From an optimization exercise on the open Yosys and OpenROAD flow, aimed at small area and a short achievable clock period; shortcuts taken in it are not production practice.
RTL that was checked went through simulation tests only; none was proved equivalent to the original.
The series may have gaps, and a smaller design here may also do less where the tests do not look.
The RTL of runs 2 to 7 was laid out without a check of its function.
No activity file was given, so power comes from the tool's default toggle rates.

==> design.v <==
`timescale 1ns / 1ps
module multiplier(clk, INPUT_A, INPUT_B, RES);
	input clk;
	input[7:0] INPUT_A, INPUT_B;
	output[15:0] RES;
	reg[15:0] RES;
	reg[15:0] in_a, in_b;
	reg[15:0] pipe;
	wire[15:0] mult_res;
	assign mult_res = in_a * in_b;
	always @(posedge clk)
	begin
		in_a <= INPUT_A;
		in_b <= INPUT_B;
		pipe<= mult_res;
		RES <= pipe;
	end
endmodule
==> run.sh <==
#!/bin/bash
# synth_recipe.tcl (not shown) runs the flow's synth.tcl, then flattens the netlist and writes it again
# the make line also repeats each setting of config.mk as NAME=value (left out here)
make -C /OpenROAD-flow-scripts/flow DESIGN_CONFIG=/design/flow/config.mk WORK_HOME=/design/flow/orfs CLKGATE_MAP_FILE= SYNTH_SCRIPT=/design/flow/synth_recipe.tcl finish
==> config.mk <==
export PLATFORM = sky130hd
export DESIGN_NAME = multiplier
export DESIGN_NICKNAME = multiplier
export VERILOG_FILES = /design/flow/design.v
export SDC_FILE = /design/flow/constraint.sdc
export NUM_CORES = 4
export LEC_CHECK = 0
export CAP_MARGIN = 20
export CORE_MARGIN = 2
export CORE_UTILIZATION = 40
export SLEW_MARGIN = 20
==> constraint.sdc <==
create_clock -name core_clock -period 4.0 [get_ports {clk}]
set_input_delay 0.8000 -clock core_clock [delete_from_list [all_inputs] [get_ports {clk}]]
set_output_delay 0.8000 -clock core_clock [all_outputs]
set_load 0.01 [all_outputs]
==> run_results.csv, run 1 <==
group,metric,value,unit
global_route,met1_usage,0.186,
synth,synthArstFlopShare,0,
finish,multi_input_area,2010,µm²
cts,htreeDepth,2,
power_and_ir_drop,p_sw,751,µW
routing,routed_via_density,4.41,
synth,syn-cell-area,3070,µm²
worst_setup_path,arrival,4.07,ns
finish,multi_input_cells,194,
placed_design,place_hpwl,4.25,mm
finish,utilization,0.531,
run_status,status,"finished clean",
global_route,grt_pass1_wl,9.23,mm
power_and_ir_drop,p_seq_frac,0.310,
routing,routed_wl,5.17,mm
finish,clkbuf_count,5,
cts,clk_pin_slew,0.09,ns
cts,cts-root-buf,"clkbuf_8",
global_route,grt_busiest_layer,"met2",
routing,wl_per_cell,11.4,µm
worst_setup_path,worst-path-buf-inv,3,
synth,syn_nets,380,
finish,layout_common_cells,"and2_1 (45), inv_1 (45), dfxtp_1 (37)",
synth,synthXorXnorAreaFrac,0.0314,
worst_setup_path,reg2reg_slack,0.15,ns
finish,nFlopsAndLatches,48,
synth,synth_compound_area_frac,0.0559,
finish,nNetsFinal,442,
placed_design,globalplace.congestion,0.842,
finish,inv_count,49,
timing,finalSetupViolCount,0,
power_and_ir_drop,combPwrFrac,0.549,
cts,numCtsBuffers,5,
finish,areaGrowthSynthToFinish,27.0,%
hold_path,hold_class,"register to register",
synth,synth_top_area_share,0.313,
global_route,grt_util_all_layers,0.136,
Run 1, supply network:
(4 px per µm) Pins as bars on the die edge. Tap cells in grey.
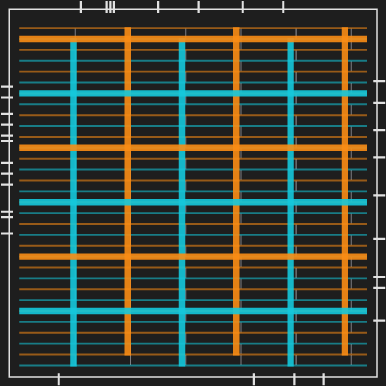
net	colour
VDD	orange
VSS	cyan
signal pins	33
met5 straps	6
Max VDD drop: 0.200 mV
core area: 7330 µm²

Run 1, placement by cell class:
(4 px per µm) Fill, decap, tap and diode cells in grey.
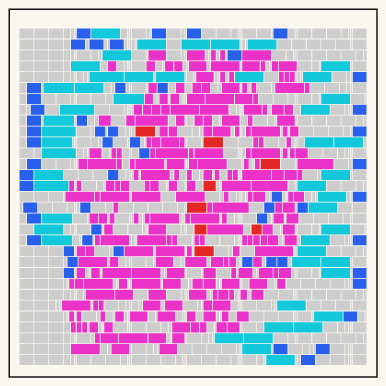
class	colour	cells
all other logic	magenta	243
flip-flops	cyan	48
other buffers and delay cells	blue	55
clock drivers and dummy loads	red	8

Run 1, clock distribution:
(6 px per µm)
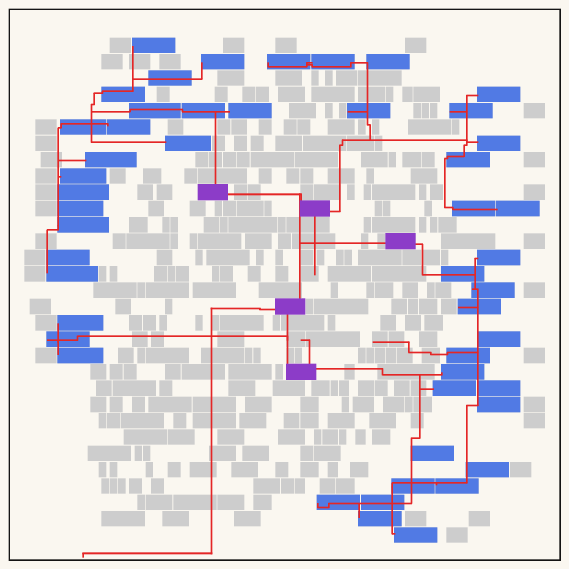
[clock wires] red | length: 613 µm
[flip-flops] blue | count: 48
[cells driving clock nets] purple | count: 5
flops lie	widely spread
routed clock nets	6
clock network power: 302 µW
Setup Skew: 0.00563 ns

Run 1, top view of the die:
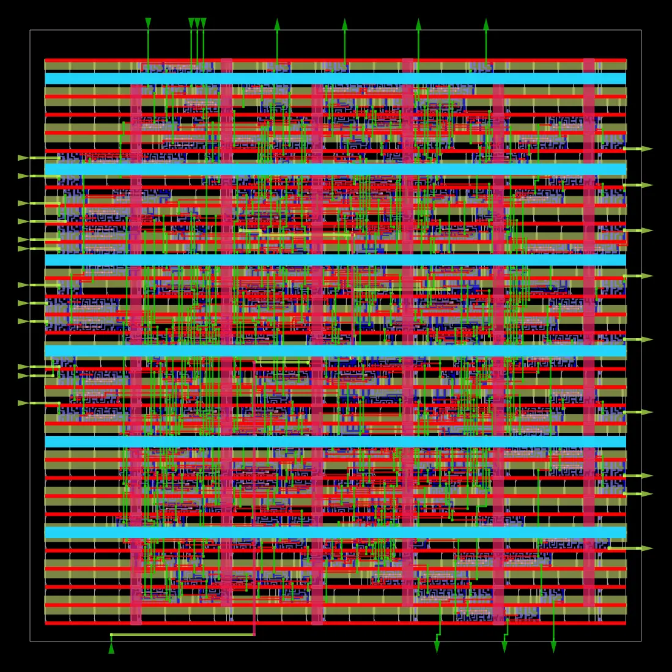

==> run 2: a larger rewrite; changed files in full <==
==> design.v <==
module multiplier(clk, INPUT_A, INPUT_B, RES);
  input clk;
  input [7:0] INPUT_A, INPUT_B;
  output reg [15:0] RES;
  reg [7:0] a_r, b_r;
  reg r2_0_0;
  reg r2_1_0;
  reg r2_1_1;
  reg r2_2_0;
  reg r2_2_1;
  reg r2_2_2;
  reg r2_3_0;
  reg r2_3_1;
  reg r2_3_2;
  reg r2_4_0;
  reg r2_4_1;
  reg r2_4_2;
  reg r2_5_0;
  reg r2_5_1;
  reg r2_5_2;
  reg r2_6_0;
  reg r2_6_1;
  reg r2_6_2;
  reg r2_7_0;
  reg r2_7_1;
  reg r2_7_2;
  reg r2_8_0;
  reg r2_8_1;
  reg r2_8_2;
  reg r2_9_0;
  reg r2_9_1;
  reg r2_9_2;
  reg r2_10_0;
  reg r2_10_1;
  reg r2_10_2;
  reg r2_11_0;
  reg r2_11_1;
  reg r2_11_2;
  reg r2_12_0;
  reg r2_12_1;
  reg r2_12_2;
  reg r2_13_0;
  reg r2_13_1;
  reg r2_13_2;
  reg r2_14_0;
  wire [15:0] prod;
  wire pp1;
  wire pp2;
  wire pp3;
  wire pp4;
  wire pp5;
  wire pp6;
  wire pp7;
  wire pp8;
  wire pp9;
  wire pp10;
  wire pp11;
  wire pp12;
  wire pp13;
  wire pp14;
  wire pp15;
  wire pp16;
  wire pp17;
  wire pp18;
  wire pp19;
  wire pp20;
  wire pp21;
  wire pp22;
  wire pp23;
  wire pp24;
  wire pp25;
  wire pp26;
  wire pp27;
  wire pp28;
  wire pp29;
  wire pp30;
  wire pp31;
  wire pp32;
  wire pp33;
  wire pp34;
  wire pp35;
  wire pp36;
  wire pp37;
  wire pp38;
  wire pp39;
  wire pp40;
  wire pp41;
  wire pp42;
  wire pp43;
  wire pp44;
  wire pp45;
  wire pp46;
  wire pp47;
  wire pp48;
  wire pp49;
  wire pp50;
  wire pp51;
  wire pp52;
  wire pp53;
  wire pp54;
  wire pp55;
  wire pp56;
  wire pp57;
  wire pp58;
  wire pp59;
  wire pp60;
  wire pp61;
  wire pp62;
  wire pp63;
  wire pp64;
  wire s65;
  wire c66;
  wire s67;
  wire c68;
  wire s69;
  wire c70;
  wire s71;
  wire c72;
  wire s73;
  wire c74;
  wire s75;
  wire c76;
  wire s77;
  wire c78;
  wire s79;
  wire c80;
  wire s81;
  wire c82;
  wire s83;
  wire c84;
  wire s85;
  wire c86;
  wire s87;
  wire c88;
  wire s89;
  wire c90;
  wire s91;
  wire c92;
  wire s93;
  wire c94;
  wire s95;
  wire c96;
  wire s97;
  wire c98;
  wire s99;
  wire c100;
  wire s101;
  wire c102;
  wire s103;
  wire c104;
  wire s105;
  wire c106;
  wire s107;
  wire c108;
  wire s109;
  wire c110;
  wire s111;
  wire c112;
  wire s113;
  wire c114;
  wire s115;
  wire c116;
  wire s117;
  wire c118;
  wire s119;
  wire c120;
  wire s121;
  wire c122;
  wire s123;
  wire c124;
  wire s125;
  wire c126;
  wire s127;
  wire c128;
  wire s129;
  wire c130;
  wire s131;
  wire c132;
  wire s133;
  wire c134;
  wire s135;
  wire c136;
  wire s137;
  wire c138;
  wire s139;
  wire c140;
  wire s141;
  wire c142;
  wire s143;
  wire c144;
  wire s145;
  wire c146;
  wire s147;
  wire c148;
  always @(posedge clk) begin
    a_r <= INPUT_A;
    b_r <= INPUT_B;
    r2_0_0 <= pp1;
    r2_1_0 <= pp2;
    r2_1_1 <= pp9;
    r2_2_0 <= pp3;
    r2_2_1 <= pp10;
    r2_2_2 <= pp17;
    r2_3_0 <= pp18;
    r2_3_1 <= pp25;
    r2_3_2 <= s105;
    r2_4_0 <= s77;
    r2_4_1 <= s107;
    r2_4_2 <= c106;
    r2_5_0 <= s79;
    r2_5_1 <= s109;
    r2_5_2 <= c108;
    r2_6_0 <= s85;
    r2_6_1 <= s111;
    r2_6_2 <= c110;
    r2_7_0 <= s89;
    r2_7_1 <= s113;
    r2_7_2 <= c112;
    r2_8_0 <= s93;
    r2_8_1 <= s115;
    r2_8_2 <= c114;
    r2_9_0 <= s97;
    r2_9_1 <= s117;
    r2_9_2 <= c116;
    r2_10_0 <= c98;
    r2_10_1 <= s119;
    r2_10_2 <= c118;
    r2_11_0 <= c102;
    r2_11_1 <= s121;
    r2_11_2 <= c120;
    r2_12_0 <= c104;
    r2_12_1 <= s123;
    r2_12_2 <= c122;
    r2_13_0 <= pp56;
    r2_13_1 <= pp63;
    r2_13_2 <= c124;
    r2_14_0 <= pp64;
    RES <= prod;
  end
  assign pp1 = a_r[0] & b_r[0];
  assign pp2 = a_r[0] & b_r[1];
  assign pp3 = a_r[0] & b_r[2];
  assign pp4 = a_r[0] & b_r[3];
  assign pp5 = a_r[0] & b_r[4];
  assign pp6 = a_r[0] & b_r[5];
  assign pp7 = a_r[0] & b_r[6];
  assign pp8 = a_r[0] & b_r[7];
  assign pp9 = a_r[1] & b_r[0];
  assign pp10 = a_r[1] & b_r[1];
  assign pp11 = a_r[1] & b_r[2];
  assign pp12 = a_r[1] & b_r[3];
  assign pp13 = a_r[1] & b_r[4];
  assign pp14 = a_r[1] & b_r[5];
  assign pp15 = a_r[1] & b_r[6];
  assign pp16 = a_r[1] & b_r[7];
  assign pp17 = a_r[2] & b_r[0];
  assign pp18 = a_r[2] & b_r[1];
  assign pp19 = a_r[2] & b_r[2];
  assign pp20 = a_r[2] & b_r[3];
  assign pp21 = a_r[2] & b_r[4];
  assign pp22 = a_r[2] & b_r[5];
  assign pp23 = a_r[2] & b_r[6];
  assign pp24 = a_r[2] & b_r[7];
  assign pp25 = a_r[3] & b_r[0];
  assign pp26 = a_r[3] & b_r[1];
  assign pp27 = a_r[3] & b_r[2];
  assign pp28 = a_r[3] & b_r[3];
  assign pp29 = a_r[3] & b_r[4];
  assign pp30 = a_r[3] & b_r[5];
  assign pp31 = a_r[3] & b_r[6];
  assign pp32 = a_r[3] & b_r[7];
  assign pp33 = a_r[4] & b_r[0];
  assign pp34 = a_r[4] & b_r[1];
  assign pp35 = a_r[4] & b_r[2];
  assign pp36 = a_r[4] & b_r[3];
  assign pp37 = a_r[4] & b_r[4];
  assign pp38 = a_r[4] & b_r[5];
  assign pp39 = a_r[4] & b_r[6];
  assign pp40 = a_r[4] & b_r[7];
  assign pp41 = a_r[5] & b_r[0];
  assign pp42 = a_r[5] & b_r[1];
  assign pp43 = a_r[5] & b_r[2];
  assign pp44 = a_r[5] & b_r[3];
  assign pp45 = a_r[5] & b_r[4];
  assign pp46 = a_r[5] & b_r[5];
  assign pp47 = a_r[5] & b_r[6];
  assign pp48 = a_r[5] & b_r[7];
  assign pp49 = a_r[6] & b_r[0];
  assign pp50 = a_r[6] & b_r[1];
  assign pp51 = a_r[6] & b_r[2];
  assign pp52 = a_r[6] & b_r[3];
  assign pp53 = a_r[6] & b_r[4];
  assign pp54 = a_r[6] & b_r[5];
  assign pp55 = a_r[6] & b_r[6];
  assign pp56 = a_r[6] & b_r[7];
  assign pp57 = a_r[7] & b_r[0];
  assign pp58 = a_r[7] & b_r[1];
  assign pp59 = a_r[7] & b_r[2];
  assign pp60 = a_r[7] & b_r[3];
  assign pp61 = a_r[7] & b_r[4];
  assign pp62 = a_r[7] & b_r[5];
  assign pp63 = a_r[7] & b_r[6];
  assign pp64 = a_r[7] & b_r[7];
  assign s65 = pp7 ^ pp14;
  assign c66 = pp7 & pp14;
  assign s67 = pp8 ^ pp15 ^ pp22;
  assign c68 = (pp8 & pp15) | (pp8 & pp22) | (pp15 & pp22);
  assign s69 = pp29 ^ pp36;
  assign c70 = pp29 & pp36;
  assign s71 = pp16 ^ pp23 ^ pp30;
  assign c72 = (pp16 & pp23) | (pp16 & pp30) | (pp23 & pp30);
  assign s73 = pp37 ^ pp44;
  assign c74 = pp37 & pp44;
  assign s75 = pp24 ^ pp31 ^ pp38;
  assign c76 = (pp24 & pp31) | (pp24 & pp38) | (pp31 & pp38);
  assign s77 = pp5 ^ pp12;
  assign c78 = pp5 & pp12;
  assign s79 = pp6 ^ pp13 ^ pp20;
  assign c80 = (pp6 & pp13) | (pp6 & pp20) | (pp13 & pp20);
  assign s81 = pp27 ^ pp34;
  assign c82 = pp27 & pp34;
  assign s83 = pp21 ^ pp28 ^ pp35;
  assign c84 = (pp21 & pp28) | (pp21 & pp35) | (pp28 & pp35);
  assign s85 = pp42 ^ pp49 ^ s65;
  assign c86 = (pp42 & pp49) | (pp42 & s65) | (pp49 & s65);
  assign s87 = pp43 ^ pp50 ^ pp57;
  assign c88 = (pp43 & pp50) | (pp43 & pp57) | (pp50 & pp57);
  assign s89 = c66 ^ s69 ^ s67;
  assign c90 = (c66 & s69) | (c66 & s67) | (s69 & s67);
  assign s91 = pp51 ^ pp58 ^ c70;
  assign c92 = (pp51 & pp58) | (pp51 & c70) | (pp58 & c70);
  assign s93 = s73 ^ c68 ^ s71;
  assign c94 = (s73 & c68) | (s73 & s71) | (c68 & s71);
  assign s95 = pp45 ^ pp52 ^ pp59;
  assign c96 = (pp45 & pp52) | (pp45 & pp59) | (pp52 & pp59);
  assign s97 = c74 ^ c72 ^ s75;
  assign c98 = (c74 & c72) | (c74 & s75) | (c72 & s75);
  assign s99 = pp32 ^ pp39 ^ pp46;
  assign c100 = (pp32 & pp39) | (pp32 & pp46) | (pp39 & pp46);
  assign s101 = pp53 ^ pp60 ^ c76;
  assign c102 = (pp53 & pp60) | (pp53 & c76) | (pp60 & c76);
  assign s103 = pp40 ^ pp47 ^ pp54;
  assign c104 = (pp40 & pp47) | (pp40 & pp54) | (pp47 & pp54);
  assign s105 = pp4 ^ pp11;
  assign c106 = pp4 & pp11;
  assign s107 = pp19 ^ pp26 ^ pp33;
  assign c108 = (pp19 & pp26) | (pp19 & pp33) | (pp26 & pp33);
  assign s109 = pp41 ^ c78 ^ s81;
  assign c110 = (pp41 & c78) | (pp41 & s81) | (c78 & s81);
  assign s111 = c82 ^ c80 ^ s83;
  assign c112 = (c82 & c80) | (c82 & s83) | (c80 & s83);
  assign s113 = c84 ^ s87 ^ c86;
  assign c114 = (c84 & s87) | (c84 & c86) | (s87 & c86);
  assign s115 = c88 ^ s91 ^ c90;
  assign c116 = (c88 & s91) | (c88 & c90) | (s91 & c90);
  assign s117 = s95 ^ c92 ^ c94;
  assign c118 = (s95 & c92) | (s95 & c94) | (c92 & c94);
  assign s119 = c96 ^ s99 ^ s101;
  assign c120 = (c96 & s99) | (c96 & s101) | (s99 & s101);
  assign s121 = pp61 ^ c100 ^ s103;
  assign c122 = (pp61 & c100) | (pp61 & s103) | (c100 & s103);
  assign s123 = pp48 ^ pp55 ^ pp62;
  assign c124 = (pp48 & pp55) | (pp48 & pp62) | (pp55 & pp62);
  assign s125 = r2_2_0 ^ r2_2_1;
  assign c126 = r2_2_0 & r2_2_1;
  assign s127 = r2_3_0 ^ r2_3_1 ^ r2_3_2;
  assign c128 = (r2_3_0 & r2_3_1) | (r2_3_0 & r2_3_2) | (r2_3_1 & r2_3_2);
  assign s129 = r2_4_0 ^ r2_4_1 ^ r2_4_2;
  assign c130 = (r2_4_0 & r2_4_1) | (r2_4_0 & r2_4_2) | (r2_4_1 & r2_4_2);
  assign s131 = r2_5_0 ^ r2_5_1 ^ r2_5_2;
  assign c132 = (r2_5_0 & r2_5_1) | (r2_5_0 & r2_5_2) | (r2_5_1 & r2_5_2);
  assign s133 = r2_6_0 ^ r2_6_1 ^ r2_6_2;
  assign c134 = (r2_6_0 & r2_6_1) | (r2_6_0 & r2_6_2) | (r2_6_1 & r2_6_2);
  assign s135 = r2_7_0 ^ r2_7_1 ^ r2_7_2;
  assign c136 = (r2_7_0 & r2_7_1) | (r2_7_0 & r2_7_2) | (r2_7_1 & r2_7_2);
  assign s137 = r2_8_0 ^ r2_8_1 ^ r2_8_2;
  assign c138 = (r2_8_0 & r2_8_1) | (r2_8_0 & r2_8_2) | (r2_8_1 & r2_8_2);
  assign s139 = r2_9_0 ^ r2_9_1 ^ r2_9_2;
  assign c140 = (r2_9_0 & r2_9_1) | (r2_9_0 & r2_9_2) | (r2_9_1 & r2_9_2);
  assign s141 = r2_10_0 ^ r2_10_1 ^ r2_10_2;
  assign c142 = (r2_10_0 & r2_10_1) | (r2_10_0 & r2_10_2) | (r2_10_1 & r2_10_2);
  assign s143 = r2_11_0 ^ r2_11_1 ^ r2_11_2;
  assign c144 = (r2_11_0 & r2_11_1) | (r2_11_0 & r2_11_2) | (r2_11_1 & r2_11_2);
  assign s145 = r2_12_0 ^ r2_12_1 ^ r2_12_2;
  assign c146 = (r2_12_0 & r2_12_1) | (r2_12_0 & r2_12_2) | (r2_12_1 & r2_12_2);
  assign s147 = r2_13_0 ^ r2_13_1 ^ r2_13_2;
  assign c148 = (r2_13_0 & r2_13_1) | (r2_13_0 & r2_13_2) | (r2_13_1 & r2_13_2);
  assign prod = {1'b0, r2_14_0, s147, s145, s143, s141, s139, s137, s135, s133, s131, s129, s127, r2_2_2, r2_1_0, r2_0_0} + {1'b0, c148, c146, c144, c142, c140, c138, c136, c134, c132, c130, c128, c126, s125, r2_1_1, 1'b0};
endmodule
Run 2, top view of the die:
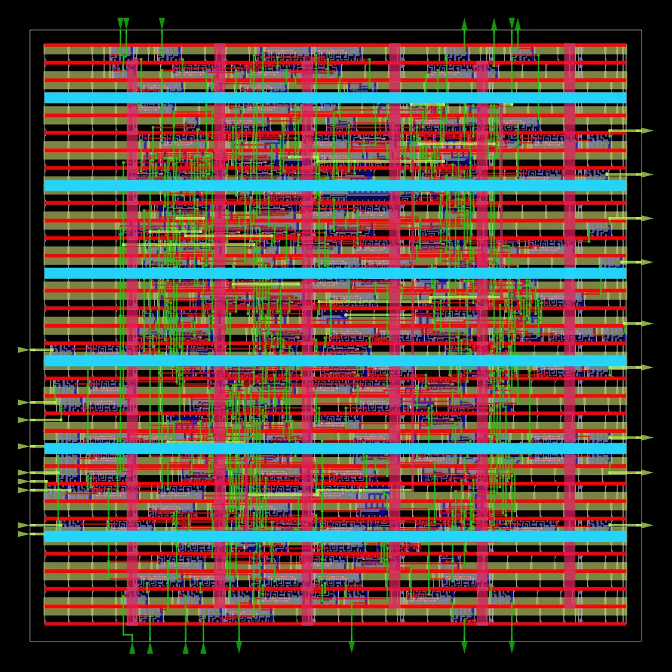
die height: 94.8 µm
Final Util: 0.489
standard-cell rows: 33
I/O Pins: 33
die area: 8990 µm²

Run 2, clock distribution:
(6 px per µm)
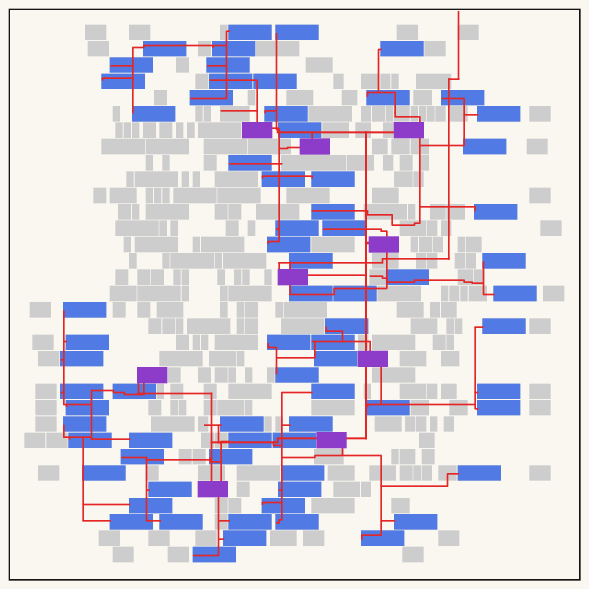
[clock wires] red | length: 854 µm
[cells driving clock nets] purple | count: 9
[flip-flops] blue | count: 72
routed clock nets	10
clock latency (worst-skew pair): 0.34 ns
clock network power: 581 µW
clock share of power: 0.251
Setup Skew: 0.00650 ns

Run 2, placement by cell class:
(4 px per µm) Fill, decap, tap and diode cells in grey.
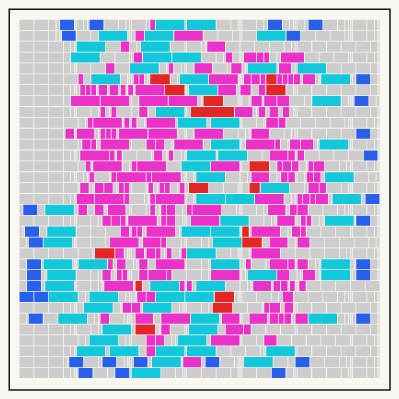
class	colour	cells
other buffers and delay cells	blue	32
flip-flops	cyan	72
all other logic	magenta	219
clock drivers and dummy loads	red	16

==> run_results.csv, run 2 <==
group,metric,value,unit
cts,clk_pin_slew,0.08,ns
finish,nNetsFinal,408,
synth,synth_compound_area_frac,0.0656,
synth,syn_nets,366,
finish,largest_class,"multi-input combinational cells",
run_status,status,"finished clean",
finish,layout_common_cells,"dfxtp_1 (72), and2_1 (38), fa_1 (36)",
placed_design,place_hpwl,4.22,mm
timing,rsz0062_at_grt,"false",
cts,htreeDepth,3,
finish,final_area,3960,µm²
power_and_ir_drop,p_per_area,585,nW/µm²
finish,nFlopsAndLatches,72,
routing,ant_nets,0,
placed_design,place_ws,1.80,ns
worst_setup_path,reg2reg_slack,1.76,ns
power_and_ir_drop,p_seq_frac,0.397,
worst_setup_path,arrival,2.48,ns
worst_setup_path,worst-path-buf-inv,0,
worst_setup_path,required,4.24,ns
floorplan,core_area,8090,µm²
synth,syn-cell-area,3300,µm²
global_route,grt_busiest_layer,"met2",
finish,inv_count,29,
placed_design,globalplace.congestion,0.848,
routing,drc,0,
finish,areaGrowthSynthToFinish,19.8,%
synth,seq_area_frac_synth,0.437,
cts,cts-root-buf,"clkbuf_8",
synth,synthArstFlopShare,0,
finish,multi_input_area_share,0.442,
synth,synthXorXnorAreaFrac,0.0265,
global_route,grt_util_all_layers,0.136,
finish,largest_reg_flops,16,
power_and_ir_drop,p_sw,727,µW
power_and_ir_drop,combPwrFrac,0.352,
worst_setup_path,cpMaxStageDelayCell,"fa_1",
global_route,grt_pass1_wl,9.40,mm
synth,yosysWarningCount,1,
global_route,met1_usage,0.179,
routing,routed_via_density,4.51,
finish,clkbuf_count,11,
hold_path,hold_class,"register to register",
routing,routed_wl,5.43,mm
power_and_ir_drop,peakVddDrop,0.190,mV
cts,numCtsBuffers,9,
hold_path,min_to,"RES[0]$_DFF_P_",
timing,setup_tns,0,ns
timing,finalSetupViolCount,0,
finish,multi_input_area,1750,µm²
finish,multi_input_cells,190,
finish,nNonClkBuffers,32,
synth,synth_top_area_share,0.437,
hold_path,hold_path_startpoint,"r2_0_0$_DFF_P_",
routing,wl_per_cell,12.2,µm
==> inputs of run 3 (changes only) <==
--- a/config.mk
+++ b/config.mk
@@ -7,2 +7,3 @@
 export LEC_CHECK = 0
+export ABC_CLOCK_PERIOD_IN_PS = 1500
 export CAP_MARGIN = 20
Run 3, supply network:
(4 px per µm) Pins as bars on the die edge. Tap cells in grey.
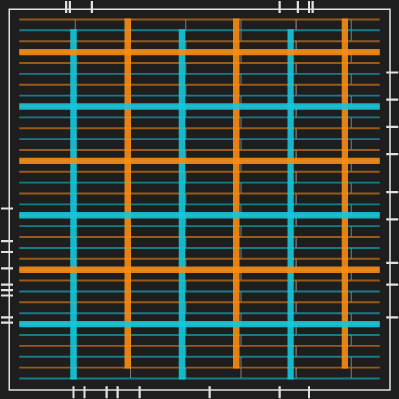
net	colour
VSS	cyan
VDD	orange
met4 straps	6
met5 straps	6
rows	33
signal pins	33
tap cells	105

Run 3, static IR drop:
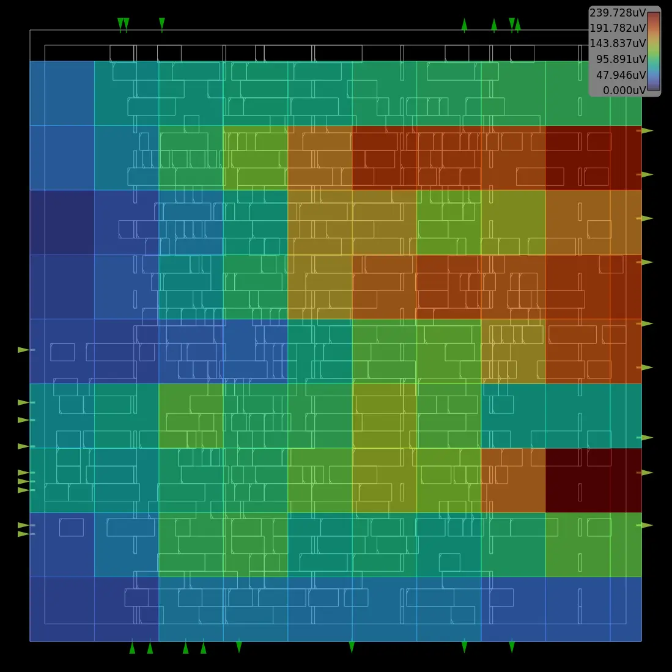
PwrDens: 585 nW/µm²
NetSw: 727 µW
Internal Pwr Total: 1590 µW
Total Power: 2310 µW

Run 3, wiring by layer:
(8 px per µm) Only two layers are drawn.
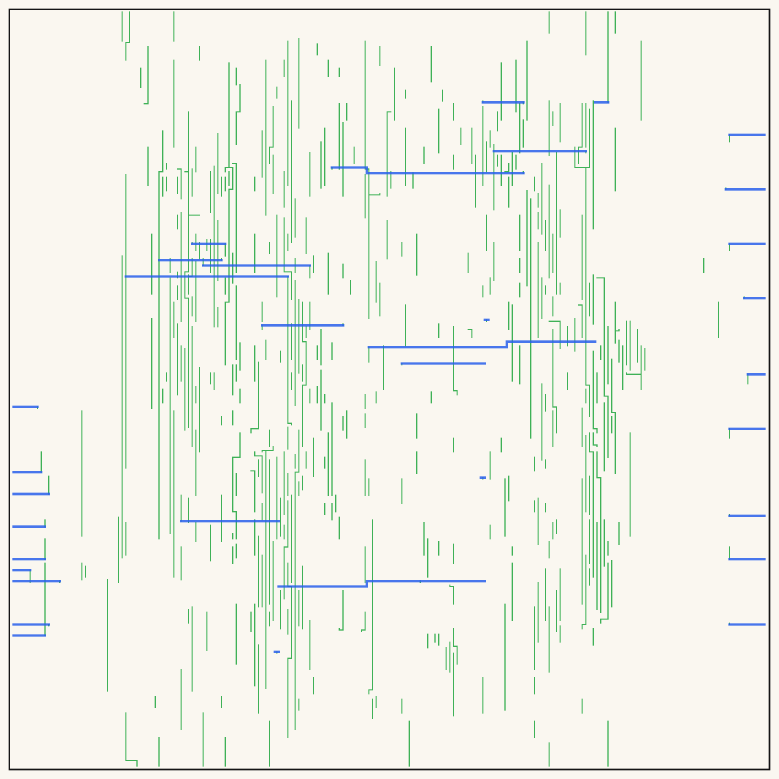
layer	colour	wire length
met3	blue	247 µm
met2	green	2420 µm

==> run_results.csv, run 3 <==
group,metric,value,unit
worst_setup_path,worst-path-buf-inv,0,
worst_setup_path,arrival,2.48,ns
power_and_ir_drop,peakVddDrop,0.190,mV
synth,seq_area_frac_synth,0.437,
run_status,status,"finished clean",
synth,syn-cell-area,3300,µm²
finish,nFlopsAndLatches,72,
placed_design,place_ws,1.80,ns
cts,insertion_delay,0.34,ns
placed_design,place_hpwl,4.22,mm
power_and_ir_drop,p_seq_frac,0.397,
cts,clk_pin_slew,0.08,ns
routing,routed_via_density,4.51,
synth,synth_compound_area_frac,0.0656,
finish,utilization,0.489,
global_route,grt_pass1_wl,9.40,mm
synth,synth_top_area_share,0.437,
synth,yosysWarningCount,1,
synth,synthXorXnorAreaFrac,0.0265,
finish,layout_common_cells,"dfxtp_1 (72), and2_1 (38), fa_1 (36)",
global_route,grt_util_all_layers,0.136,
hold_path,hold_path_startpoint,"r2_0_0$_DFF_P_",
routing,routed_wl,5.43,mm
finish,multi_input_area,1750,µm²
worst_setup_path,cpMaxStageDelayCell,"fa_1",
finish,final_area,3960,µm²
timing,rsz0062_at_grt,"false",
cts,numCtsBuffers,9,
floorplan,ios,33,
finish,multi_input_area_share,0.442,
placed_design,globalplace.congestion,0.848,
worst_setup_path,required,4.24,ns
finish,areaGrowthSynthToFinish,19.8,%
cts,htreeDepth,3,
finish,nNetsFinal,408,
timing,final.setup_skew,0.00650,ns
hold_path,min_to,"RES[0]$_DFF_P_",
finish,inv_count,29,
global_route,grt_busiest_layer,"met2",
power_and_ir_drop,combPwrFrac,0.352,
floorplan,core_area,8090,µm²
timing,finalSetupViolCount,0,
floorplan,core.rowCount,33,
finish,clkbuf_count,11,
floorplan,die_h,94.8,µm
power_and_ir_drop,clkPwrFrac,0.251,
floorplan,dieArea,8990,µm²
==> inputs of run 4 (changes only) <==
--- a/config.mk
+++ b/config.mk
@@ -7,3 +7,2 @@
 export LEC_CHECK = 0
-export ABC_CLOCK_PERIOD_IN_PS = 1500
 export CAP_MARGIN = 20
@@ -11,2 +10,3 @@
 export CORE_UTILIZATION = 40
+export SETUP_SLACK_MARGIN = 2.0
 export SLEW_MARGIN = 20
Run 4, placement by cell class:
(4 px per µm) Fill, decap, tap and diode cells in grey.
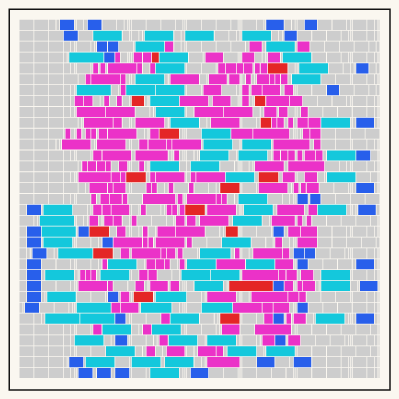
class	colour	cells
other buffers and delay cells	blue	49
clock drivers and dummy loads	red	16
all other logic	magenta	219
flip-flops	cyan	72

Run 4, supply network:
(4 px per µm) Pins as bars on the die edge. Tap cells in grey.
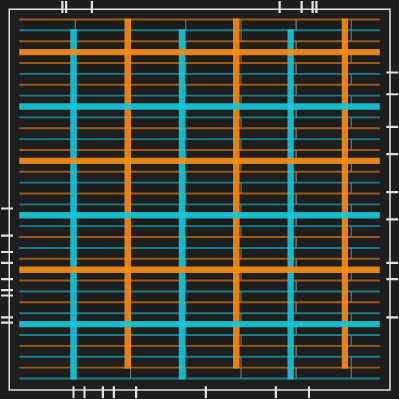
net	colour
VSS	cyan
VDD	orange
met4 straps	6
signal pins	33
tap cells	105

==> run_results.csv, run 4 <==
group,metric,value,unit
run_status,status,"finished clean",
power_and_ir_drop,peakVddDrop,0.182,mV
cts,clk_pin_slew,0.08,ns
routing,drc,0,
floorplan,dieArea,8990,µm²
worst_setup_path,cpMaxStageDelayCell,"fa_1",
finish,inv_count,29,
placed_design,globalplace.congestion,0.830,
power_and_ir_drop,p_seq_frac,0.362,
cts,htreeDepth,3,
global_route,grt_pass1_wl,10.4,mm
finish,nFlopsAndLatches,72,
cts,numCtsBuffers,9,
finish,nNonClkBuffers,49,
hold_path,hold_class,"register to register",
timing,finalSetupViolCount,0,
power_and_ir_drop,pg_clk,584,µW
synth,syn-cell-area,3300,µm²
worst_setup_path,required,4.28,ns
finish,utilization,0.531,
hold_path,hold_path_startpoint,"r2_0_0$_DFF_P_",
power_and_ir_drop,combPwrFrac,0.407,
worst_setup_path,arrival,2.41,ns
routing,routed_via_density,4.56,
finish,nNetsFinal,425,
timing,final.setup_skew,0.00796,ns
cts,cts-root-buf,"clkbuf_8",
routing,routed_wl,6.21,mm
global_route,grt_busiest_layer,"met2",
power_and_ir_drop,clkPwrFrac,0.232,
finish,multi_input_area_share,0.444,
finish,final_area,4300,µm²
synth,yosysWarningCount,1,
placed_design,place_ws,1.81,ns
Run 4, static IR drop:
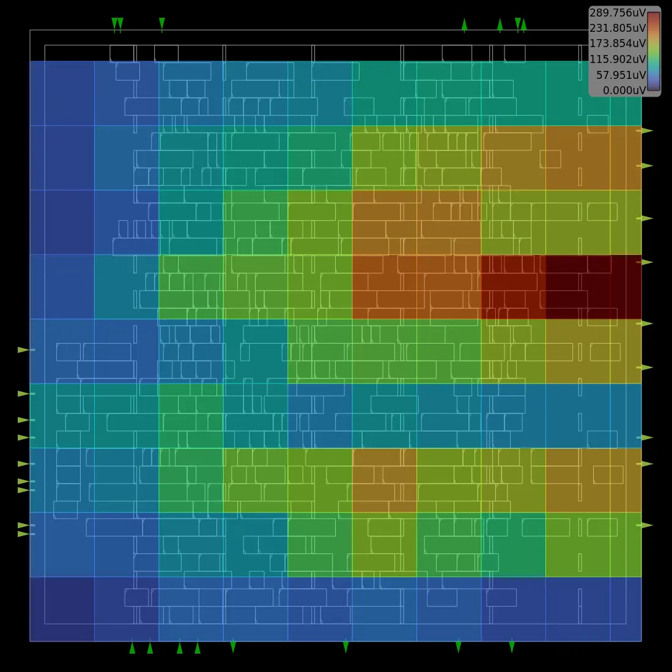
PwrDens: 587 nW/µm²
NetSw: 831 µW
Total Power: 2520 µW
Internal Pwr Total: 1690 µW

Run 4, top view of the die:
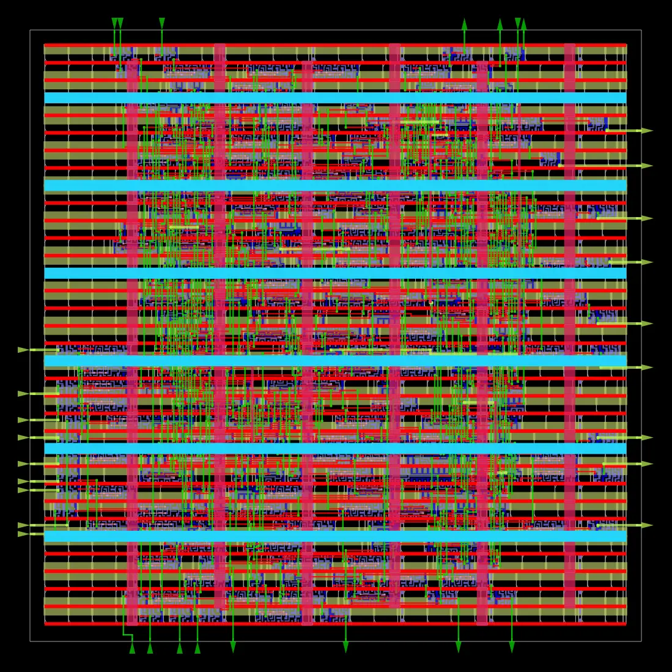

==> inputs of run 5 (changes only) <==
--- a/design.v
+++ b/design.v
@@ -10,37 +10,26 @@
   reg r2_2_1;
-  reg r2_2_2;
   reg r2_3_0;
   reg r2_3_1;
-  reg r2_3_2;
   reg r2_4_0;
   reg r2_4_1;
-  reg r2_4_2;
   reg r2_5_0;
   reg r2_5_1;
-  reg r2_5_2;
   reg r2_6_0;
   reg r2_6_1;
-  reg r2_6_2;
   reg r2_7_0;
   reg r2_7_1;
-  reg r2_7_2;
   reg r2_8_0;
   reg r2_8_1;
-  reg r2_8_2;
   reg r2_9_0;
   reg r2_9_1;
-  reg r2_9_2;
   reg r2_10_0;
   reg r2_10_1;
-  reg r2_10_2;
   reg r2_11_0;
   reg r2_11_1;
-  reg r2_11_2;
   reg r2_12_0;
   reg r2_12_1;
-  reg r2_12_2;
   reg r2_13_0;
   reg r2_13_1;
-  reg r2_13_2;
   reg r2_14_0;
+  reg r2_14_1;
   wire [15:0] prod;
@@ -200,39 +189,28 @@
     r2_1_1 <= pp9;
-    r2_2_0 <= pp3;
-    r2_2_1 <= pp10;
-    r2_2_2 <= pp17;
-    r2_3_0 <= pp18;
-    r2_3_1 <= pp25;
-    r2_3_2 <= s105;
-    r2_4_0 <= s77;
-    r2_4_1 <= s107;
-    r2_4_2 <= c106;
-    r2_5_0 <= s79;
-    r2_5_1 <= s109;
-    r2_5_2 <= c108;
-    r2_6_0 <= s85;
-    r2_6_1 <= s111;
-    r2_6_2 <= c110;
-    r2_7_0 <= s89;
-    r2_7_1 <= s113;
-    r2_7_2 <= c112;
-    r2_8_0 <= s93;
-    r2_8_1 <= s115;
-    r2_8_2 <= c114;
-    r2_9_0 <= s97;
-    r2_9_1 <= s117;
-    r2_9_2 <= c116;
-    r2_10_0 <= c98;
-    r2_10_1 <= s119;
-    r2_10_2 <= c118;
-    r2_11_0 <= c102;
-    r2_11_1 <= s121;
-    r2_11_2 <= c120;
-    r2_12_0 <= c104;
-    r2_12_1 <= s123;
-    r2_12_2 <= c122;
-    r2_13_0 <= pp56;
-    r2_13_1 <= pp63;
-    r2_13_2 <= c124;
+    r2_2_0 <= pp17;
+    r2_2_1 <= s125;
+    r2_3_0 <= s127;
+    r2_3_1 <= c126;
+    r2_4_0 <= s129;
+    r2_4_1 <= c128;
+    r2_5_0 <= s131;
+    r2_5_1 <= c130;
+    r2_6_0 <= s133;
+    r2_6_1 <= c132;
+    r2_7_0 <= s135;
+    r2_7_1 <= c134;
+    r2_8_0 <= s137;
+    r2_8_1 <= c136;
+    r2_9_0 <= s139;
+    r2_9_1 <= c138;
+    r2_10_0 <= s141;
+    r2_10_1 <= c140;
+    r2_11_0 <= s143;
+    r2_11_1 <= c142;
+    r2_12_0 <= s145;
+    r2_12_1 <= c144;
+    r2_13_0 <= s147;
+    r2_13_1 <= c146;
     r2_14_0 <= pp64;
+    r2_14_1 <= c148;
     RES <= prod;
@@ -363,27 +341,27 @@
   assign c124 = (pp48 & pp55) | (pp48 & pp62) | (pp55 & pp62);
-  assign s125 = r2_2_0 ^ r2_2_1;
-  assign c126 = r2_2_0 & r2_2_1;
-  assign s127 = r2_3_0 ^ r2_3_1 ^ r2_3_2;
-  assign c128 = (r2_3_0 & r2_3_1) | (r2_3_0 & r2_3_2) | (r2_3_1 & r2_3_2);
-  assign s129 = r2_4_0 ^ r2_4_1 ^ r2_4_2;
-  assign c130 = (r2_4_0 & r2_4_1) | (r2_4_0 & r2_4_2) | (r2_4_1 & r2_4_2);
-  assign s131 = r2_5_0 ^ r2_5_1 ^ r2_5_2;
-  assign c132 = (r2_5_0 & r2_5_1) | (r2_5_0 & r2_5_2) | (r2_5_1 & r2_5_2);
-  assign s133 = r2_6_0 ^ r2_6_1 ^ r2_6_2;
-  assign c134 = (r2_6_0 & r2_6_1) | (r2_6_0 & r2_6_2) | (r2_6_1 & r2_6_2);
-  assign s135 = r2_7_0 ^ r2_7_1 ^ r2_7_2;
-  assign c136 = (r2_7_0 & r2_7_1) | (r2_7_0 & r2_7_2) | (r2_7_1 & r2_7_2);
-  assign s137 = r2_8_0 ^ r2_8_1 ^ r2_8_2;
-  assign c138 = (r2_8_0 & r2_8_1) | (r2_8_0 & r2_8_2) | (r2_8_1 & r2_8_2);
-  assign s139 = r2_9_0 ^ r2_9_1 ^ r2_9_2;
-  assign c140 = (r2_9_0 & r2_9_1) | (r2_9_0 & r2_9_2) | (r2_9_1 & r2_9_2);
-  assign s141 = r2_10_0 ^ r2_10_1 ^ r2_10_2;
-  assign c142 = (r2_10_0 & r2_10_1) | (r2_10_0 & r2_10_2) | (r2_10_1 & r2_10_2);
-  assign s143 = r2_11_0 ^ r2_11_1 ^ r2_11_2;
-  assign c144 = (r2_11_0 & r2_11_1) | (r2_11_0 & r2_11_2) | (r2_11_1 & r2_11_2);
-  assign s145 = r2_12_0 ^ r2_12_1 ^ r2_12_2;
-  assign c146 = (r2_12_0 & r2_12_1) | (r2_12_0 & r2_12_2) | (r2_12_1 & r2_12_2);
-  assign s147 = r2_13_0 ^ r2_13_1 ^ r2_13_2;
-  assign c148 = (r2_13_0 & r2_13_1) | (r2_13_0 & r2_13_2) | (r2_13_1 & r2_13_2);
-  assign prod = {1'b0, r2_14_0, s147, s145, s143, s141, s139, s137, s135, s133, s131, s129, s127, r2_2_2, r2_1_0, r2_0_0} + {1'b0, c148, c146, c144, c142, c140, c138, c136, c134, c132, c130, c128, c126, s125, r2_1_1, 1'b0};
+  assign s125 = pp3 ^ pp10;
+  assign c126 = pp3 & pp10;
+  assign s127 = pp18 ^ pp25 ^ s105;
+  assign c128 = (pp18 & pp25) | (pp18 & s105) | (pp25 & s105);
+  assign s129 = c106 ^ s77 ^ s107;
+  assign c130 = (c106 & s77) | (c106 & s107) | (s77 & s107);
+  assign s131 = c108 ^ s79 ^ s109;
+  assign c132 = (c108 & s79) | (c108 & s109) | (s79 & s109);
+  assign s133 = c110 ^ s85 ^ s111;
+  assign c134 = (c110 & s85) | (c110 & s111) | (s85 & s111);
+  assign s135 = c112 ^ s89 ^ s113;
+  assign c136 = (c112 & s89) | (c112 & s113) | (s89 & s113);
+  assign s137 = c114 ^ s93 ^ s115;
+  assign c138 = (c114 & s93) | (c114 & s115) | (s93 & s115);
+  assign s139 = s97 ^ c116 ^ s117;
+  assign c140 = (s97 & c116) | (s97 & s117) | (c116 & s117);
+  assign s141 = c98 ^ c118 ^ s119;
+  assign c142 = (c98 & c118) | (c98 & s119) | (c118 & s119);
+  assign s143 = c102 ^ s121 ^ c120;
+  assign c144 = (c102 & s121) | (c102 & c120) | (s121 & c120);
+  assign s145 = c104 ^ s123 ^ c122;
+  assign c146 = (c104 & s123) | (c104 & c122) | (s123 & c122);
+  assign s147 = pp56 ^ pp63 ^ c124;
+  assign c148 = (pp56 & pp63) | (pp56 & c124) | (pp63 & c124);
+  assign prod = {1'b0, r2_14_0, r2_13_0, r2_12_0, r2_11_0, r2_10_0, r2_9_0, r2_8_0, r2_7_0, r2_6_0, r2_5_0, r2_4_0, r2_3_0, r2_2_0, r2_1_0, r2_0_0} + {1'b0, r2_14_1, r2_13_1, r2_12_1, r2_11_1, r2_10_1, r2_9_1, r2_8_1, r2_7_1, r2_6_1, r2_5_1, r2_4_1, r2_3_1, r2_2_1, r2_1_1, 1'b0};
 endmodule
--- a/config.mk
+++ b/config.mk
@@ -10,3 +10,2 @@
 export CORE_UTILIZATION = 40
-export SETUP_SLACK_MARGIN = 2.0
 export SLEW_MARGIN = 20
Run 5, top view of the die:
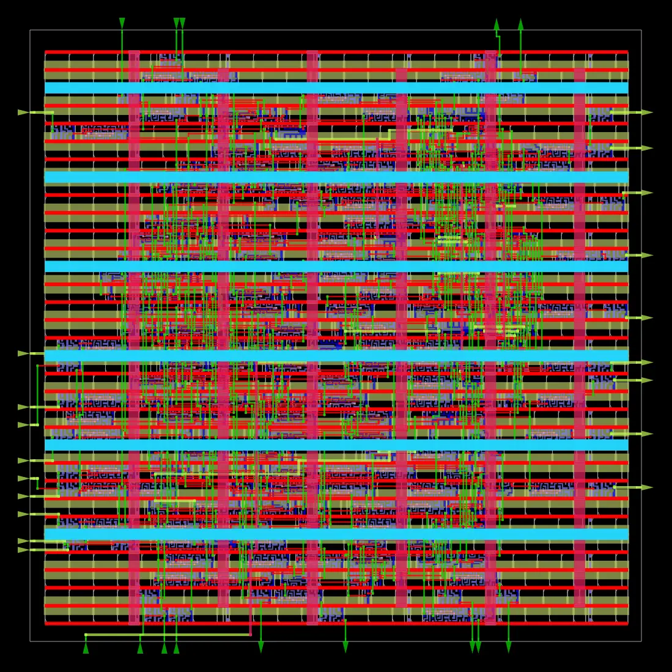
non-filler cells, final: 443
Final Cell Area: 3770 µm²
final WL: 5.58 mm
die height: 93.1 µm

Run 5, static IR drop:
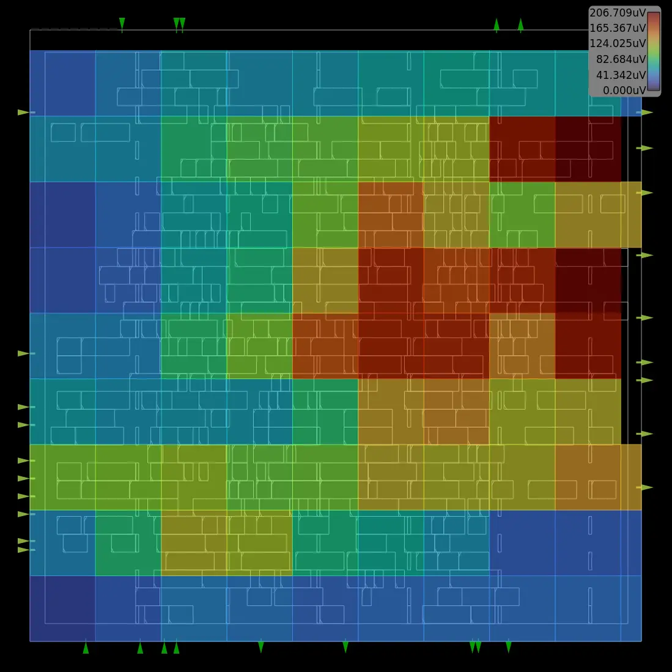
PwrDens: 564 nW/µm²
Internal Pwr Total: 1400 µW
Total Power: 2120 µW
NetSw: 719 µW

==> run_results.csv, run 5 <==
group,metric,value,unit
finish,multi_input_area_share,0.483,
cts,htreeDepth,3,
global_route,grt_busiest_layer,"met2",
synth,syn-cell-area,3180,µm²
power_and_ir_drop,combPwrFrac,0.414,
run_status,status,"finished clean",
routing,ant_nets,0,
hold_path,hold_class,"register to register",
finish,largest_class,"multi-input combinational cells",
finish,nNonClkBuffers,32,
floorplan,dieArea,8670,µm²
timing,finalSetupViolCount,0,
finish,nFlopsAndLatches,61,
routing,drc,0,
hold_path,hold_path_startpoint,"r2_0_0$_DFF_P_",
finish,utilization,0.488,
cts,cts-root-buf,"clkbuf_8",
timing,final.setup_skew,0.00515,ns
global_route,grt_pass1_wl,9.84,mm
finish,areaGrowthSynthToFinish,18.5,%
power_and_ir_drop,pg_clk,428,µW
global_route,met1_usage,0.189,
synth,synthXorXnorAreaFrac,0.0220,
placed_design,globalplace.congestion,0.896,
global_route,grt_util_all_layers,0.148,
hold_path,min_to,"RES[0]$_DFF_P_",
finish,layout_common_cells,"dfxtp_1 (61), and2_1 (42), fa_1 (36)",
Run 5, supply network:
(4 px per µm) Pins as bars on the die edge. Tap cells in grey.
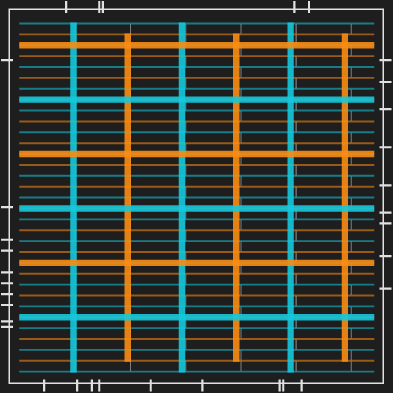
net	colour
VDD	orange
VSS	cyan
tap cells	102
met5 straps	6
met1 rails	33
rows	32
Max VDD drop: 0.176 mV
core area: 7730 µm²
die width: 93.1 µm

Run 5, placement by cell class:
(4 px per µm) Fill, decap, tap and diode cells in grey.
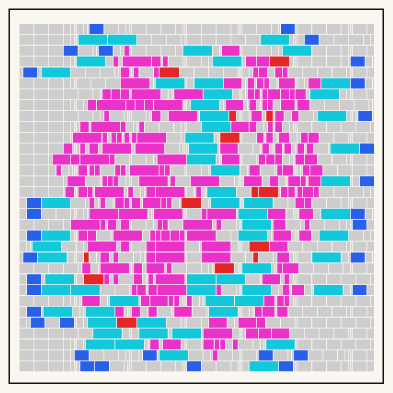

--- run 6 (changed files replaced; the others as in run 5) ---
removed: run.sh
==> design.v <==
module fa(input a, input b, input ci, output s, output co);
  assign s = a ^ b ^ ci;
  assign co = (a & b) | (a & ci) | (b & ci);
endmodule
module multiplier(clk, INPUT_A, INPUT_B, RES);
  input clk;
  input [7:0] INPUT_A, INPUT_B;
  output reg [15:0] RES;
  reg [7:0] a_r, b_r;
  reg r2_0_0;
  reg r2_1_0;
  reg r2_1_1;
  reg r2_2_0;
  reg r2_2_1;
  reg r2_2_2;
  reg r2_3_0;
  reg r2_3_1;
  reg r2_3_2;
  reg r2_4_0;
  reg r2_4_1;
  reg r2_4_2;
  reg r2_5_0;
  reg r2_5_1;
  reg r2_5_2;
  reg r2_6_0;
  reg r2_6_1;
  reg r2_6_2;
  reg r2_7_0;
  reg r2_7_1;
  reg r2_7_2;
  reg r2_8_0;
  reg r2_8_1;
  reg r2_8_2;
  reg r2_9_0;
  reg r2_9_1;
  reg r2_9_2;
  reg r2_10_0;
  reg r2_10_1;
  reg r2_10_2;
  reg r2_11_0;
  reg r2_11_1;
  reg r2_11_2;
  reg r2_12_0;
  reg r2_12_1;
  reg r2_12_2;
  reg r2_13_0;
  reg r2_13_1;
  reg r2_13_2;
  reg r2_14_0;
  wire [15:0] prod;
  wire pp1;
  wire pp2;
  wire pp3;
  wire pp4;
  wire pp5;
  wire pp6;
  wire pp7;
  wire pp8;
  wire pp9;
  wire pp10;
  wire pp11;
  wire pp12;
  wire pp13;
  wire pp14;
  wire pp15;
  wire pp16;
  wire pp17;
  wire pp18;
  wire pp19;
  wire pp20;
  wire pp21;
  wire pp22;
  wire pp23;
  wire pp24;
  wire pp25;
  wire pp26;
  wire pp27;
  wire pp28;
  wire pp29;
  wire pp30;
  wire pp31;
  wire pp32;
  wire pp33;
  wire pp34;
  wire pp35;
  wire pp36;
  wire pp37;
  wire pp38;
  wire pp39;
  wire pp40;
  wire pp41;
  wire pp42;
  wire pp43;
  wire pp44;
  wire pp45;
  wire pp46;
  wire pp47;
  wire pp48;
  wire pp49;
  wire pp50;
  wire pp51;
  wire pp52;
  wire pp53;
  wire pp54;
  wire pp55;
  wire pp56;
  wire pp57;
  wire pp58;
  wire pp59;
  wire pp60;
  wire pp61;
  wire pp62;
  wire pp63;
  wire pp64;
  wire s65;
  wire c66;
  wire s67;
  wire c68;
  wire s69;
  wire c70;
  wire s71;
  wire c72;
  wire s73;
  wire c74;
  wire s75;
  wire c76;
  wire s77;
  wire c78;
  wire s79;
  wire c80;
  wire s81;
  wire c82;
  wire s83;
  wire c84;
  wire s85;
  wire c86;
  wire s87;
  wire c88;
  wire s89;
  wire c90;
  wire s91;
  wire c92;
  wire s93;
  wire c94;
  wire s95;
  wire c96;
  wire s97;
  wire c98;
  wire s99;
  wire c100;
  wire s101;
  wire c102;
  wire s103;
  wire c104;
  wire s105;
  wire c106;
  wire s107;
  wire c108;
  wire s109;
  wire c110;
  wire s111;
  wire c112;
  wire s113;
  wire c114;
  wire s115;
  wire c116;
  wire s117;
  wire c118;
  wire s119;
  wire c120;
  wire s121;
  wire c122;
  wire s123;
  wire c124;
  wire s125;
  wire c126;
  wire s127;
  wire c128;
  wire s129;
  wire c130;
  wire s131;
  wire c132;
  wire s133;
  wire c134;
  wire s135;
  wire c136;
  wire s137;
  wire c138;
  wire s139;
  wire c140;
  wire s141;
  wire c142;
  wire s143;
  wire c144;
  wire s145;
  wire c146;
  wire s147;
  wire c148;
  always @(posedge clk) begin
    a_r <= INPUT_A;
    b_r <= INPUT_B;
    r2_0_0 <= pp1;
    r2_1_0 <= pp2;
    r2_1_1 <= pp9;
    r2_2_0 <= pp3;
    r2_2_1 <= pp10;
    r2_2_2 <= pp17;
    r2_3_0 <= pp18;
    r2_3_1 <= pp25;
    r2_3_2 <= s105;
    r2_4_0 <= s77;
    r2_4_1 <= s107;
    r2_4_2 <= c106;
    r2_5_0 <= s79;
    r2_5_1 <= s109;
    r2_5_2 <= c108;
    r2_6_0 <= s85;
    r2_6_1 <= s111;
    r2_6_2 <= c110;
    r2_7_0 <= s89;
    r2_7_1 <= s113;
    r2_7_2 <= c112;
    r2_8_0 <= s93;
    r2_8_1 <= s115;
    r2_8_2 <= c114;
    r2_9_0 <= s97;
    r2_9_1 <= s117;
    r2_9_2 <= c116;
    r2_10_0 <= c98;
    r2_10_1 <= s119;
    r2_10_2 <= c118;
    r2_11_0 <= c102;
    r2_11_1 <= s121;
    r2_11_2 <= c120;
    r2_12_0 <= c104;
    r2_12_1 <= s123;
    r2_12_2 <= c122;
    r2_13_0 <= pp56;
    r2_13_1 <= pp63;
    r2_13_2 <= c124;
    r2_14_0 <= pp64;
    RES <= prod;
  end
  assign pp1 = ~(a_r[0] & b_r[0]);
  assign pp2 = ~(a_r[0] & b_r[1]);
  assign pp3 = ~(a_r[0] & b_r[2]);
  assign pp4 = ~(a_r[0] & b_r[3]);
  assign pp5 = ~(a_r[0] & b_r[4]);
  assign pp6 = ~(a_r[0] & b_r[5]);
  assign pp7 = ~(a_r[0] & b_r[6]);
  assign pp8 = ~(a_r[0] & b_r[7]);
  assign pp9 = ~(a_r[1] & b_r[0]);
  assign pp10 = ~(a_r[1] & b_r[1]);
  assign pp11 = ~(a_r[1] & b_r[2]);
  assign pp12 = ~(a_r[1] & b_r[3]);
  assign pp13 = ~(a_r[1] & b_r[4]);
  assign pp14 = ~(a_r[1] & b_r[5]);
  assign pp15 = ~(a_r[1] & b_r[6]);
  assign pp16 = ~(a_r[1] & b_r[7]);
  assign pp17 = ~(a_r[2] & b_r[0]);
  assign pp18 = ~(a_r[2] & b_r[1]);
  assign pp19 = ~(a_r[2] & b_r[2]);
  assign pp20 = ~(a_r[2] & b_r[3]);
  assign pp21 = ~(a_r[2] & b_r[4]);
  assign pp22 = ~(a_r[2] & b_r[5]);
  assign pp23 = ~(a_r[2] & b_r[6]);
  assign pp24 = ~(a_r[2] & b_r[7]);
  assign pp25 = ~(a_r[3] & b_r[0]);
  assign pp26 = ~(a_r[3] & b_r[1]);
  assign pp27 = ~(a_r[3] & b_r[2]);
  assign pp28 = ~(a_r[3] & b_r[3]);
  assign pp29 = ~(a_r[3] & b_r[4]);
  assign pp30 = ~(a_r[3] & b_r[5]);
  assign pp31 = ~(a_r[3] & b_r[6]);
  assign pp32 = ~(a_r[3] & b_r[7]);
  assign pp33 = ~(a_r[4] & b_r[0]);
  assign pp34 = ~(a_r[4] & b_r[1]);
  assign pp35 = ~(a_r[4] & b_r[2]);
  assign pp36 = ~(a_r[4] & b_r[3]);
  assign pp37 = ~(a_r[4] & b_r[4]);
  assign pp38 = ~(a_r[4] & b_r[5]);
  assign pp39 = ~(a_r[4] & b_r[6]);
  assign pp40 = ~(a_r[4] & b_r[7]);
  assign pp41 = ~(a_r[5] & b_r[0]);
  assign pp42 = ~(a_r[5] & b_r[1]);
  assign pp43 = ~(a_r[5] & b_r[2]);
  assign pp44 = ~(a_r[5] & b_r[3]);
  assign pp45 = ~(a_r[5] & b_r[4]);
  assign pp46 = ~(a_r[5] & b_r[5]);
  assign pp47 = ~(a_r[5] & b_r[6]);
  assign pp48 = ~(a_r[5] & b_r[7]);
  assign pp49 = ~(a_r[6] & b_r[0]);
  assign pp50 = ~(a_r[6] & b_r[1]);
  assign pp51 = ~(a_r[6] & b_r[2]);
  assign pp52 = ~(a_r[6] & b_r[3]);
  assign pp53 = ~(a_r[6] & b_r[4]);
  assign pp54 = ~(a_r[6] & b_r[5]);
  assign pp55 = ~(a_r[6] & b_r[6]);
  assign pp56 = ~(a_r[6] & b_r[7]);
  assign pp57 = ~(a_r[7] & b_r[0]);
  assign pp58 = ~(a_r[7] & b_r[1]);
  assign pp59 = ~(a_r[7] & b_r[2]);
  assign pp60 = ~(a_r[7] & b_r[3]);
  assign pp61 = ~(a_r[7] & b_r[4]);
  assign pp62 = ~(a_r[7] & b_r[5]);
  assign pp63 = ~(a_r[7] & b_r[6]);
  assign pp64 = ~(a_r[7] & b_r[7]);
  assign s65 = ~(pp7 ^ pp14);
  assign c66 = pp7 | pp14;
  fa u_fa1 (.a(pp8), .b(pp15), .ci(pp22), .s(s67), .co(c68));
  assign s69 = ~(pp29 ^ pp36);
  assign c70 = pp29 | pp36;
  fa u_fa2 (.a(pp16), .b(pp23), .ci(pp30), .s(s71), .co(c72));
  assign s73 = ~(pp37 ^ pp44);
  assign c74 = pp37 | pp44;
  fa u_fa3 (.a(pp24), .b(pp31), .ci(pp38), .s(s75), .co(c76));
  assign s77 = ~(pp5 ^ pp12);
  assign c78 = pp5 | pp12;
  fa u_fa4 (.a(pp6), .b(pp13), .ci(pp20), .s(s79), .co(c80));
  assign s81 = ~(pp27 ^ pp34);
  assign c82 = pp27 | pp34;
  fa u_fa5 (.a(pp21), .b(pp28), .ci(pp35), .s(s83), .co(c84));
  fa u_fa6 (.a(pp42), .b(pp49), .ci(s65), .s(s85), .co(c86));
  fa u_fa7 (.a(pp43), .b(pp50), .ci(pp57), .s(s87), .co(c88));
  fa u_fa8 (.a(s69), .b(c66), .ci(s67), .s(s89), .co(c90));
  fa u_fa9 (.a(pp51), .b(pp58), .ci(s73), .s(s91), .co(c92));
  fa u_fa10 (.a(c70), .b(c68), .ci(s71), .s(s93), .co(c94));
  fa u_fa11 (.a(pp45), .b(pp52), .ci(pp59), .s(s95), .co(c96));
  fa u_fa12 (.a(c74), .b(c72), .ci(s75), .s(s97), .co(c98));
  fa u_fa13 (.a(pp32), .b(pp39), .ci(pp46), .s(s99), .co(c100));
  fa u_fa14 (.a(pp53), .b(pp60), .ci(c76), .s(s101), .co(c102));
  fa u_fa15 (.a(pp40), .b(pp47), .ci(pp54), .s(s103), .co(c104));
  assign s105 = ~(pp4 ^ pp11);
  assign c106 = pp4 | pp11;
  fa u_fa16 (.a(pp19), .b(pp26), .ci(pp33), .s(s107), .co(c108));
  fa u_fa17 (.a(pp41), .b(s81), .ci(c78), .s(s109), .co(c110));
  fa u_fa18 (.a(c82), .b(c80), .ci(s83), .s(s111), .co(c112));
  fa u_fa19 (.a(c84), .b(s87), .ci(c86), .s(s113), .co(c114));
  fa u_fa20 (.a(c88), .b(s91), .ci(c90), .s(s115), .co(c116));
  fa u_fa21 (.a(s95), .b(c92), .ci(c94), .s(s117), .co(c118));
  fa u_fa22 (.a(c96), .b(s99), .ci(s101), .s(s119), .co(c120));
  fa u_fa23 (.a(pp61), .b(c100), .ci(s103), .s(s121), .co(c122));
  fa u_fa24 (.a(pp48), .b(pp55), .ci(pp62), .s(s123), .co(c124));
  assign s125 = ~(r2_2_0 ^ r2_2_1);
  assign c126 = r2_2_0 | r2_2_1;
  fa u_fa25 (.a(r2_3_0), .b(r2_3_1), .ci(r2_3_2), .s(s127), .co(c128));
  fa u_fa26 (.a(r2_4_0), .b(r2_4_1), .ci(r2_4_2), .s(s129), .co(c130));
  fa u_fa27 (.a(r2_5_0), .b(r2_5_1), .ci(r2_5_2), .s(s131), .co(c132));
  fa u_fa28 (.a(r2_6_0), .b(r2_6_1), .ci(r2_6_2), .s(s133), .co(c134));
  fa u_fa29 (.a(r2_7_0), .b(r2_7_1), .ci(r2_7_2), .s(s135), .co(c136));
  fa u_fa30 (.a(r2_8_0), .b(r2_8_1), .ci(r2_8_2), .s(s137), .co(c138));
  fa u_fa31 (.a(r2_9_0), .b(r2_9_1), .ci(r2_9_2), .s(s139), .co(c140));
  fa u_fa32 (.a(r2_10_0), .b(r2_10_1), .ci(r2_10_2), .s(s141), .co(c142));
  fa u_fa33 (.a(r2_11_0), .b(r2_11_1), .ci(r2_11_2), .s(s143), .co(c144));
  fa u_fa34 (.a(r2_12_0), .b(r2_12_1), .ci(r2_12_2), .s(s145), .co(c146));
  fa u_fa35 (.a(r2_13_0), .b(r2_13_1), .ci(r2_13_2), .s(s147), .co(c148));
  assign prod = ~({1'b1, r2_14_0, s147, s145, s143, s141, s139, s137, s135, s133, s131, s129, s127, r2_2_2, r2_1_0, r2_0_0} + {1'b1, c148, c146, c144, c142, c140, c138, c136, c134, c132, c130, c128, c126, s125, r2_1_1, 1'b1} + 16'd1);
endmodule
==> flow/run.sh <==
#!/bin/bash
# Own layout flow: the standard flow (standard.sh), unchanged synthesis, with
# small buffers on the ports and a lighter clock tree. Each step logs to its own file.
set -euo pipefail
here=$(pwd)
extra=()
[[ -f flow/extra.txt ]] && mapfile -t extra < flow/extra.txt
bash standard.sh synth > "$here/synth.log" 2>&1
bash standard.sh "${extra[@]}" floorplan > "$here/floorplan.log" 2>&1
bash standard.sh "${extra[@]}" place > "$here/place.log" 2>&1
bash standard.sh "${extra[@]}" cts > "$here/cts.log" 2>&1
bash standard.sh "${extra[@]}" route > "$here/route.log" 2>&1
bash standard.sh "${extra[@]}" finish > "$here/finish.log" 2>&1
==> flow/extra.txt <==
BUFFER_PORTS_ARGS=-buffer_cell sky130_fd_sc_hd__buf_1
MATCH_CELL_FOOTPRINT=0
==> standard.sh <==
#!/bin/bash
# synth_recipe.tcl (not shown) runs the flow's synth.tcl, then flattens the netlist and writes it again
# the make line also repeats each setting of config.mk as NAME=value (left out here)
make -C /OpenROAD-flow-scripts/flow DESIGN_CONFIG=/design/flow/config.mk WORK_HOME=/design/flow/orfs CLKGATE_MAP_FILE= SYNTH_SCRIPT=/design/flow/synth_recipe.tcl "${@:-finish}"
==> config.mk <==
export PLATFORM = sky130hd
export DESIGN_NAME = multiplier
export DESIGN_NICKNAME = multiplier
export VERILOG_FILES = /design/flow/design.v
export SDC_FILE = /design/flow/constraint.sdc
export NUM_CORES = 4
export LEC_CHECK = 0
export CAP_MARGIN = 20
export CORE_MARGIN = 2
export CORE_UTILIZATION = 40
export SLEW_MARGIN = 20
export SYNTH_HIERARCHICAL = 1
Run 6, placement by cell class:
(4 px per µm) Fill, decap, tap and diode cells in grey.
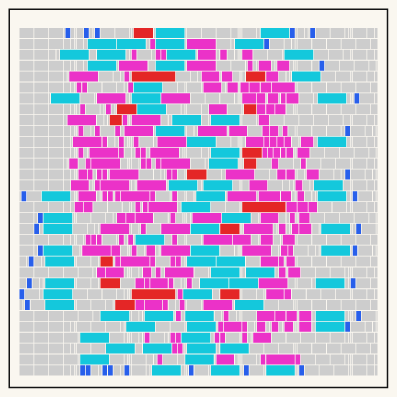
class	colour	cells
other buffers and delay cells	blue	32
flip-flops	cyan	72
clock drivers and dummy loads	red	16
all other logic	magenta	210
Final Util: 0.477
Final Cell Area: 3720 µm²
core area: 7810 µm²
Seq area share: 0.387
standard-cell rows: 32

Run 6, clock distribution:
(6 px per µm)
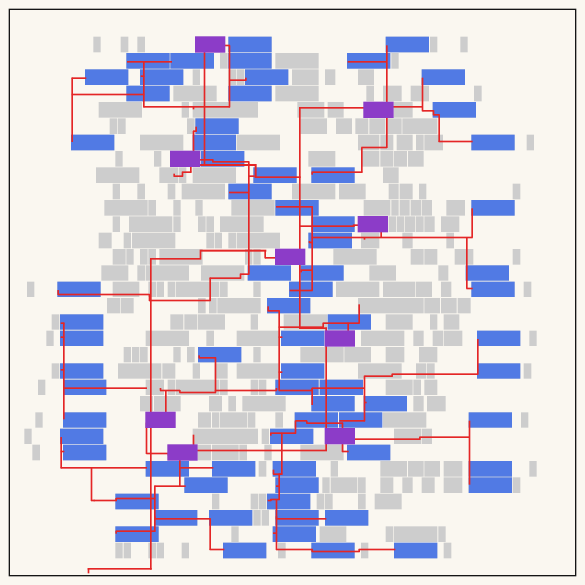
[clock wires] red | length: 892 µm
[cells driving clock nets] purple | count: 9
[flip-flops] blue | count: 72
flops lie	widely spread

Run 6, static IR drop:
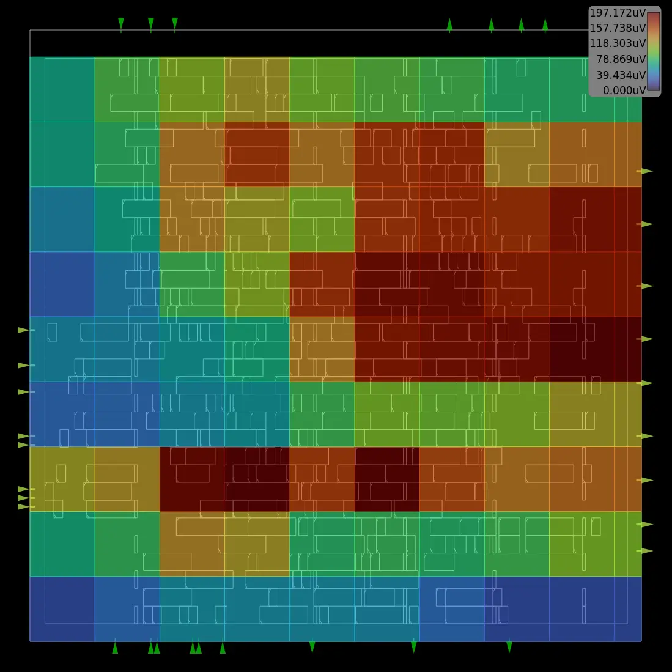
Internal Pwr Total: 1690 µW
Total Power: 2530 µW

==> run_results.csv, run 6 <==
group,metric,value,unit
global_route,grt_pass1_wl,9.63,mm
placed_design,place_hpwl,4.22,mm
cts,clk_pin_slew,0.08,ns
power_and_ir_drop,combPwrFrac,0.355,
power_and_ir_drop,p_per_area,680,nW/µm²
placed_design,globalplace.congestion,0.802,
finish,largest_class,"multi-input combinational cells",
finish,multi_input_cells,186,
worst_setup_path,worst-path-buf-inv,0,
floorplan,dieArea,8870,µm²
floorplan,ios,33,
power_and_ir_drop,pg_comb,900,µW
global_route,met1_usage,0.188,
power_and_ir_drop,clkPwrFrac,0.280,
finish,areaGrowthSynthToFinish,14.4,%
hold_path,hold_class,"register to register",
worst_setup_path,required,4.24,ns
run_status,status,"finished clean",
routing,ant_nets,0,
finish,clkbuf_count,9,
power_and_ir_drop,p_seq_frac,0.365,
cts,insertion_delay,0.34,ns
global_route,overflow,0,
synth,synthXorXnorAreaFrac,0.0296,
finish,largest_reg_flops,16,
finish,finalNonFillerCells,432,
routing,routed_wl,5.48,mm
synth,yosysWarningCount,7,
finish,inv_count,24,
synth,syn-cell-area,3250,µm²
synth,synthArstFlopShare,0,
timing,setup_tns,0,ns
finish,layout_common_cells,"dfxtp_1 (72), nand2_1 (58), fa_1 (36)",
hold_path,min_to,"RES[0]$_DFF_P_",
synth,synth_compound_area_frac,0.0708,
worst_setup_path,cpMaxStageDelayCell,"fa_1",
timing,min_period_over_period,0.598,
synth,seq_area_frac_synth,0.443,
hold_path,hold_path_startpoint,"r2_0_0$_DFF_P_",
timing,final.setup_skew,0.00898,ns
routing,wl_per_cell,12.7,µm
global_route,grt_busiest_layer,"met2",
synth,synth_top_area_share,0.443,
power_and_ir_drop,p_sw,844,µW
global_route,grt_util_all_layers,0.145,
cts,cts-root-buf,"clkbuf_8",
routing,routed_via_density,4.59,
floorplan,fp.dieW,94.2,µm
finish,nFlopsAndLatches,72,
worst_setup_path,reg2reg_slack,1.61,ns
timing,rsz0062_at_grt,"false",
worst_setup_path,arrival,2.63,ns
cts,numCtsBuffers,9,
finish,nNonClkBuffers,32,
Run 6, wiring by layer:
(8 px per µm) Only two layers are drawn.
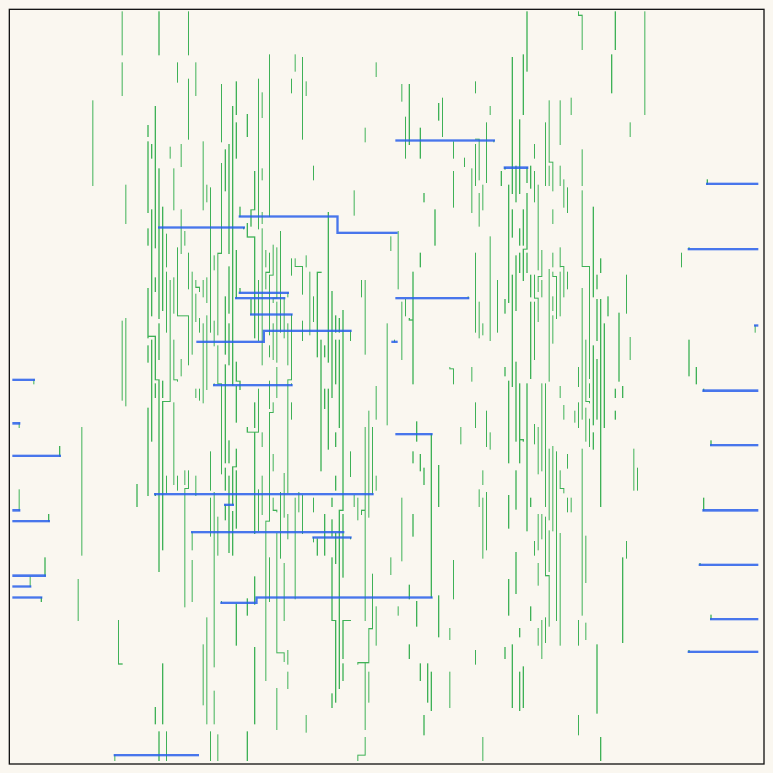

==> inputs of run 7 (changes only) <==
==> run.sh (new file) <==
#!/bin/bash
# synth_recipe.tcl (not shown) runs the flow's synth.tcl, then flattens the netlist and writes it again
# the make line also repeats each setting of config.mk as NAME=value (left out here)
make -C /OpenROAD-flow-scripts/flow DESIGN_CONFIG=/design/flow/config.mk WORK_HOME=/design/flow/orfs CLKGATE_MAP_FILE= SYNTH_SCRIPT=/design/flow/synth_recipe.tcl finish
removed: flow/run.sh
removed: flow/extra.txt
removed: standard.sh
Run 7, wiring by layer:
(8 px per µm) Only two layers are drawn.
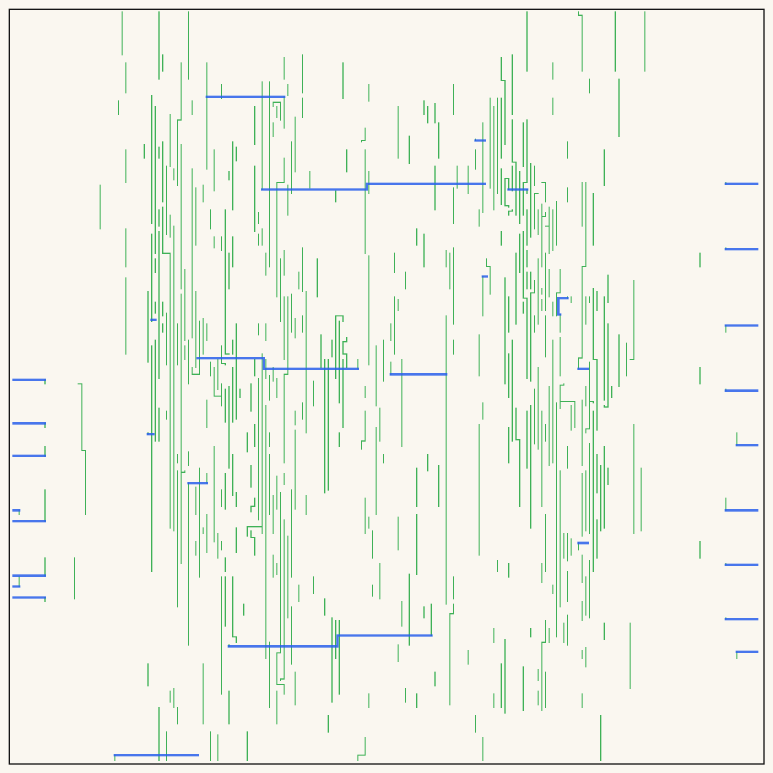
layer	colour	wire length
met3	blue	173 µm
met2	green	2510 µm

Run 7, clock distribution:
(6 px per µm)
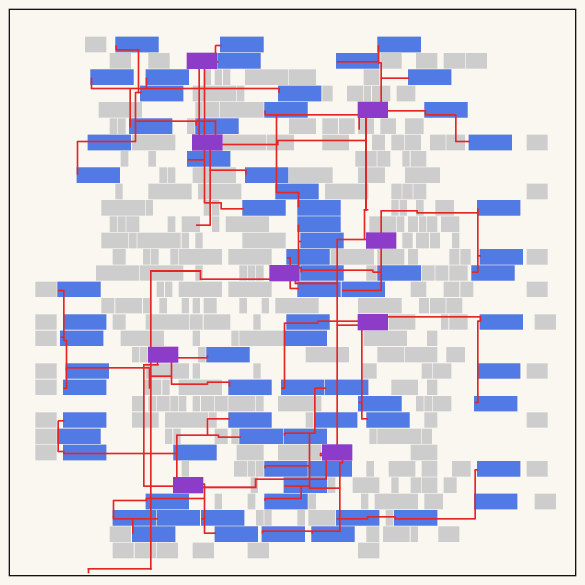
[clock wires] red | length: 935 µm
[cells driving clock nets] purple | count: 9
[flip-flops] blue | count: 72
routed clock nets	10
flops lie	widely spread
clock latency (worst-skew pair): 0.35 ns
clock network power: 507 µW

==> run_results.csv, run 7 <==
group,metric,value,unit
run_status,status,"finished clean",
cts,htreeDepth,3,
worst_setup_path,worst-path-buf-inv,0,
synth,synthArstFlopShare,0,
finish,clkbuf_count,10,
power_and_ir_drop,p_per_area,634,nW/µm²
power_and_ir_drop,clkPwrFrac,0.208,
finish,final_area,3840,µm²
synth,seq_area_frac_synth,0.443,
floorplan,dieArea,8870,µm²
routing,ant_nets,0,
finish,multi_input_cells,186,
routing,routed_via_density,4.60,
finish,largest_class,"multi-input combinational cells",
timing,rsz0062_at_grt,"false",
finish,largest_reg_flops,16,
timing,min_period_over_period,0.609,
power_and_ir_drop,p_seq_frac,0.380,
finish,nFlopsAndLatches,72,
floorplan,core_area,7810,µm²
power_and_ir_drop,pg_comb,1000,µW
hold_path,hold_class,"register to register",
routing,wl_per_cell,13.0,µm
global_route,grt_busiest_layer,"met2",
cts,numCtsBuffers,9,
floorplan,core.rowCount,32,
power_and_ir_drop,p_int,1590,µW
cts,cts-root-buf,"clkbuf_8",
global_route,grt_util_all_layers,0.147,
routing,drc,0,
placed_design,place_ws,1.60,ns
finish,areaGrowthSynthToFinish,18.2,%
synth,synthXorXnorAreaFrac,0.0296,
power_and_ir_drop,combPwrFrac,0.412,
worst_setup_path,arrival,2.68,ns
synth,synth_top_area_share,0.443,
floorplan,ios,33,
timing,final.setup_skew,0.00586,ns
Run 7, supply network:
(4 px per µm) Pins as bars on the die edge. Tap cells in grey.
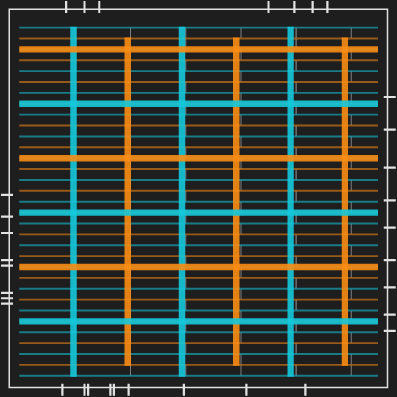
net	colour
VDD	orange
VSS	cyan
tap cells	102
met5 straps	6
met1 rails	33
rows	32
met4 straps	6
Max VDD drop: 0.196 mV
die height: 94.2 µm
die width: 94.2 µm

## port drivers added, routing unchanged
No port has a modelled driver above. Below, the same layouts with a new extraction and two added sets of constraints.
Step 1 assumes that a clkbuf_16 drives the clock port and a buf_2 every other input.
Step 2 moves the port delays by t, midway between the first and last clock arrival at a register: inputs arrive t later, outputs are due t later. That takes back most of the time a late clock gives input paths.
Three values: ideal, step 1, step 2; two values: the first two.
| run | shift t [ns] | setup WS [ns] | worst setup path after step 2 | cell pins on the clock port's net |
|---|---|---|---|---|
| run 1 | 0.325 | 0.155 / 0.155 / 0.155 | register to register | 1 |
| run 2 | 0.366 | 1.757 / 1.757 / 1.757 | register to register | 1 |
| run 3 | 0.366 | 1.757 / 1.757 / 1.757 | register to register | 1 |
| run 4 | 0.374 | 1.870 / 1.870 / 1.870 | register to register | 1 |
| run 5 | 0.354 | 1.413 / 1.413 / 1.413 | register to register | 1 |
| run 6 | 0.370 | 1.610 / 1.610 / 1.610 | register to register | 1 |
| run 7 | 0.373 | 1.564 / 1.564 / 1.564 | register to register | 1 |
After both steps setup and hold are still met in every run listed.
